Source: an optimization exercise on an open RTL-to-GDS flow (aim: small area). Production flows keep margins and buffers that such runs may drop.
Function was checked by simulation only, so behaviour that the tests miss may differ from the original.
The series may have gaps, and a smaller design here may also do less where the tests do not look.
Power is estimated from default activity; no workload was simulated.

File: design/flow/design.v
module EvE #(parameter num_PE = 2)(parent1, parent2, input_clk, wr_en, reset, cfg1, cfg2, cfg3, out1, out2, out3);
input [63:0] parent1;
input [63:0] parent2;
input input_clk, reset, wr_en;
output [64*num_PE-1:0] out1, out2, out3;
input [31:0] cfg1;
input [31:0] cfg2;
input [31:0] cfg3;
wire clk = input_clk;
wire rst = reset;
reg [55:0] memA [0:31];
reg [48:0] memB [0:31];    
reg [4:0]  wp, rpA, rpB;
reg [55:0] dA;
reg [48:0] dB;
reg        rdA, rdB;
always @(posedge clk) begin
  if (wr_en) begin
    memA[wp] <= parent1[55:0];
    memB[wp] <= {parent2[55], parent2[47:0]};
  end
end
always @(posedge clk) begin
  if (rst) begin
    wp  <= 5'd0;
    rpA <= 5'd0;
    rpB <= 5'd0;
  end else begin
    if (wr_en) wp <= wp + 5'd1;
    if (rdA && wp != 5'd0) rpA <= rpA + 5'd1;
    if (rdB && wp != 5'd0) rpB <= rpB + 5'd1;
  end
end
always @(posedge clk) begin
  if (rst) begin
    dA <= 56'd0;
    dB <= 49'd0;
  end else begin
    if (rdA) dA <= memA[rpA];
    if (rdB) dB <= memB[rpB];
  end
end
reg  [35:0] r1;
wire [35:0] R1 = {r1[0], r1[35:1]} ^ r1;
always @(posedge clk) begin
  if (rst) r1 <= 36'h101010101;
  else     r1 <= R1;
end
wire [3:0] S1;
assign S1[3] = R1[35:4] > cfg1;
assign S1[2] = R1[34:3] > cfg1;
assign S1[1] = R1[33:2] > cfg1;
assign S1[0] = R1[32:1] > cfg1;
wire gr1  = R1[35:4] > cfg2;
wire grt1 = R1[34:3] > cfg3;
wire       cA = dA[55];
wire       cB = dB[48];
wire [7:0] nA = dA[47:40], nB = dB[47:40];
wire [7:0] tA = dA[39:32], tB = dB[39:32];
wire eq_n = nA == nB;
wire gr_n = nA > nB;
wire eq_c = tA == tB;
wire gr_c = tA > tB;
wire same = cA == cB;
wire xEQ  = same & eq_n & (~cA | eq_c);
wire selB = (cA & ~cB) | (same & (gr_n | (cA & eq_n & gr_c)));
wire selA = ~xEQ & ~selB;
reg signalX, stage;
reg xv;                
reg x55;
reg [15:0] x4732;
reg [6:0]  x5448;
reg [31:0] xd0, xd1;   
wire xload = !stage && !signalX;
always @(posedge clk) begin
  if (rst) begin
    signalX <= 1'b1;
    stage   <= 1'b0;
    rdA     <= 1'b0;
    rdB     <= 1'b0;
    xv      <= 1'b0;
    x55     <= 1'b1;
    x4732   <= 16'hFFFF;
  end else begin
    stage <= ~stage;
    if (signalX) begin
      rdA     <= 1'b1;
      rdB     <= 1'b1;
      signalX <= 1'b0;
    end
    if (xload) begin
      rdA   <= 1'b0;
      rdB   <= 1'b0;
      xv    <= ~selB;
      x55   <= selB ? cB : cA;
      x4732 <= selB ? dB[47:32] : dA[47:32];
    end
    if (stage && !signalX) begin
      xv  <= 1'b0;
      rdA <= ~selB;
      rdB <= ~selA;
    end
  end
end
always @(posedge clk) begin
  if (xload) begin
    x5448 <= dA[54:48];
    xd0   <= dA[31:0];
    xd1[31:24] <= (xEQ & S1[3]) ? dB[31:24] : dA[31:24];
    xd1[23:16] <= (xEQ & S1[2]) ? dB[23:16] : dA[23:16];
    xd1[15:8]  <= (xEQ & S1[1]) ? dB[15:8]  : dA[15:8];
    xd1[7:0]   <= (xEQ & S1[0]) ? dB[7:0]   : dA[7:0];
  end
end
wire [31:0] p1w;
assign p1w[31:24] = S1[3] ? xd1[31:24] : xd1[31:24] + {5'd0, R1[2:0]};
assign p1w[23:16] = S1[2] ? xd1[23:16] : xd1[23:16] + {5'd0, R1[5:3]};
assign p1w[15:8]  = S1[1] ? xd1[15:8]  : xd1[15:8]  + {5'd0, R1[8:6]};
assign p1w[7:0]   = S1[0] ? xd1[7:0]   : xd1[7:0]   + {5'd0, R1[11:9]};
wire [55:0] c0 = {x55, x5448, x4732, xd0};
wire [55:0] c1 = {x55, x5448, x4732, p1w};
reg        dv0, dv1;
reg [55:0] dl0, dl1;
wire del0_match = x55 && (x4732[15:8] == 8'hFF || x4732[7:0] == 8'hFF);
always @(posedge clk) begin
  if (rst) begin
    dv0 <= 1'b0;
    dl0[55] <= 1'b1;
  end else if (!del0_match) begin
    dv0 <= xv;
    dl0[55] <= c0[55];
  end else begin
    dv0 <= 1'b0;
  end
end
always @(posedge clk) begin
  if (!del0_match) dl0[54:0] <= c0[54:0];
end
reg [7:0] dn [0:7];
reg [3:0] nd;
wire [7:0] mt1, mt2;
genvar gi;
generate
  for (gi = 0; gi < 8; gi = gi + 1) begin : gmatch
    assign mt1[gi] = dn[gi] == x4732[15:8];
    assign mt2[gi] = dn[gi] == x4732[7:0];
  end
endgenerate
wire del1_match = |mt1 | |mt2;
wire del1_add   = gr1 & xv & ~x55 & ~nd[3];
integer ii;
always @(posedge clk) begin
  if (rst) begin
    nd <= 4'd0;
    for (ii = 0; ii < 8; ii = ii + 1) dn[ii] <= 8'hFF;
  end else if (del1_add) begin
    dn[nd[2:0]] <= x4732[15:8];
    nd <= nd + 4'd1;
  end
end
wire del1_top  = (gr1 & xv) | (x55 & del1_match);
always @(posedge clk) begin
  if (rst) begin
    dv1 <= 1'b0;
    dl1[55] <= 1'b1;
  end else if (!del1_top) begin
    dv1 <= xv;
    dl1[55] <= c1[55];
  end else begin
    dv1 <= 1'b0;
  end
end
always @(posedge clk) begin
  if (!del1_top) dl1[54:0] <= c1[54:0];
end
reg        a0v;
reg [55:0] a0l;
always @(posedge clk) begin
  if (rst) begin
    a0v <= 1'b0;
    a0l <= {56{1'b1}};
  end else if (dv0) begin
    a0v <= 1'b1;
    a0l <= dl0;
  end else if (dl0[55]) begin
    a0v <= 1'b0;
    a0l <= {56{1'b1}};
  end
end
wire       conn1 = dl1[55];
wire [7:0] id1   = dl1[47:40];
wire A1 = dv1 &  conn1;
wire B1 = dv1 & ~conn1;
wire C1 = ~dv1 & ~conn1;
reg [7:0] prevID;
reg       cntEn;
reg [7:0] maxID;
wire      ge1 = id1 >= maxID;
always @(posedge clk) begin
  if (dv1 && (!conn1 || !rst)) prevID <= id1;
  else if (rst)                prevID <= 8'h05;
end
always @(posedge clk) begin
  if (!rst && maxID < 8'd128) begin
    if (cntEn) maxID <= maxID + 8'd1;
  end else begin
    maxID <= 8'd0;
  end
end
always @(posedge clk) begin
  if (rst)                cntEn <= 1'b0;
  else if (A1)            cntEn <= grt1;
  else if (~conn1)        cntEn <= ge1;
  else                    cntEn <= 1'b0;
end
reg        o1v;
reg [55:0] o1l;
always @(posedge clk) begin
  if (rst || (!dv1 && conn1)) begin
    o1v <= 1'b0;
    o1l <= {56{1'b1}};
  end else if (A1 && grt1) begin
    o1v <= 1'b1;
    o1l[55]    <= 1'b1;
    o1l[54:53] <= dl1[54:53];
    o1l[47:40] <= dl1[47:40];
    o1l[39:32] <= maxID;
    o1l[31:0]  <= dl1[31:0];
  end else if (dv1) begin
    o1v <= 1'b1;
    o1l <= dl1;
  end
end
reg       o2v;
reg       o2_55;
reg [1:0] o2_5453;
reg [7:0] o2_4740, o2_3932;
always @(posedge clk) begin
  if (rst || (dv1 && !grt1) || (!dv1 && conn1)) begin
    o2v     <= 1'b0;
    o2_55   <= 1'b1;
    o2_5453 <= 2'b11;
    o2_4740 <= 8'hFF;
    o2_3932 <= 8'hFF;
  end else if (A1) begin
    o2v     <= 1'b1;
    o2_55   <= 1'b0;
    o2_5453 <= dl1[54:53];
    o2_4740 <= maxID;
  end else if (B1) begin
    o2v     <= 1'b1;
    o2_55   <= 1'b1;
    o2_5453 <= 2'b00;
    o2_4740 <= id1;
    o2_3932 <= prevID;
  end
end
reg       o3v;
reg [1:0] o3_5453;
reg [7:0] o3_4740, o3_3932;
always @(posedge clk) begin
  if (rst || !C1) o3v <= !rst && A1 && grt1;
end
always @(posedge clk) begin
  if (A1 && grt1) begin
    o3_5453 <= dl1[54:53];
    o3_4740 <= maxID;
    o3_3932 <= dl1[39:32];
  end
end
assign out1[63:0]   = {a0v ? 8'h00 : 8'hFF, a0l};
assign out2[63:0]   = {64{1'b1}};
assign out3[63:0]   = {64{1'b1}};
assign out1[127:64] = {o1v ? 8'h01 : 8'hFF, o1l};
assign out2[127:64] = {o2v ? 8'h01 : 8'hFF, o2_55, o2_5453, 5'b11111, o2_4740, o2_3932,
                       {4{2'b11, {6{~o2v}}}}};
assign out3[127:64] = o3v ? {8'h01, 1'b1, o3_5453, 5'b11111, o3_4740, o3_3932, 32'hC0C0C0C0}
                          : {64{1'b1}};
endmodule
File: design/flow/run.sh
#!/bin/bash
# synth_recipe.tcl (not shown) runs the flow's synth.tcl, then flattens the netlist and writes it again
# the make line also repeats each setting of config.mk as NAME=value (left out here)
make -C /OpenROAD-flow-scripts/flow DESIGN_CONFIG=/design/flow/config.mk WORK_HOME=/design/flow/orfs CLKGATE_MAP_FILE= SYNTH_SCRIPT=/design/flow/synth_recipe.tcl finish
File: design/flow/config.mk
export PLATFORM = sky130hd
export DESIGN_NAME = EvE
export DESIGN_NICKNAME = EvE
export VERILOG_FILES = /design/flow/design.v
export SDC_FILE = /design/flow/constraint.sdc
export NUM_CORES = 4
export LEC_CHECK = 0
export CAP_MARGIN = 20
export CORE_MARGIN = 2
export CORE_UTILIZATION = 45
export PLACE_DENSITY = 0.6
export SLEW_MARGIN = 20
File: design/flow/constraint.sdc
create_clock -name core_clock -period 10.0 [get_ports {input_clk}]
set_input_delay 2.0000 -clock core_clock [delete_from_list [all_inputs] [get_ports {input_clk}]]
set_output_delay 2.0000 -clock core_clock [all_outputs]
set_load 0.01 [all_outputs]
==> run_1/power_grid.png <==
Pins as bars on the die edge.
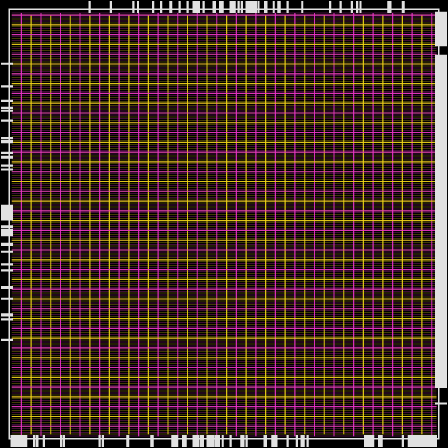
legend:
  VDD:
    color: yellow
  VSS:
    color: magenta
met5 straps: 43
rows: 216
signal pins: 611
met4 straps: 43
met1 rails: 217
Peak supply drop: 0.172 mV
Die X: 595 um

==> run_1/placement_by_type.png <==
Fill, decap, tap and diode cells in gray.
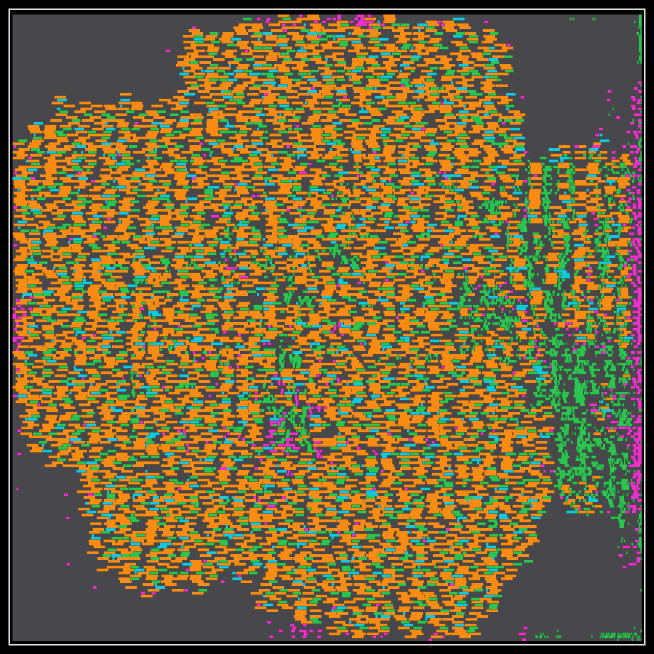
legend:
  remaining buffers and delay cells:
    color: magenta
    cells: 622
    share_of_their_area: 3.4%
  sequential cells:
    color: orange
    cells: 3961
    share_of_their_area: 67%
  clock drivers and dummy loads:
    color: cyan
    cells: 760
    share_of_their_area: 7.5%
  combinational and other logic:
    color: green
    cells: 3217
    share_of_their_area: 22%

==> run_1/clk_routes.png <==
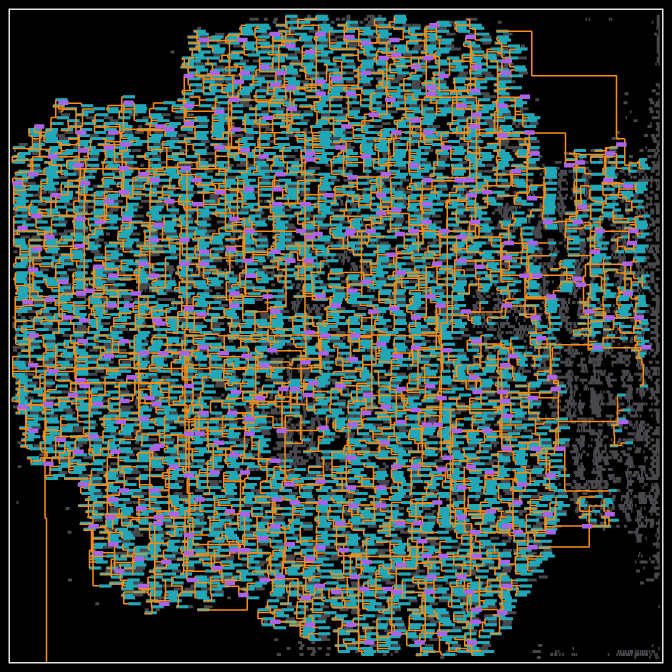
legend:
  clock drivers:
    color: purple
    count: 409
  clock wires:
    color: orange
    length: 45.2 mm
  flip-flops:
    color: cyan
    count: 3961
flops lie: all over the die
routed clock nets: 410
power in the clock group: 14.8 mW
Clock power frac: 37.8%
worst-skew pair later-pin latency: 1000 ps
Worst Clk Skew: 61.8 ps

==> impl_metrics.py, run 1 <==
metrics = {
    "outcome": {
        "outcome": "no timing/DRC/antenna violations",
    },
    "critical_path": {
        "cp_cell_sequence": "clkdlybuf4s50_1 -> inv_1 -> ha_1 -> nand4_1 -> or4_1 -> a21o_1 -> a31oi_1 -> o2111a_1 -> nand4_1 -> nand2b_1",
        "crit_arrival_ps": 5660,
        "slowest_delay_ps": 570,
        "start_kind": "input port",
        "criticalPathCategory": "input port to flop",
        "path_max_fanout": 11,
        "cp_common_cell": "nand4_1",
        "critical_path_depth": 10,
        "worstRegToRegCells": 9,
        "critPathRequiredTime_ps": 10650,
        "path_delay_family": "simple AND/OR/NAND/NOR gates",
        "slowest_stage": "or4_1",
        "crit_path_end_kind": "flop",
        "crit_buf_inv": 2,
    },
    "timing": {
        "hold_ws_ps": 407,
        "tightest_slew_ps": 1190,
        "rsz0062_at_grt": "false",
        "finalWorstSetupSlack_ps": 5000,
        "finalHoldViolations": 0,
        "max_freq_mhz": 200,
        "fin_tns_setup_ps": 0,
        "finalCritPeriodShare_pct": 50.0,
        "fin_crit_ps": 5000,
        "slew_violations": 0,
        "finalSetupViolations": 0,
    },
    "routing": {
        "vias": 78277,
        "wire_per_inst_um": 32.3,
        "postRouteAntennaNets": 0,
        "top_layer": "met5",
        "dr.pass1.iters": 5,
        "drcViolationCount": 0,
        "wl_met2_mm": 213,
        "viasPerCell": 5.95,
        "routed_wl_mm": 425,
        "wl_met3_mm": 28.6,
    },
    "synth": {
        "muxShareOfSynthArea_pct": 16.1,
        "yosys.area.top_type": "edfxtp_1",
        "yosys.area_share.adder_pct": 1.95,
        "synth_most_common_cell": "edfxtp_1",
        "synth-edff-count": 3632,
        "synth_area_per_cell_um2": 20.5,
        "synth_commonest_cells": "3632 x edfxtp_1, 1050 x mux4_2, 329 x dfxtp_1",
        "ys_types": 69,
        "synth_compound_area_share_pct": 2.09,
        "ys_seq_area_share_pct": 73.7,
        "synth_xor_area_share_pct": 1.14,
        "netlist.area_leader.share_pct": 69.5,
        "synth.top_cells.by_area": "edfxtp_1 69%, mux4_2 15%, dfxtp_1 4.2%",
        "syn_inst": 7642,
        "synth-seq-cells": 3961,
        "ys_warn_count": 1,
        "ys.flop_type": "edfxtp_1",
    },
    "cells_and_area": {
        "drive_above_1_share_pct": 23.5,
        "layout_commonest_cell": "edfxtp_1",
        "fin_cells": 13152,
        "finalInstanceArea_um2": 179000,
        "final_nets": 8680,
        "register_area_um2": 116000,
        "multi_input_area_um2": 38300,
        "largest_reg_flops": 1792,
        "reg_top3": "memA: 1792 flops, memB: 1568 flops, dn: 64 flops",
        "fillers": 27175,
        "syn_to_final_growth_pct": 14.2,
        "final_util_pct": 51.7,
        "layout_common_cells": "3632 x edfxtp_1, 1050 x mux4_2, 420 x clkdlybuf4s50_1",
    },
    "floorplan": {
        "die_area_um2": 353000,
        "core_um2": 347000,
        "start_util_pct": 45.3,
        "num_rows": 216,
        "ios": 611,
    },
    "pwr": {
        "maxPowerGroup": "registers",
        "pwr-share-seq_pct": 48.9,
        "switching_power_mw": 9.93,
        "p_comb_share_pct": 13.3,
        "p_leak_nw": 56.1,
        "pg_seq_mw": 19.1,
        "cellPowerDensity_nw_per_um2": 218,
        "power.total_mw": 39.1,
        "pg_comb_mw": 5.22,
        "switching_share_pct": 25.4,
    },
    "global_routing": {
        "top_usage_layer": "met2",
        "gr-usage-met3_pct": 3.15,
        "gr-usage-met2_pct": 40.6,
        "grt_pass1_wl_mm": 599,
        "grt_pass1_vias": 78630,
        "grt_start_max_net_pins": 149,
        "antenna_found_initial": 51,
        "grtUsageTotal_pct": 23.8,
        "use_met1_pct": 31.9,
        "overflow": 0,
    },
    "hold_path": {
        "worst_hold_path.num_cells": 1,
        "hold_class": "flop to flop",
    },
    "clocking": {
        "cts_hold_buf": 0,
        "clkTransAtPathRegs_ps": 60,
        "cts_tree": "built",
        "h-tree-depth": 5,
        "cts-resized-gates": 0,
        "clk_path_buf_depth": 4,
        "post_cts_buffers": 0,
        "cts_buffers": 409,
        "clkSinkCount": 3961,
    },
    "place": {
        "place_hpwl_mm": 238,
        "dp_cells": 12377,
        "dpl_cell_area_um2": 166000,
        "gp_congestion": 0.860,
        "pre_cts_ws_ps": 3980,
    },
    "job": {
        "max_cap_viol_count": 0,
    },
}
[run 1: path summary, 6_finish.rpt]
kind	start	endpoint	slack, ps
worst min-delay path	stage$_SDFF_PP0_	stage$_SDFF_PP0_	410
worst max register to register	r1[19]$_SDFF_PP0_	dn[7][6]$_SDFFCE_PN1P_	5510
worst max-delay path	cfg2[15]	dn[7][6]$_SDFFCE_PN1P_	5000
worst min register to register	stage$_SDFF_PP0_	stage$_SDFF_PP0_	410
[run 1: final cells by class]
| class | instances | share of cell area (%) |
|---|---|---|
| clock inverter | 202 | 1.00 |
| antenna | 14 | 0.0195 |
| clock buffer | 558 | 6.25 |
| multi-input combinational | 3066 | 21.4 |
| inverter | 151 | 0.318 |
| timing repair buffer | 622 | 3.28 |
| tap | 4578 | 3.20 |
| sequential | 3961 | 64.5 |
[run 1: worst reg2reg max path, cell delays in order, from the launching register on]
cell	delay, ps
dfxtp_1	420
xor2_1	750
ha_1	270
nand4_1	130
or4_1	570
a21o_1	170
a31oi_1	490
o2111a_1	570
nand4_1	410
nand2b_1	420
==> inputs of run 2 (changes only) <==
--- a/design/flow/design.v
+++ b/design/flow/design.v
@@ -31,13 +31,24 @@
     if (rdB && wp != 5'd0) rpB <= rpB + 5'd1;
   end
 end
+reg [55:0] rdA_val;
+reg [48:0] rdB_val;
+integer k;
+always @* begin
+  rdA_val = 56'd0;
+  rdB_val = 49'd0;
+  for (k = 0; k < 32; k = k + 1) begin
+    rdA_val = rdA_val | (memA[k] & {56{rpA == k}});
+    rdB_val = rdB_val | (memB[k] & {49{rpB == k}});
+  end
+end
 always @(posedge clk) begin
   if (rst) begin
     dA <= 56'd0;
     dB <= 49'd0;
   end else begin
-    if (rdA) dA <= memA[rpA];
-    if (rdB) dB <= memB[rpB];
+    if (rdA) dA <= rdA_val;
+    if (rdB) dB <= rdB_val;
   end
 end
 reg  [35:0] r1;
@@ -103,7 +114,7 @@
   end
 end
 always @(posedge clk) begin
-  if (xload) begin
+  begin
     x5448 <= dA[54:48];
     xd0   <= dA[31:0];
     xd1[31:24] <= (xEQ & S1[3]) ? dB[31:24] : dA[31:24];
@@ -117,24 +128,30 @@
 assign p1w[23:16] = S1[2] ? xd1[23:16] : xd1[23:16] + {5'd0, R1[5:3]};
 assign p1w[15:8]  = S1[1] ? xd1[15:8]  : xd1[15:8]  + {5'd0, R1[8:6]};
 assign p1w[7:0]   = S1[0] ? xd1[7:0]   : xd1[7:0]   + {5'd0, R1[11:9]};
-wire [55:0] c0 = {x55, x5448, x4732, xd0};
-wire [55:0] c1 = {x55, x5448, x4732, p1w};
 reg        dv0, dv1;
-reg [55:0] dl0, dl1;
+reg        d55_0, d55_1;
+reg [7:0]  d4740_0, d4740_1;
+reg [6:0]  d5448;
+reg [7:0]  d3932;
+reg [31:0] dw0, dw1;
+always @(posedge clk) begin
+  d5448   <= x5448;
+  d3932   <= x4732[7:0];
+  d4740_0 <= x4732[15:8];
+  dw0     <= xd0;
+  dw1     <= p1w;
+end
 wire del0_match = x55 && (x4732[15:8] == 8'hFF || x4732[7:0] == 8'hFF);
 always @(posedge clk) begin
   if (rst) begin
+    dv0   <= 1'b0;
+    d55_0 <= 1'b1;
+  end else if (!del0_match) begin
+    dv0   <= xv;
+    d55_0 <= x55;
+  end else begin
     dv0 <= 1'b0;
-    dl0[55] <= 1'b1;
-  end else if (!del0_match) begin
-    dv0 <= xv;
-    dl0[55] <= c0[55];
-  end else begin
-    dv0 <= 1'b0;
-  end
-end
-always @(posedge clk) begin
-  if (!del0_match) dl0[54:0] <= c0[54:0];
+  end
 end
 reg [7:0] dn [0:7];
 reg [3:0] nd;
@@ -161,18 +178,18 @@
 wire del1_top  = (gr1 & xv) | (x55 & del1_match);
 always @(posedge clk) begin
   if (rst) begin
+    dv1   <= 1'b0;
+    d55_1 <= 1'b1;
+  end else if (!del1_top) begin
+    dv1     <= xv;
+    d55_1   <= x55;
+    d4740_1 <= x4732[15:8];
+  end else begin
     dv1 <= 1'b0;
-    dl1[55] <= 1'b1;
-  end else if (!del1_top) begin
-    dv1 <= xv;
-    dl1[55] <= c1[55];
-  end else begin
-    dv1 <= 1'b0;
-  end
-end
-always @(posedge clk) begin
-  if (!del1_top) dl1[54:0] <= c1[54:0];
-end
+  end
+end
+wire [55:0] dl0 = {d55_0, d5448, d4740_0, d3932, dw0};
+wire [55:0] dl1 = {d55_1, d5448, d4740_1, d3932, dw1};
 reg        a0v;
 reg [55:0] a0l;
 always @(posedge clk) begin
==> run_2/placement.png <==
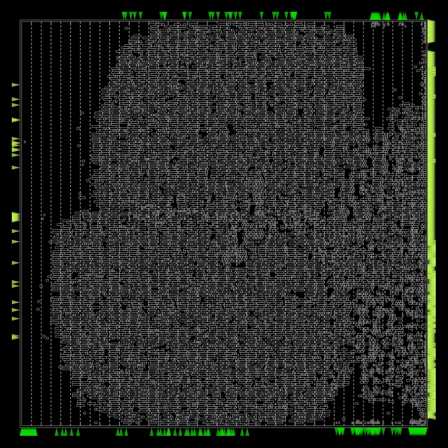
Fillers: 26168
number of cell rows: 210
fraction of area in registers: 67.0%
Seq Cell Count: 3946

==> run_2/clk_routes.png <==
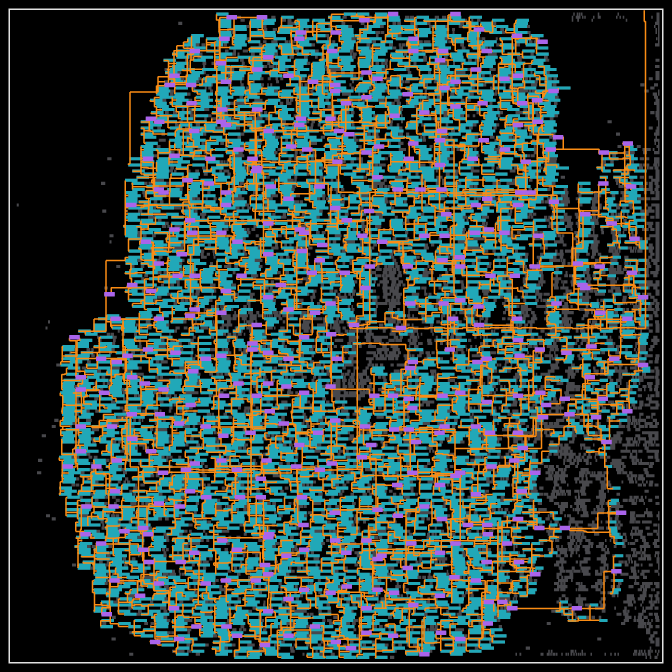
legend:
  flip-flops:
    color: cyan
    count: 3946
  clock wires:
    color: orange
    length: 42.6 mm
  clock drivers:
    color: purple
    count: 392
routed clock nets: 393

==> run_2/wires.png <==
Two of the layers only.
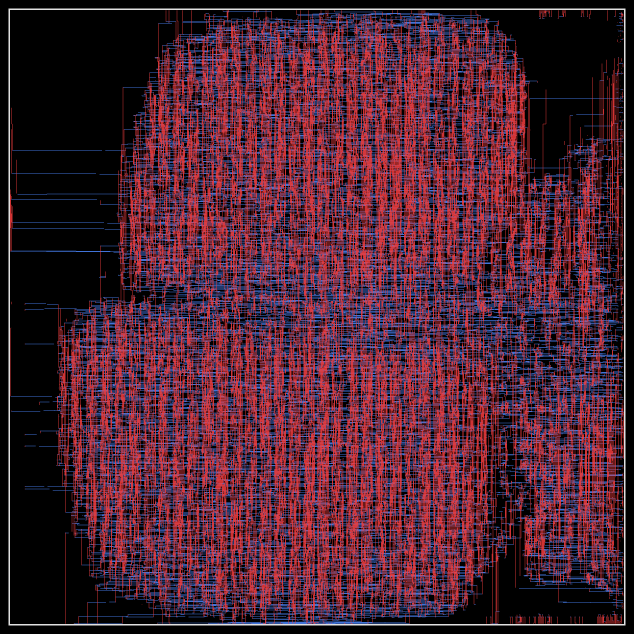
legend:
  metal 1:
    color: blue
    wire_length: 191 mm
  metal 2:
    color: red
    wire_length: 237 mm

==> impl_metrics.py, run 2 <==
metrics = {
    "outcome": {
        "outcome": "no timing/DRC/antenna violations",
    },
    "synth": {
        "netlist.area_leader.share_pct": 70.5,
        "synth-seq-cells": 3946,
        "synth_area_per_cell_um2": 16.7,
        "ys_seq_area_share_pct": 77.1,
        "yosys.area.top_type": "edfxtp_1",
        "synth_most_common_cell": "edfxtp_1",
        "synth.top_cells.by_area": "edfxtp_1 71%, dfxtp_1 6.6%, a22oi_1 3.2%",
    },
    "clocking": {
        "cts_tree": "built",
        "cts_buffers": 392,
        "insertion_delay_ps": 980,
    },
    "cells_and_area": {
        "buf_share_pct": 3.90,
        "layout_common_cells": "3459 x edfxtp_1, 632 x a22oi_1, 485 x dfxtp_1",
        "largestClassByArea": "flip-flops and latches",
        "multi_input_cells": 4188,
        "multi_input_area_um2": 30800,
        "final_nets": 9883,
        "reg_top3": "memA: 1792 flops, memB: 1568 flops, dn: 64 flops",
        "drive_above_1_share_pct": 11.1,
    },
    "global_routing": {
        "gr-usage-met2_pct": 48.3,
        "grt_start_max_net_pins": 90,
        "use_met1_pct": 40.7,
        "gr-usage-met3_pct": 6.35,
        "grtUsageTotal_pct": 30.0,
    },
    "pwr": {
        "cellPowerDensity_nw_per_um2": 221,
        "clk-power_mw": 14.5,
        "p_clk_share_pct": 38.9,
        "p_comb_share_pct": 11.3,
        "pwr-share-seq_pct": 49.8,
        "pg_seq_mw": 18.6,
    },
    "routing": {
        "wire_per_inst_um": 36.3,
        "drcViolationCount": 0,
        "viasPerCell": 6.46,
        "routed_wl_mm": 512,
        "vias": 91086,
    },
    "place": {
        "dp_cells": 13353,
        "gp_congestion": 0.874,
        "pre_cts_ws_ps": 3940,
    },
    "critical_path": {
        "rrSetupSlack_ps": 5670,
        "start_kind": "input port",
        "crit_arrival_ps": 5660,
    },
    "hold_path": {
        "hold_class": "flop to flop",
    },
    "timing": {
        "max_freq_mhz": 198,
        "finalCritPeriodShare_pct": 50.5,
        "tightest_slew_ps": 1260,
        "fin_crit_ps": 5050,
    },
    "floorplan": {
        "ios": 611,
        "start_util_pct": 45.1,
        "die_area_um2": 332000,
        "tap_cells": 4346,
        "die_x_um": 576,
    },
}
[run 2: cell count changes in the layout (fill, tap and decap cells not counted), moves of 165 or more]
cell,before,now
edfxtp_1,3632,3459
dfxtp_1,317,485
mux4_2,1050,0
nand4_1,77,280
a22oi_1,2,632
a22o_1,0,420
a221oi_1,9,423
nor3_1,39,204
[run 2: path summary, 6_finish.rpt]
kind | from | to | cells after the start
worst max-delay path | cfg2[31] | dn[7][3]$_SDFFCE_PN1P_ | 10
worst max register to register | r1[35]$_SDFF_PP0_ | dn[7][3]$_SDFFCE_PN1P_ | 9
worst min-delay path | xd0[26]$_DFF_P_ | dw0[26]$_DFF_P_ | 0
worst min register to register | xd0[26]$_DFF_P_ | dw0[26]$_DFF_P_ | 0
[run 2: metrics by stage]
stage | cell area (um^2) | total power [mW]
2_1_floorplan | 148000 | 21.4
3_3_place_gp | 157000 | 23.1
3_5_place_dp | 157000 | 23.2
4_1_cts | 170000 | 37.4
5_1_grt | 170000 | 38.6
6_report | 170000 | 37.4
[run 2: worst max-delay path, delay by kind of cell]
family / cells / cell delay, ps
AO/OA/AOI/OAI: 2 / 1210
AND/OR/NAND/NOR: 5 / 1480
adder cells (fa/ha/maj): 1 / 350
buffers and inverters: 2 / 600
==> inputs of run 3 (changes only) <==
--- a/design/flow/design.v
+++ b/design/flow/design.v
@@ -44,13 +44,24 @@
 end
 always @(posedge clk) begin
   if (rst) begin
-    dA <= 56'd0;
-    dB <= 49'd0;
+    dA[55]    <= 1'b0;
+    dA[47:32] <= 16'd0;
+    dB[48:32] <= 17'd0;
   end else begin
-    if (rdA) dA <= rdA_val;
-    if (rdB) dB <= rdB_val;
+    if (rdA) begin
+      dA[55]    <= rdA_val[55];
+      dA[47:32] <= rdA_val[47:32];
+    end
+    if (rdB) dB[48:32] <= rdB_val[48:32];
   end
 end
+always @(posedge clk) begin
+  if (rdA) begin
+    dA[54:48] <= rdA_val[54:48];
+    dA[31:0]  <= rdA_val[31:0];
+  end
+  if (rdB) dB[31:0] <= rdB_val[31:0];
+end
 reg  [35:0] r1;
 wire [35:0] R1 = {r1[0], r1[35:1]} ^ r1;
 always @(posedge clk) begin
@@ -91,7 +102,6 @@
     rdB     <= 1'b0;
     xv      <= 1'b0;
     x55     <= 1'b1;
-    x4732   <= 16'hFFFF;
   end else begin
     stage <= ~stage;
     if (signalX) begin
--- a/design/flow/config.mk
+++ b/design/flow/config.mk
@@ -7,6 +7,8 @@
 export LEC_CHECK = 0
 export CAP_MARGIN = 20
 export CORE_MARGIN = 2
-export CORE_UTILIZATION = 45
-export PLACE_DENSITY = 0.6
+export CORE_UTILIZATION = 65
+export CTS_CLUSTER_DIAMETER = 80
+export CTS_CLUSTER_SIZE = 25
+export PLACE_DENSITY = 0.75
 export SLEW_MARGIN = 20
==> run_3/wires.png <==
Two of the layers only.
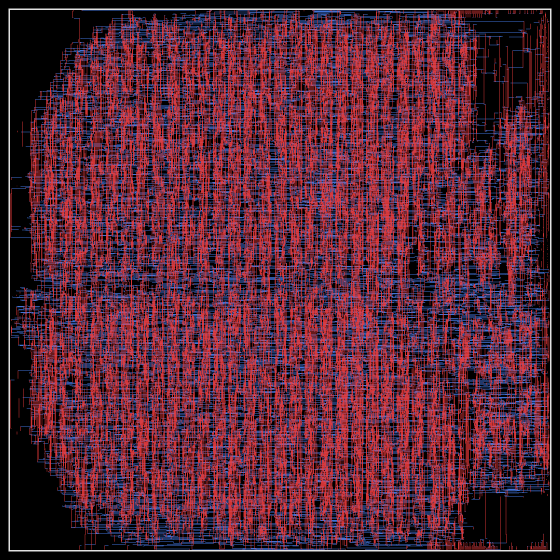
legend:
  metal 1:
    color: blue
    wire_length: 150 mm
  metal 2:
    color: red
    wire_length: 202 mm

==> run_3/placement_by_type.png <==
Fill, decap, tap and diode cells in gray.
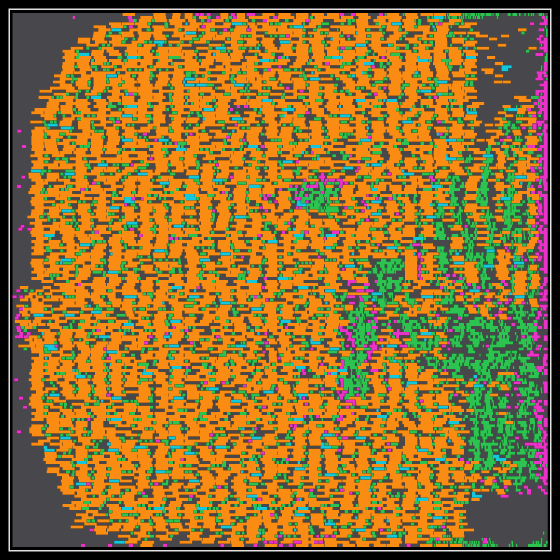
legend:
  clock drivers and dummy loads:
    color: cyan
    cells: 294
    share_of_their_area: 3.3%
  sequential cells:
    color: orange
    cells: 3946
    share_of_their_area: 74%
  combinational and other logic:
    color: green
    cells: 3958
    share_of_their_area: 19%
  remaining buffers and delay cells:
    color: magenta
    cells: 653
    share_of_their_area: 3.9%

==> run_3/clk_routes.png <==
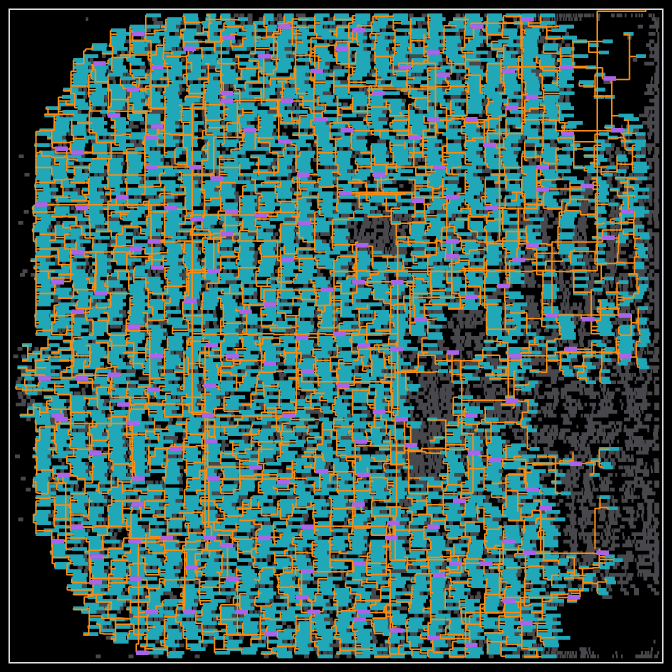
legend:
  clock wires:
    color: orange
    length: 34.0 mm
  clock drivers:
    color: purple
    count: 179
  flip-flops:
    color: cyan
    count: 3946
flops lie: all over the die
power in the clock group: 8.38 mW
worst-skew pair later-pin latency: 900 ps
Worst Clk Skew: 37.8 ps

==> impl_metrics.py, run 3 <==
metrics = {
    "global_routing": {
        "antenna_found_initial": 47,
        "grt_start_max_net_pins": 99,
        "grtUsageTotal_pct": 40.0,
        "grt_pass1_wl_mm": 638,
    },
    "clocking": {
        "cts_hold_buf": 0,
        "clkTransAtPathRegs_ps": 110,
        "cts-resized-gates": 0,
        "h-tree-depth": 4,
        "clkSinkCount": 3946,
        "cts_buffers": 179,
        "clk_path_buf_depth": 3,
    },
    "synth": {
        "synth-seq-cells": 3946,
        "ys_types": 76,
        "synth_xor_area_share_pct": 1.20,
        "ys.flop_type": "edfxtp_1",
        "ys_seq_area_share_pct": 78.2,
        "netlist.area_leader.share_pct": 72.7,
        "synth_most_common_cell": "edfxtp_1",
        "muxShareOfSynthArea_pct": 0.575,
        "yosys.area_share.adder_pct": 2.17,
        "ys_warn_count": 1,
        "yosys.area.top_type": "edfxtp_1",
        "synth-edff-count": 3546,
    },
    "pwr": {
        "p_comb_share_pct": 12.4,
        "p_clk_share_pct": 27.0,
        "switching_share_pct": 24.9,
        "p_leak_nw": 50.7,
        "switching_power_mw": 7.72,
        "cellPowerDensity_nw_per_um2": 194,
    },
    "hold_path": {
        "min_from": "xd0[31]$_DFF_P_",
        "worst_hold_path.num_cells": 0,
        "hold_class": "flop to flop",
    },
    "critical_path": {
        "crit_arrival_ps": 5680,
        "critPathRequiredTime_ps": 10520,
        "critical_path_depth": 8,
        "worstRegToRegCells": 8,
        "criticalPathCategory": "input port to flop",
        "endpoint": "dn[6][7]$_SDFFCE_PN1P_",
        "crit_path_start": "cfg2[31]",
        "path_delay_family": "compound AO/OA/AOI/OAI gates",
        "rr_endpoint": "dn[3][3]$_SDFFCE_PN1P_",
        "slowest_stage": "o31ai_1",
    },
    "cells_and_area": {
        "multi_input_area_um2": 29300,
        "buf_share_pct": 3.84,
        "clk_share_pct": 3.26,
        "sh_seq_area_pct": 71.8,
        "largest_reg_flops": 1792,
        "fillers": 13515,
        "layout_commonest_cell": "edfxtp_1",
        "register_area_um2": 114000,
        "drive_above_1_share_pct": 6.87,
        "diodes": 30,
        "non_clock_buffer_count": 653,
        "final_nets": 9217,
    },
    "floorplan": {
        "die_x_um": 479,
        "start_util_pct": 65.2,
        "core_um2": 224000,
        "ios": 611,
        "tap_cells": 2992,
        "num_rows": 174,
    },
    "timing": {
        "finalHoldViolations": 0,
        "finalCritPeriodShare_pct": 51.7,
        "finalWorstSetupSlack_ps": 4830,
        "max_freq_mhz": 194,
        "fin_crit_ps": 5170,
        "slew_violations": 0,
        "rsz0062_at_grt": "false",
        "hold_ws_ps": 327,
        "finalSetupViolations": 0,
        "tightest_slew_ps": 1320,
    },
    "place": {
        "pre_cts_ws_ps": 3950,
        "place_hpwl_mm": 247,
    },
    "outcome": {
        "outcome": "no timing/DRC/antenna violations",
    },
    "routing": {
        "vias": 88728,
        "dr.pass1.iters": 9,
        "routed_wl_mm": 465,
    },
    "job": {
        "max_cap_viol_count": 0,
    },
}
[run 3: cell count changes after synthesis, sizes merged, moves of 35 or more]
cell    delta
a21oi    -134
nand4     +61
a22oi     +96
a222oi    +71
nand3     -35
edfxtp    +87
nor3     -194
clkbuf   +106
nor2     -142
a22o      -99
buf      -141
a221oi    -66
or3       +69
dfxtp     -87
[run 3: power groups by stage]
stage	combinational (mW)	sequential, mW	clock, mW
after floorplan	2.39	18.9	0
after global placement	3.63	19.1	0
after detailed placement	3.75	19.1	0
after CTS	3.77	18.8	8.31
after global routing	4.21	18.8	8.86
final	3.84	18.8	8.38
[run 3: stage by stage]
step	instance area (um^2)	instances	total power, mW	TNS [ps]
3_3_place_gp	154000	11548	22.7	0
4_1_cts	159000	11842	30.8	0
2_1_floorplan	147000	8594	21.3	-122050
6_report	159000	11873	31.0	0
3_5_place_dp	154000	11548	22.9	0
5_1_grt	159000	11859	31.9	0
[run 3: per-layer routing]
layer  share of wire, %  track usage, %  vias up
li1                   -               -    34722
met1                 32            54.7    43573
met2                 44            59.0     8913
met3                 18            12.6     1482
met4                6.1            19.5       38
met5               0.11           0.849        -
==> inputs of run 4 (changes only) <==
==> design/flow/flow/run.sh (new file) <==
#!/bin/bash
# Own layout flow: the standard flow (standard.sh, with its unchanged
# synthesis), with two settings passed to ORFS through its own variables:
#  - clock tree synthesis with larger sink clusters and no dummy loads;
#  - port buffers (every input and output port still gets one) use the
#    smallest buffer cell; repair_design resizes them where needed.
# The make output goes to standard_flow.log; ORFS keeps each step's log
# under orfs/logs.
set -euo pipefail
export CTS_ARGS="-sink_clustering_enable -repair_clock_nets -dont_use_dummy_load -sink_clustering_size 25 -sink_clustering_max_diameter 80"
export BUFFER_PORTS_ARGS="-buffer_cell sky130_fd_sc_hd__buf_1"
bash standard.sh > standard_flow.log 2>&1
==> design/flow/standard.sh (new file) <==
#!/bin/bash
# synth_recipe.tcl (not shown) runs the flow's synth.tcl, then flattens the netlist and writes it again
# the make line also repeats each setting of config.mk as NAME=value (left out here)
make -C /OpenROAD-flow-scripts/flow DESIGN_CONFIG=/design/flow/config.mk WORK_HOME=/design/flow/orfs CLKGATE_MAP_FILE= SYNTH_SCRIPT=/design/flow/synth_recipe.tcl "${@:-finish}"
--- a/design/flow/config.mk
+++ b/design/flow/config.mk
@@ -8,7 +8,5 @@
 export CAP_MARGIN = 20
 export CORE_MARGIN = 2
 export CORE_UTILIZATION = 65
-export CTS_CLUSTER_DIAMETER = 80
-export CTS_CLUSTER_SIZE = 25
 export PLACE_DENSITY = 0.75
 export SLEW_MARGIN = 20
removed: design/flow/run.sh
==> run_4/wires.png <==
Two of the layers only.
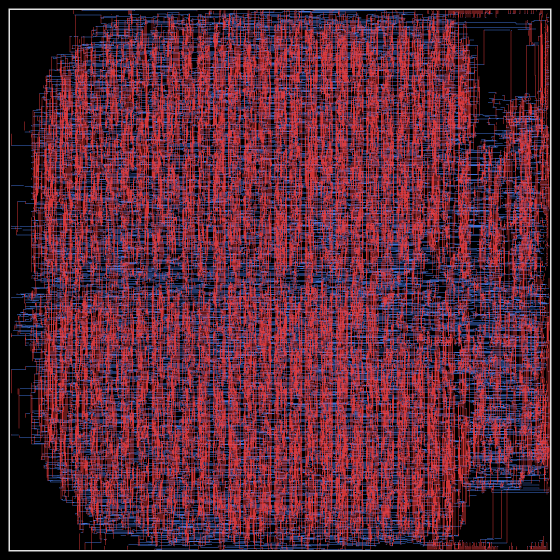
legend:
  metal 1:
    color: blue
    wire_length: 149 mm
  metal 2:
    color: red
    wire_length: 208 mm

==> run_4/placement.png <==
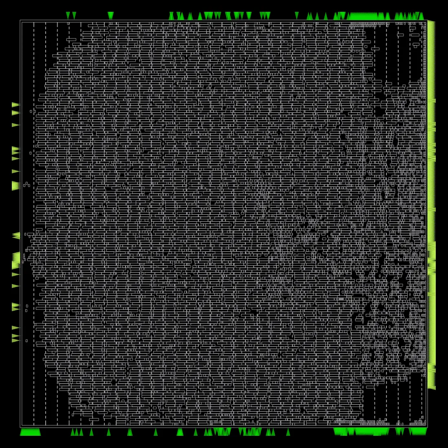
Layout Utilization: 69.6%
number of cell rows: 174
fraction of area in registers: 73.2%

==> run_4/power_grid.png <==
Pins as bars on the die edge.
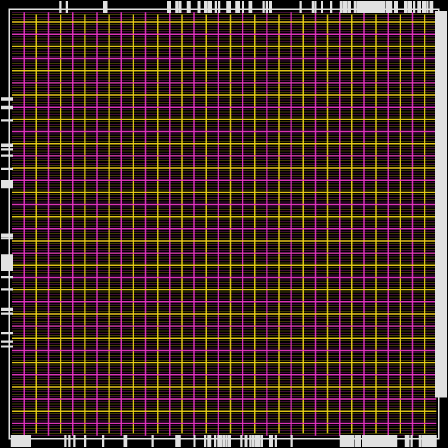
legend:
  VDD:
    color: yellow
  VSS:
    color: magenta
rows: 174
met1 rails: 175
met4 straps: 34
met5 straps: 34
height of the die: 479 um
Peak supply drop: 0.179 mV

==> impl_metrics.py, run 4 <==
metrics = {
    "pwr": {
        "switching_power_mw": 7.50,
        "pg_comb_mw": 3.73,
        "switching_share_pct": 24.6,
        "pg_seq_mw": 18.8,
        "p_leak_nw": 49.5,
        "power.total_mw": 30.4,
        "maxPowerGroup": "registers",
        "pwr-share-seq_pct": 61.7,
        "p_clk_share_pct": 26.0,
        "cellPowerDensity_nw_per_um2": 195,
        "p_comb_share_pct": 12.3,
    },
    "clocking": {
        "insertion_delay_ps": 910,
        "clk_path_buf_depth": 3,
        "cts_hold_buf": 0,
        "cts-resized-gates": 0,
        "clkSinkCount": 3946,
        "h-tree-depth": 4,
        "clkTransAtPathRegs_ps": 90,
        "post_cts_buffers": 0,
        "cts_tree": "built",
    },
    "cells_and_area": {
        "layout_commonest_cell": "edfxtp_1",
        "final_nets": 9219,
        "finalInstanceArea_um2": 156000,
        "layout_common_cells": "3546 x edfxtp_1, 728 x a22oi_1, 398 x dfxtp_1",
        "fillers": 13789,
        "drive_above_1_share_pct": 7.82,
        "syn_to_final_growth_pct": 6.75,
        "fin_cells": 11765,
        "largest_reg_flops": 1792,
    },
    "critical_path": {
        "r2r_start": "r1[14]$_SDFF_PP0_",
        "critPathRequiredTime_ps": 10490,
        "crit_path_end_kind": "flop",
        "cp_cell_sequence": "buf_1 -> nand2_1 -> nor3_4 -> buf_4 -> buf_4",
        "crit_path_start": "wr_en",
        "start_kind": "input port",
        "crit_arrival_ps": 5320,
        "rr_endpoint": "dn[1][0]$_SDFFCE_PN1P_",
        "endpoint": "memB[9][23]$_DFFE_PP_",
        "slowest_stage": "nor3_4",
        "cp_common_cell": "buf_4",
        "path_max_fanout": 34,
        "worstRegToRegCells": 8,
        "rrSetupSlack_ps": 5550,
        "slowest_delay_ps": 1030,
    },
    "synth": {
        "netlist.area_leader.share_pct": 72.7,
        "ys_warn_count": 1,
        "yosys.area.top_type": "edfxtp_1",
        "synth_commonest_cells": "3546 x edfxtp_1, 728 x a22oi_1, 400 x dfxtp_1",
        "ys_seq_area_share_pct": 78.2,
        "syn_inst": 8437,
        "synth-edff-count": 3546,
        "ys.flop_type": "edfxtp_1",
        "synth_most_common_cell": "edfxtp_1",
        "synth.top_cells.by_area": "edfxtp_1 73%, dfxtp_1 5.5%, a22oi_1 3.7%",
        "synth_area_per_cell_um2": 17.4,
        "synth-seq-cells": 3946,
    },
    "place": {
        "gp_congestion": 0.913,
        "dp_cells": 11547,
        "place_hpwl_mm": 244,
    },
    "global_routing": {
        "overflow": 0,
        "grt_start_max_net_pins": 94,
        "grtUsageTotal_pct": 40.1,
        "antenna_found_initial": 52,
        "grt_pass1_wl_mm": 636,
        "grt_pass1_vias": 82442,
    },
    "outcome": {
        "so.violations": "antenna rules",
        "outcome": "finished with violations",
    },
    "floorplan": {
        "die_x_um": 479,
        "start_util_pct": 65.2,
        "ios": 611,
        "core_um2": 224000,
        "die_area_um2": 229000,
    },
    "timing": {
        "hold_ws_ps": 326,
        "finalCritPeriodShare_pct": 48.4,
        "finalWorstSetupSlack_ps": 5160,
        "finalSetupViolations": 0,
        "fin_crit_ps": 4840,
        "rsz0062_at_grt": "false",
        "tightest_slew_ps": 1270,
        "slew_violations": 0,
        "max_freq_mhz": 207,
        "finalHoldViolations": 0,
    },
    "routing": {
        "viasPerCell": 7.53,
        "routed_wl_mm": 467,
        "wl_met3_mm": 79.8,
        "wl_met2_mm": 208,
        "wire_per_inst_um": 39.7,
        "top_layer": "met5",
        "postRouteAntennaNets": 1,
        "wl_met1_mm": 149,
        "vias": 88550,
        "dr.pass1.iters": 9,
        "drcViolationCount": 0,
    },
    "hold_path": {
        "worst_hold_path.num_cells": 0,
        "min_from": "xd0[27]$_DFF_P_",
        "hold-path-endpoint": "dw0[27]$_DFF_P_",
    },
    "job": {
        "max_cap_viol_count": 0,
    },
}
run 4: logic make-up (layout without fill, tap and decap cells):
family	after synthesis	after routing	synth area share, %
DFF	3946	3946	78.2
AOI/OAI and AO/OA	1958	1958	10.8
and+or+nand+nor	1159	1159	4.27
buffers and inverters	843	987	2.78
adders and majority gates	252	252	2.17
xor gates and xnor gates	201	201	1.20
muxes	77	77	0.575
other	1	193	0.00256
run 4: worst max-delay path, delay by kind of cell:
kind,cells,cell delay [ps]
buf+inv,3,1660
simple gates,2,1580
run 4: final cells by class:
cell class	instances	area, um^2	share of cell area, %
Clock buffer	181	4530	2.90
Tap cell	2992	3740	2.39
Sequential cell	3946	114000	73.2
Multi-Input combinational cell	3805	29300	18.7
Timing Repair Buffer	653	3610	2.31
Inverter	153	577	0.369
Antenna cell	35	87.6	0.0560
run 4: per-layer routing:
| metal | vias up | GRT usage, % |
|---|---|---|
| met3 | 1612 | 11.5 |
| li1 | 34631 | - |
| met1 | 43460 | 53.5 |
| met4 | 38 | 21.7 |
| met2 | 8809 | 60.4 |
| met5 | - | 0 |
==> inputs of run 5 (changes only) <==
--- a/design/flow/design.v
+++ b/design/flow/design.v
@@ -124,7 +124,7 @@
   end
 end
 always @(posedge clk) begin
-  begin
+  if (xload) begin
     x5448 <= dA[54:48];
     xd0   <= dA[31:0];
     xd1[31:24] <= (xEQ & S1[3]) ? dB[31:24] : dA[31:24];
@@ -133,24 +133,20 @@
     xd1[7:0]   <= (xEQ & S1[0]) ? dB[7:0]   : dA[7:0];
   end
 end
-wire [31:0] p1w;
-assign p1w[31:24] = S1[3] ? xd1[31:24] : xd1[31:24] + {5'd0, R1[2:0]};
-assign p1w[23:16] = S1[2] ? xd1[23:16] : xd1[23:16] + {5'd0, R1[5:3]};
-assign p1w[15:8]  = S1[1] ? xd1[15:8]  : xd1[15:8]  + {5'd0, R1[8:6]};
-assign p1w[7:0]   = S1[0] ? xd1[7:0]   : xd1[7:0]   + {5'd0, R1[11:9]};
 reg        dv0, dv1;
 reg        d55_0, d55_1;
-reg [7:0]  d4740_0, d4740_1;
-reg [6:0]  d5448;
-reg [7:0]  d3932;
-reg [31:0] dw0, dw1;
-always @(posedge clk) begin
-  d5448   <= x5448;
-  d3932   <= x4732[7:0];
-  d4740_0 <= x4732[15:8];
-  dw0     <= xd0;
-  dw1     <= p1w;
-end
+reg [7:0]  d4740_1;
+reg [3:0]  S1q;
+reg [11:0] R1q;
+always @(posedge clk) begin
+  S1q <= S1;
+  R1q <= R1[11:0];
+end
+wire [31:0] dw1;
+assign dw1[31:24] = S1q[3] ? xd1[31:24] : xd1[31:24] + {5'd0, R1q[2:0]};
+assign dw1[23:16] = S1q[2] ? xd1[23:16] : xd1[23:16] + {5'd0, R1q[5:3]};
+assign dw1[15:8]  = S1q[1] ? xd1[15:8]  : xd1[15:8]  + {5'd0, R1q[8:6]};
+assign dw1[7:0]   = S1q[0] ? xd1[7:0]   : xd1[7:0]   + {5'd0, R1q[11:9]};
 wire del0_match = x55 && (x4732[15:8] == 8'hFF || x4732[7:0] == 8'hFF);
 always @(posedge clk) begin
   if (rst) begin
@@ -198,8 +194,8 @@
     dv1 <= 1'b0;
   end
 end
-wire [55:0] dl0 = {d55_0, d5448, d4740_0, d3932, dw0};
-wire [55:0] dl1 = {d55_1, d5448, d4740_1, d3932, dw1};
+wire [55:0] dl0 = {d55_0, x5448, x4732, xd0};
+wire [55:0] dl1 = {d55_1, x5448, d4740_1, x4732[7:0], dw1};
 reg        a0v;
 reg [55:0] a0l;
 always @(posedge clk) begin
==> run_5/power_grid.png <==
Pins as bars on the die edge.
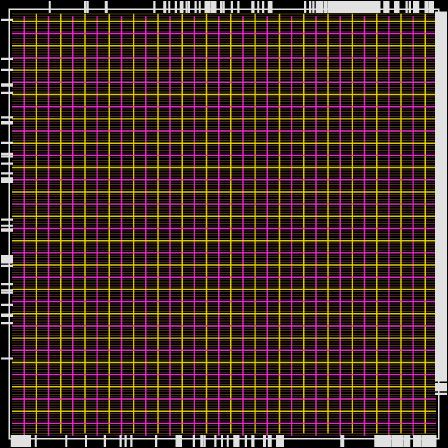
legend:
  VDD:
    color: yellow
  VSS:
    color: magenta
rows: 173
signal pins: 611
met1 rails: 174
Peak supply drop: 0.157 mV
Die X: 478 um

==> run_5/clk_routes.png <==
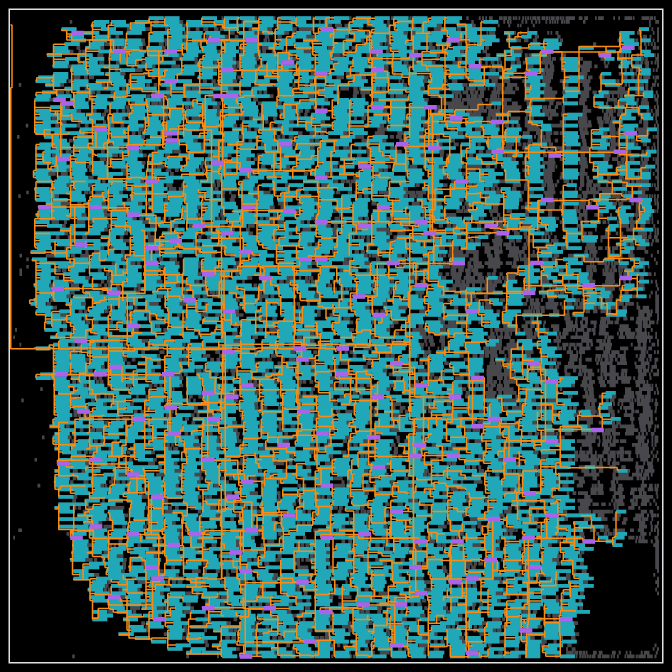
legend:
  flip-flops:
    color: cyan
    count: 3875
  clock wires:
    color: orange
    length: 33.0 mm
  clock drivers:
    color: purple
    count: 175
flops lie: all over the die

==> run_5/placement_by_type.png <==
Fill, decap, tap and diode cells in gray.
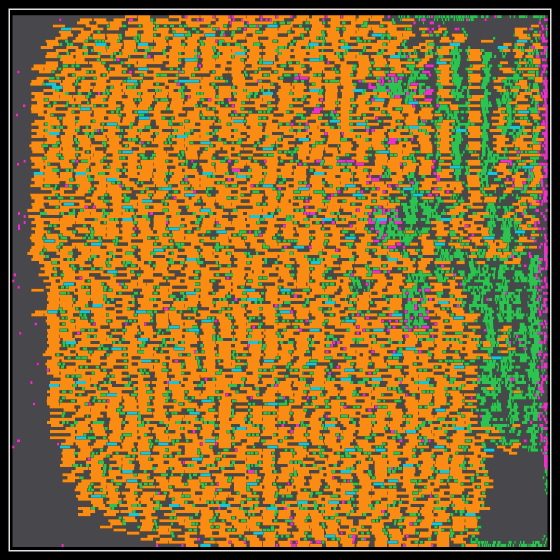
legend:
  sequential cells:
    color: orange
    cells: 3875
    share_of_their_area: 75%
  combinational and other logic:
    color: green
    cells: 4006
    share_of_their_area: 20%
  clock drivers:
    color: cyan
    cells: 175
    share_of_their_area: 2.9%
  remaining buffers and delay cells:
    color: magenta
    cells: 653
    share_of_their_area: 2.4%

==> impl_metrics.py, run 5 <==
metrics = {
    "synth": {
        "synth_xor_area_share_pct": 1.18,
        "synth_compound_area_share_pct": 10.9,
        "ys_types": 72,
        "synthSimpleGateAreaFrac_pct": 4.43,
        "netlist.area_leader.share_pct": 74.4,
        "ys_warn_count": 1,
        "ys.flop_type": "edfxtp_1",
        "synth.top_cells.by_area": "edfxtp_1 74%, a22oi_1 3.9%, dfxtp_1 3.5%",
        "ys_seq_area_share_pct": 78.0,
        "synth_top_family_by_area": "compound AO/OA/AOI/OAI gates",
        "synth_commonest_cells": "3617 x edfxtp_1, 749 x a22oi_1, 363 x clkbuf_1",
        "muxShareOfSynthArea_pct": 0.497,
        "synth_area_per_cell_um2": 17.3,
        "syn_inst": 8414,
        "synth_most_common_cell": "edfxtp_1",
    },
    "clocking": {
        "clkSinkCount": 3875,
        "cts_tree": "built",
        "cts_buffers": 175,
        "insertion_delay_ps": 910,
        "cts_hold_buf": 0,
        "post_cts_buffers": 0,
        "clk_path_buf_depth": 3,
        "clkTransAtPathRegs_ps": 100,
        "h-tree-depth": 4,
        "cts-resized-gates": 0,
    },
    "pwr": {
        "pg_comb_mw": 3.49,
        "p_clk_share_pct": 26.1,
        "cellPowerDensity_nw_per_um2": 190,
        "switching_power_mw": 7.25,
        "pg_seq_mw": 18.4,
        "pwr-share-seq_pct": 62.1,
        "maxPowerGroup": "registers",
        "p_leak_nw": 48.8,
    },
    "floorplan": {
        "ios": 611,
        "start_util_pct": 65.5,
        "die_area_um2": 228000,
        "num_rows": 173,
    },
    "cells_and_area": {
        "reg_top3": "memA: 1792 flops, memB: 1568 flops, dn: 64 flops",
        "final_util_pct": 69.9,
        "layout_commonest_cell": "edfxtp_1",
        "finalInstanceArea_um2": 156000,
        "layout_common_cells": "3617 x edfxtp_1, 749 x a22oi_1, 349 x a221oi_1",
        "largest_reg_flops": 1792,
        "final_nets": 9190,
    },
    "routing": {
        "routed_wl_mm": 471,
        "postRouteAntennaNets": 0,
        "dr.pass1.iters": 14,
        "vias": 89105,
    },
    "critical_path": {
        "rrSetupSlack_ps": 5250,
        "crit_path_end_kind": "flop",
        "r2r_start": "r1[29]$_SDFF_PP0_",
        "rr_endpoint": "o1l[52]$_SDFFE_PP1P_",
        "start_kind": "input port",
        "crit_path_start": "cfg3[27]",
        "critPathRequiredTime_ps": 10750,
    },
    "global_routing": {
        "grt_start_max_net_pins": 90,
        "antenna_found_initial": 49,
        "gr-usage-met3_pct": 12.1,
        "overflow": 0,
        "gr-usage-met2_pct": 61.3,
        "grt_pass1_wl_mm": 646,
        "top_usage_layer": "met2",
        "grt_pass1_vias": 83170,
        "use_met1_pct": 54.2,
    },
    "outcome": {
        "outcome": "no timing/DRC/antenna violations",
    },
    "hold_path": {
        "hold_class": "flop to flop",
        "hold-path-endpoint": "x5448[4]$_DFFE_PP_",
        "min_from": "dA[52]$_DFFE_PP_",
    },
    "timing": {
        "tightest_slew_ps": 1250,
        "rsz0062_at_grt": "false",
        "slew_violations": 0,
        "skew_ps": 74.3,
        "finalCritPeriodShare_pct": 50.4,
        "max_freq_mhz": 198,
        "finalHoldViolations": 0,
        "finalSetupViolations": 0,
        "fin_tns_setup_ps": 0,
    },
    "place": {
        "dp_cells": 11505,
        "dpl_cell_area_um2": 151000,
        "place_hpwl_mm": 248,
        "gp_congestion": 0.933,
    },
}
## run 5: cell count changes in the layout (fill, tap and decap cells not counted), sizes merged, moves of 19 or more
cell / delta
edfxtp: +71
nand2b: +29
or3: -29
dfxtp: -142
or2: +20
o21ai: +27
a22oi: +21
nand3: -19
a21oi: +25
nand2: -48
o22ai: -41
nor3: +30
## run 5: stage by stage
step	power, mW	setup slack, ps
final	29.7	4960
after global routing	30.4	4850
after CTS	29.5	4940
after detailed placement	22.2	4030
after global placement	22.0	4100
after floorplan	20.8	-387
## run 5: critical path, stage by stage
cell     delay (ps)
buf_1            70
inv_1            50
ha_1            310
nand4_1         230
nor4_1          760
o31ai_1         370
a21oi_2         230
buf_4           300
nand3_1         160
inv_1           710
o21ai_1         330
o32a_1          260
## run 5: cell type report
cell class                      instances  area (um^2)
Fill cell                           13738        66900
Tap cell                             2975         3720
Multi-Input combinational cell       3841        29400
Sequential cell                      3875       114000
Inverter                              165          622
Clock buffer                          175         4380
Timing Repair Buffer                  653         3720
Antenna cell                           48          120
## run 5: routing by layer
metal  wire (um)  vias up
met5         332        -
met4       30000       20
met3       82900     1556
met2      210000     9135
met1      149000    43797
li1            -    34597
==> inputs of run 6 (changes only) <==
--- a/design/flow/config.mk
+++ b/design/flow/config.mk
@@ -7,6 +7,6 @@
 export LEC_CHECK = 0
 export CAP_MARGIN = 20
 export CORE_MARGIN = 2
-export CORE_UTILIZATION = 65
-export PLACE_DENSITY = 0.75
+export CORE_UTILIZATION = 55
+export PLACE_DENSITY = 0.65
 export SLEW_MARGIN = 20
==> run_6/placement.png <==
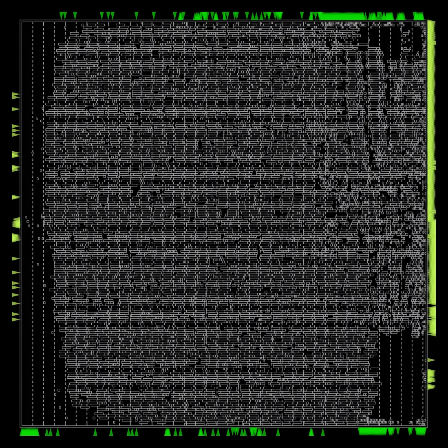
Tapcells: 3533
Layout Utilization: 59.3%
number of cell rows: 189
Non-Filler Instances: 12289

==> run_6/placement_by_type.png <==
Fill, decap, tap and diode cells in gray.
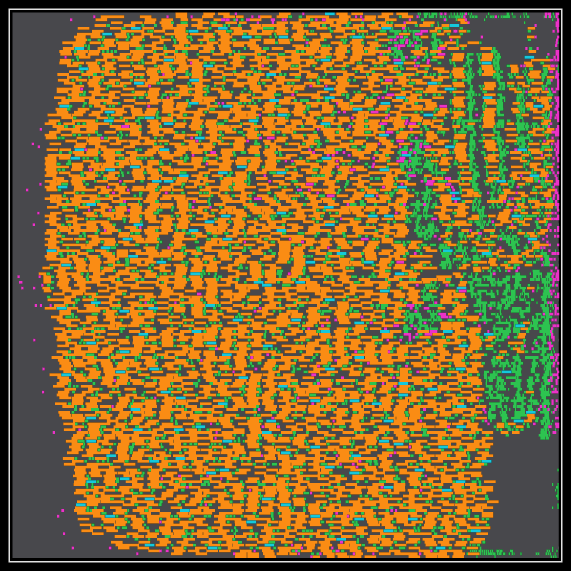
legend:
  remaining buffers and delay cells:
    color: magenta
    cells: 656
    share_of_their_area: 2.5%
  clock drivers:
    color: cyan
    cells: 190
    share_of_their_area: 3.1%
  sequential cells:
    color: orange
    cells: 3875
    share_of_their_area: 75%
  combinational and other logic:
    color: green
    cells: 4006
    share_of_their_area: 20%
core area: 265000 um^2
fraction of area in registers: 72.5%

==> run_6/wires.png <==
Two of the layers only.
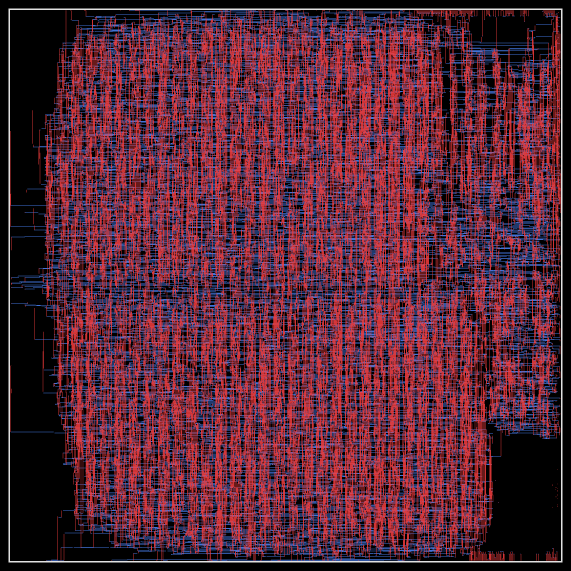
legend:
  metal 1:
    color: blue
    wire_length: 173 mm
  metal 2:
    color: red
    wire_length: 224 mm

==> impl_metrics.py, run 6 <==
metrics = {
    "outcome": {
        "outcome": "no timing/DRC/antenna violations",
    },
    "cells_and_area": {
        "layout_common_cells": "3617 x edfxtp_1, 749 x a22oi_1, 349 x a221oi_1",
        "non_clock_buffer_count": 656,
        "nNonClkInverters": 165,
        "multi_input_area_um2": 29500,
        "layout_commonest_cell": "edfxtp_1",
        "clk_share_pct": 3.03,
        "design.seq.count": 3875,
        "syn_to_final_growth_pct": 7.56,
    },
    "timing": {
        "finalHoldViolations": 0,
        "finalWorstSetupSlack_ps": 5070,
        "skew_ps": 104,
        "finalCritPeriodShare_pct": 49.3,
        "fin_tns_setup_ps": 0,
        "slew_violations": 0,
    },
    "hold_path": {
        "hold_class": "flop to flop",
    },
    "routing": {
        "vias": 88273,
        "postRouteAntennaNets": 0,
        "drcViolationCount": 0,
        "viasPerCell": 7.18,
    },
    "floorplan": {
        "die_x_um": 519,
        "die_y_um": 519,
        "ios": 611,
    },
    "synth": {
        "synth_commonest_cells": "3617 x edfxtp_1, 749 x a22oi_1, 363 x clkbuf_1",
        "synth-seq-cells": 3875,
        "ys_warn_count": 1,
        "synth_most_common_cell": "edfxtp_1",
        "netlist.area_leader.share_pct": 74.4,
    },
    "place": {
        "gp_congestion": 0.890,
        "pre_cts_ws_ps": 4190,
        "place_hpwl_mm": 254,
        "dpl_cell_area_um2": 152000,
    },
    "pwr": {
        "p_leak_nw": 49.1,
    },
    "critical_path": {
        "cp_common_cell": "inv_1",
        "r2r_start": "r1[28]$_SDFF_PP0_",
        "critical_path_depth": 12,
        "critPathRequiredTime_ps": 10770,
        "path_max_fanout": 22,
        "start_kind": "input port",
        "cp_cell_sequence": "buf_1 -> inv_1 -> ha_1 -> nand4_1 -> nor4_1 -> o31ai_1 -> a21oi_2 -> buf_4 -> nand3_1 -> inv_1 -> o21ai_1 -> o32a_1",
        "rr_endpoint": "o1l[49]$_SDFFE_PP1P_",
        "slowest_stage": "nor4_1",
    },
    "global_routing": {
        "grtUsageTotal_pct": 35.7,
        "overflow": 0,
        "grt_pass1_vias": 81374,
    },
    "clocking": {
        "cts-resized-gates": 0,
        "cts_hold_buf": 0,
    },
    "job": {
        "max_cap_viol_count": 0,
    },
}
==> run 6: cell counts after synthesis <==
No cell type changed its count.
==> run 6: per-layer routing <==
metal	global-route usage (%)	wire length, um	vias to the layer above
met5	0	170	-
met4	15.3	24200	26
met3	7.95	70200	1006
met2	55.3	224000	7372
met1	48.9	173000	45249
li1	-	-	34620
==> run 6: how the worst min path moves through the flow <==
stage	startpoint	to	slack, ps	cells past startpoint
floorplan	dA[48]$_DFFE_PP_	x5448[0]$_DFFE_PP_	400	0
global placement	a0l[18]$_SDFFE_PP1P_	a0l[18]$_SDFFE_PP1P_	440	1
detailed placement	a0l[16]$_SDFFE_PP1P_	a0l[16]$_SDFFE_PP1P_	450	1
CTS	a0l[16]$_SDFFE_PP1P_	a0l[16]$_SDFFE_PP1P_	470	1
global route	a0l[16]$_SDFFE_PP1P_	a0l[16]$_SDFFE_PP1P_	490	1
finish	a0l[30]$_SDFFE_PP1P_	a0l[30]$_SDFFE_PP1P_	470	1
==> run 6: kinds of logic after synthesis <==
logic type / synth area share (%)
xor+xnor: 1.18
compound gates: 10.9
fa+ha+maj: 2.18
buf+inv: 2.81
flops: 78.0
mux: 0.497
simple gates: 4.43
other cells: 0.00257
==> inputs of run 7 (changes only) <==
==> design/flow/run.sh (new file) <==
#!/bin/bash
# synth_recipe.tcl (not shown) runs the flow's synth.tcl, then flattens the netlist and writes it again
# the make line also repeats each setting of config.mk as NAME=value (left out here)
make -C /OpenROAD-flow-scripts/flow DESIGN_CONFIG=/design/flow/config.mk WORK_HOME=/design/flow/orfs CLKGATE_MAP_FILE= SYNTH_SCRIPT=/design/flow/synth_recipe.tcl finish
--- a/design/flow/config.mk
+++ b/design/flow/config.mk
@@ -7,6 +7,8 @@
 export LEC_CHECK = 0
 export CAP_MARGIN = 20
 export CORE_MARGIN = 2
-export CORE_UTILIZATION = 55
-export PLACE_DENSITY = 0.65
+export CORE_UTILIZATION = 65
+export CTS_CLUSTER_DIAMETER = 80
+export CTS_CLUSTER_SIZE = 25
+export PLACE_DENSITY = 0.75
 export SLEW_MARGIN = 20
removed: design/flow/flow/run.sh
removed: design/flow/standard.sh
==> run_7/placement.png <==
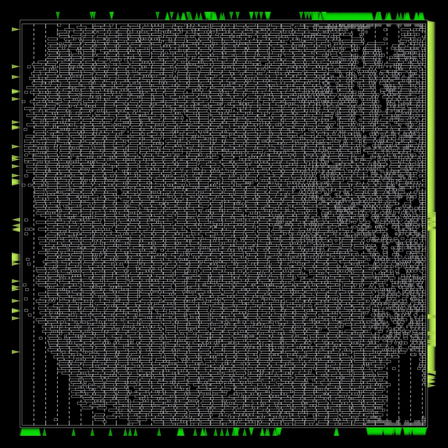
Non-Filler Instances: 11842
Fillers: 13189
core area: 223000 um^2
Layout Utilization: 71.5%
number of cell rows: 173

==> run_7/clk_routes.png <==
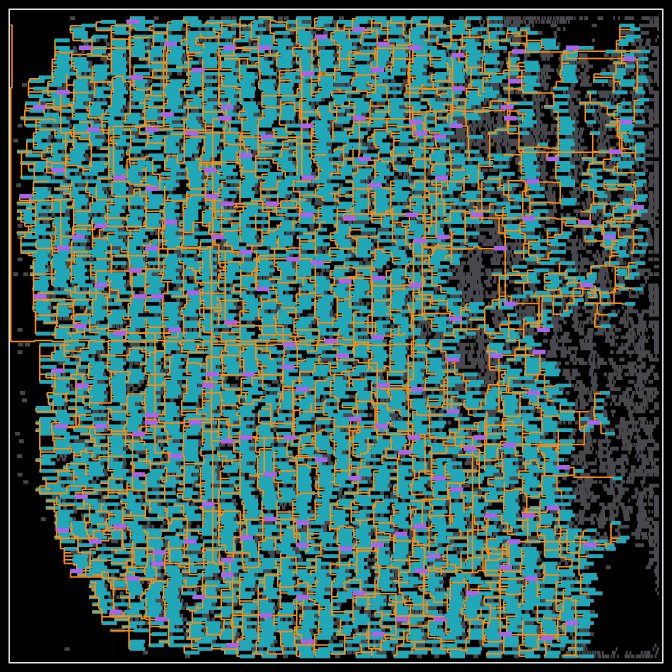
legend:
  clock drivers:
    color: purple
    count: 178
  clock wires:
    color: orange
    length: 33.6 mm
  flip-flops:
    color: cyan
    count: 3875
flops lie: all over the die
routed clock nets: 179
Clock power frac: 27.5%
Worst Clk Skew: 46.0 ps

==> run_7/placement_by_type.png <==
Fill, decap, tap and diode cells in gray.
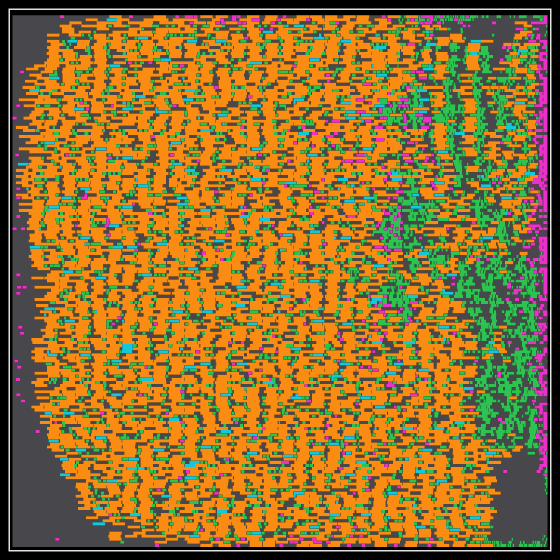
legend:
  clock drivers and dummy loads:
    color: cyan
    cells: 295
    share_of_their_area: 3.4%
  sequential cells:
    color: orange
    cells: 3875
    share_of_their_area: 73%
  combinational and other logic:
    color: green
    cells: 4006
    share_of_their_area: 19%
  remaining buffers and delay cells:
    color: magenta
    cells: 643
    share_of_their_area: 4.0%
fraction of area in registers: 71.5%
post-route cell area: 159000 um^2

==> impl_metrics.py, run 7 <==
metrics = {
    "critical_path": {
        "critPathRequiredTime_ps": 10780,
        "worstRegToRegCells": 11,
        "cp_cell_sequence": "clkdlybuf4s50_1 -> inv_1 -> ha_1 -> nand4_1 -> nor4_1 -> o31ai_1 -> a21oi_2 -> buf_4 -> nand3_1 -> inv_1 -> o21ai_1 -> o32a_1",
        "slowest_delay_ps": 830,
        "crit_path_end_kind": "flop",
        "crit_arrival_ps": 6190,
        "rrSetupSlack_ps": 5210,
        "rr_endpoint": "o1l[49]$_SDFFE_PP1P_",
        "slowest_stage": "nor4_1",
        "r2r_start": "r1[29]$_SDFF_PP0_",
        "start_kind": "input port",
        "cp_common_cell": "inv_1",
        "path_delay_family": "buffers and inverters",
        "crit_buf_inv": 4,
        "path_max_fanout": 22,
    },
    "clocking": {
        "cts_hold_buf": 0,
        "post_cts_buffers": 0,
        "h-tree-depth": 4,
        "insertion_delay_ps": 900,
        "cts_buffers": 178,
        "cts-resized-gates": 0,
        "clkTransAtPathRegs_ps": 100,
        "cts_tree": "built",
        "clkSinkCount": 3875,
    },
    "routing": {
        "postRouteAntennaNets": 0,
        "drcViolationCount": 0,
        "dr.pass1.iters": 8,
        "routed_wl_mm": 472,
        "vias": 89094,
        "viasPerCell": 7.52,
    },
    "floorplan": {
        "die_x_um": 478,
        "ios": 611,
        "start_util_pct": 65.5,
        "die_area_um2": 228000,
        "die_y_um": 478,
    },
    "hold_path": {
        "min_from": "dA[52]$_DFFE_PP_",
        "hold-path-endpoint": "x5448[4]$_DFFE_PP_",
        "hold_class": "flop to flop",
    },
    "place": {
        "pre_cts_ws_ps": 3650,
        "place_hpwl_mm": 245,
        "dp_cells": 11499,
        "gp_congestion": 0.914,
        "dpl_cell_area_um2": 154000,
    },
    "timing": {
        "finalHoldViolations": 0,
        "finalWorstSetupSlack_ps": 4590,
        "fin_crit_ps": 5410,
        "finalCritPeriodShare_pct": 54.1,
        "rsz0062_at_grt": "false",
        "tightest_slew_ps": 1280,
        "slew_violations": 0,
        "max_freq_mhz": 185,
        "finalSetupViolations": 0,
    },
    "pwr": {
        "power.total_mw": 30.4,
        "p_leak_nw": 50.1,
        "cellPowerDensity_nw_per_um2": 191,
        "ir_drop_mv": 0.219,
    },
    "synth": {
        "yosys.area.top_type": "edfxtp_1",
        "ys_warn_count": 1,
        "synth.top_cells.by_area": "edfxtp_1 74%, a22oi_1 3.9%, dfxtp_1 3.5%",
        "yosys.area_share.adder_pct": 2.18,
        "ys.flop_type": "edfxtp_1",
        "syn_inst": 8414,
        "synth_area_per_cell_um2": 17.3,
        "muxShareOfSynthArea_pct": 0.497,
        "synth_compound_area_share_pct": 10.9,
        "synth_top_family_by_area": "compound AO/OA/AOI/OAI gates",
        "ys_types": 72,
        "synth_most_common_cell": "edfxtp_1",
        "ys_seq_area_share_pct": 78.0,
        "synthSimpleGateAreaFrac_pct": 4.43,
        "synth-edff-count": 3617,
        "netlist.area_leader.share_pct": 74.4,
        "synth_commonest_cells": "3617 x edfxtp_1, 749 x a22oi_1, 363 x clkbuf_1",
    },
    "global_routing": {
        "antenna_found_initial": 53,
        "grt_pass1_wl_mm": 647,
        "grt_pass1_vias": 83328,
        "overflow": 0,
        "grtUsageTotal_pct": 40.8,
        "grt_start_max_net_pins": 93,
    },
    "cells_and_area": {
        "syn_to_final_growth_pct": 9.05,
        "reg_top3": "memA: 1792 flops, memB: 1568 flops, dn: 64 flops",
        "layout_common_cells": "3617 x edfxtp_1, 749 x a22oi_1, 427 x clkdlybuf4s50_1",
        "largest_reg_flops": 1792,
        "layout_commonest_cell": "edfxtp_1",
    },
    "outcome": {
        "outcome": "no timing/DRC/antenna violations",
    },
}
==> run 7: how the worst max path moves through the flow <==
stage	startpoint	to	cells after the start
floorplan	wr_en	memA[8][0]$_DFFE_PP_	3
finish	cfg3[27]	o1l[49]$_SDFFE_PP1P_	12
global placement	cfg3[27]	o1l[52]$_SDFFE_PP1P_	12
CTS	cfg3[27]	o1l[49]$_SDFFE_PP1P_	12
global route	cfg3[27]	o1l[49]$_SDFFE_PP1P_	12
detailed placement	cfg3[27]	o1l[49]$_SDFFE_PP1P_	12
==> run 7: where the power goes <==
group          internal (mW)  total (mW)  switching, mW
clock                   3.49        8.36           4.87
sequential              18.1        18.4          0.381
combinational           1.32        3.57           2.25
total                   22.9        30.4           7.50
==> run 7: layout make-up <==
type / instances / area, um^2
inverter: 165 / 622
multi-input combinational: 3841 / 29400
clock inverter: 28 / 348
fill: 13189 / 63600
timing repair buffer: 643 / 6230
sequential: 3875 / 114000
tap: 2975 / 3720
clock buffer: 267 / 4890
antenna: 48 / 120
==> run 7: routing by layer <==
layer,vias up,part of all wire (%),track usage (%)
met5,-,0.14,0.693
met4,38,6.4,22.4
met3,1520,17,12.1
met2,8814,44,60.6
met1,44062,32,54.7
li1,34660,-,-

==> screenshots <==
Routed metal, one color a layer.
Two of the layers only.
Plate I
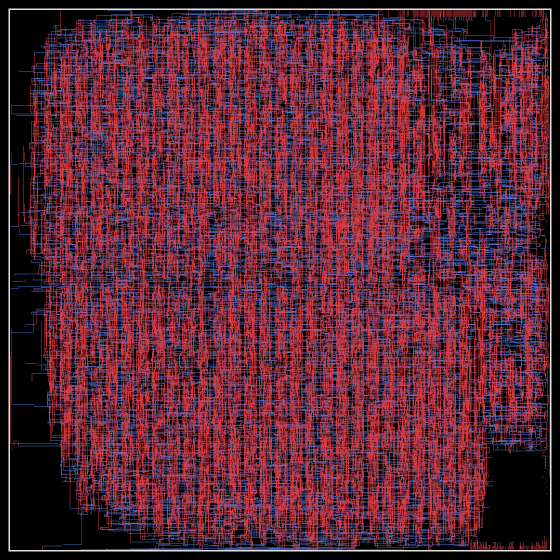
Plate II
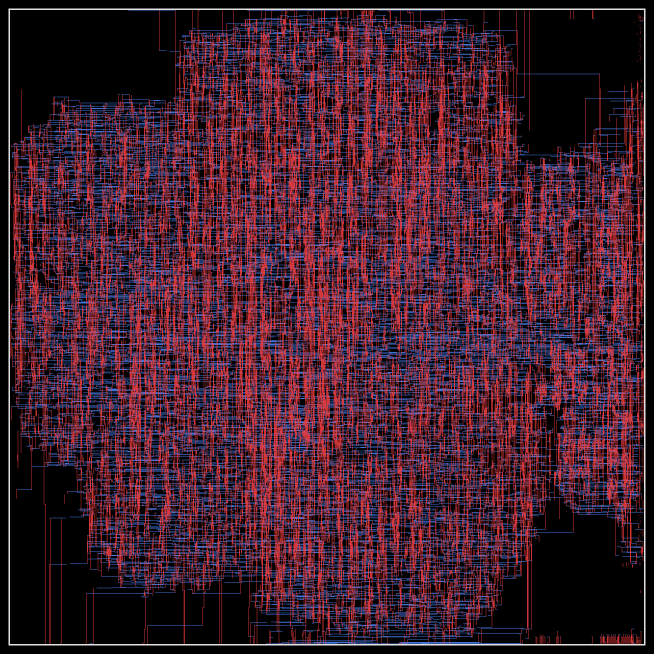
- run 1 = Plate II
- run 5 = Plate I


==> layout pictures side by side <==
Cell outlines without signal wires.
panel A
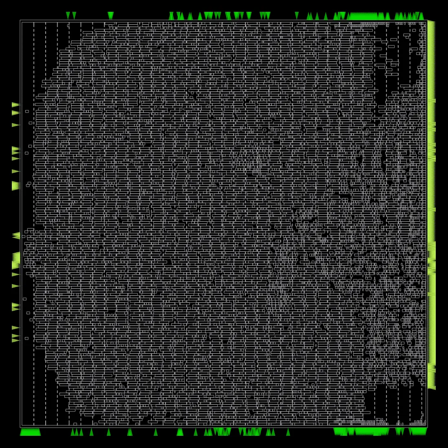
panel B
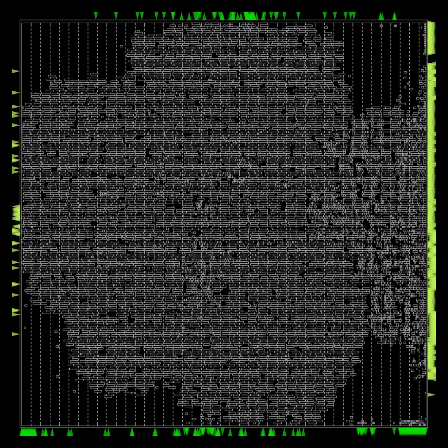
Of these, highest utilization: panel A
| from | picture |
|---|---|
| run 1 | panel B |
| run 3 | panel A |

## afterwards: timing with drivers on the ports
How much do the figures lean on ideal ports? The routed layouts below were timed once more, with nothing changed but the port constraints. Step 1 (the two cells are an assumption about what drives the block):
set clk [get_ports {input_clk}]
set_driving_cell -lib_cell sky130_fd_sc_hd__clkbuf_16 $clk
set_driving_cell -lib_cell sky130_fd_sc_hd__buf_2 [delete_from_list [all_inputs] $clk]
Step 2 moves the port delays by t, midway between the first and last clock arrival at a register: inputs arrive t later, outputs are due t later. That takes back most of the time a late clock gives input paths. Three values: ideal ports, drivers, drivers and shift; two values: the first two.
run | shift t [ns] | slack for setup (ns) | slew at the worst register clock pin (ns)
run 1 | 1.059 | 4.995 / 4.941 / 3.976 | 0.07 / 0.07
run 2 | 1.066 | 4.953 / 4.783 / 3.717 | 0.07 / 0.07
run 3 | 0.990 | 4.834 / 4.885 / 3.895 | 0.11 / 0.11
run 4 | 0.973 | 5.162 / 5.081 / 4.108 | 0.10 / 0.10
run 5 | 0.950 | 4.960 / 5.028 / 4.078 | 0.10 / 0.10
run 6 | 0.988 | 5.069 / 5.154 / 4.166 | 0.10 / 0.10
run 7 | 0.972 | 4.589 / 4.649 / 3.678 | 0.10 / 0.10
For run 2, which loses most, drivers alone change the setup slack by -0.170 ns; drivers and shift together by -1.236 ns.
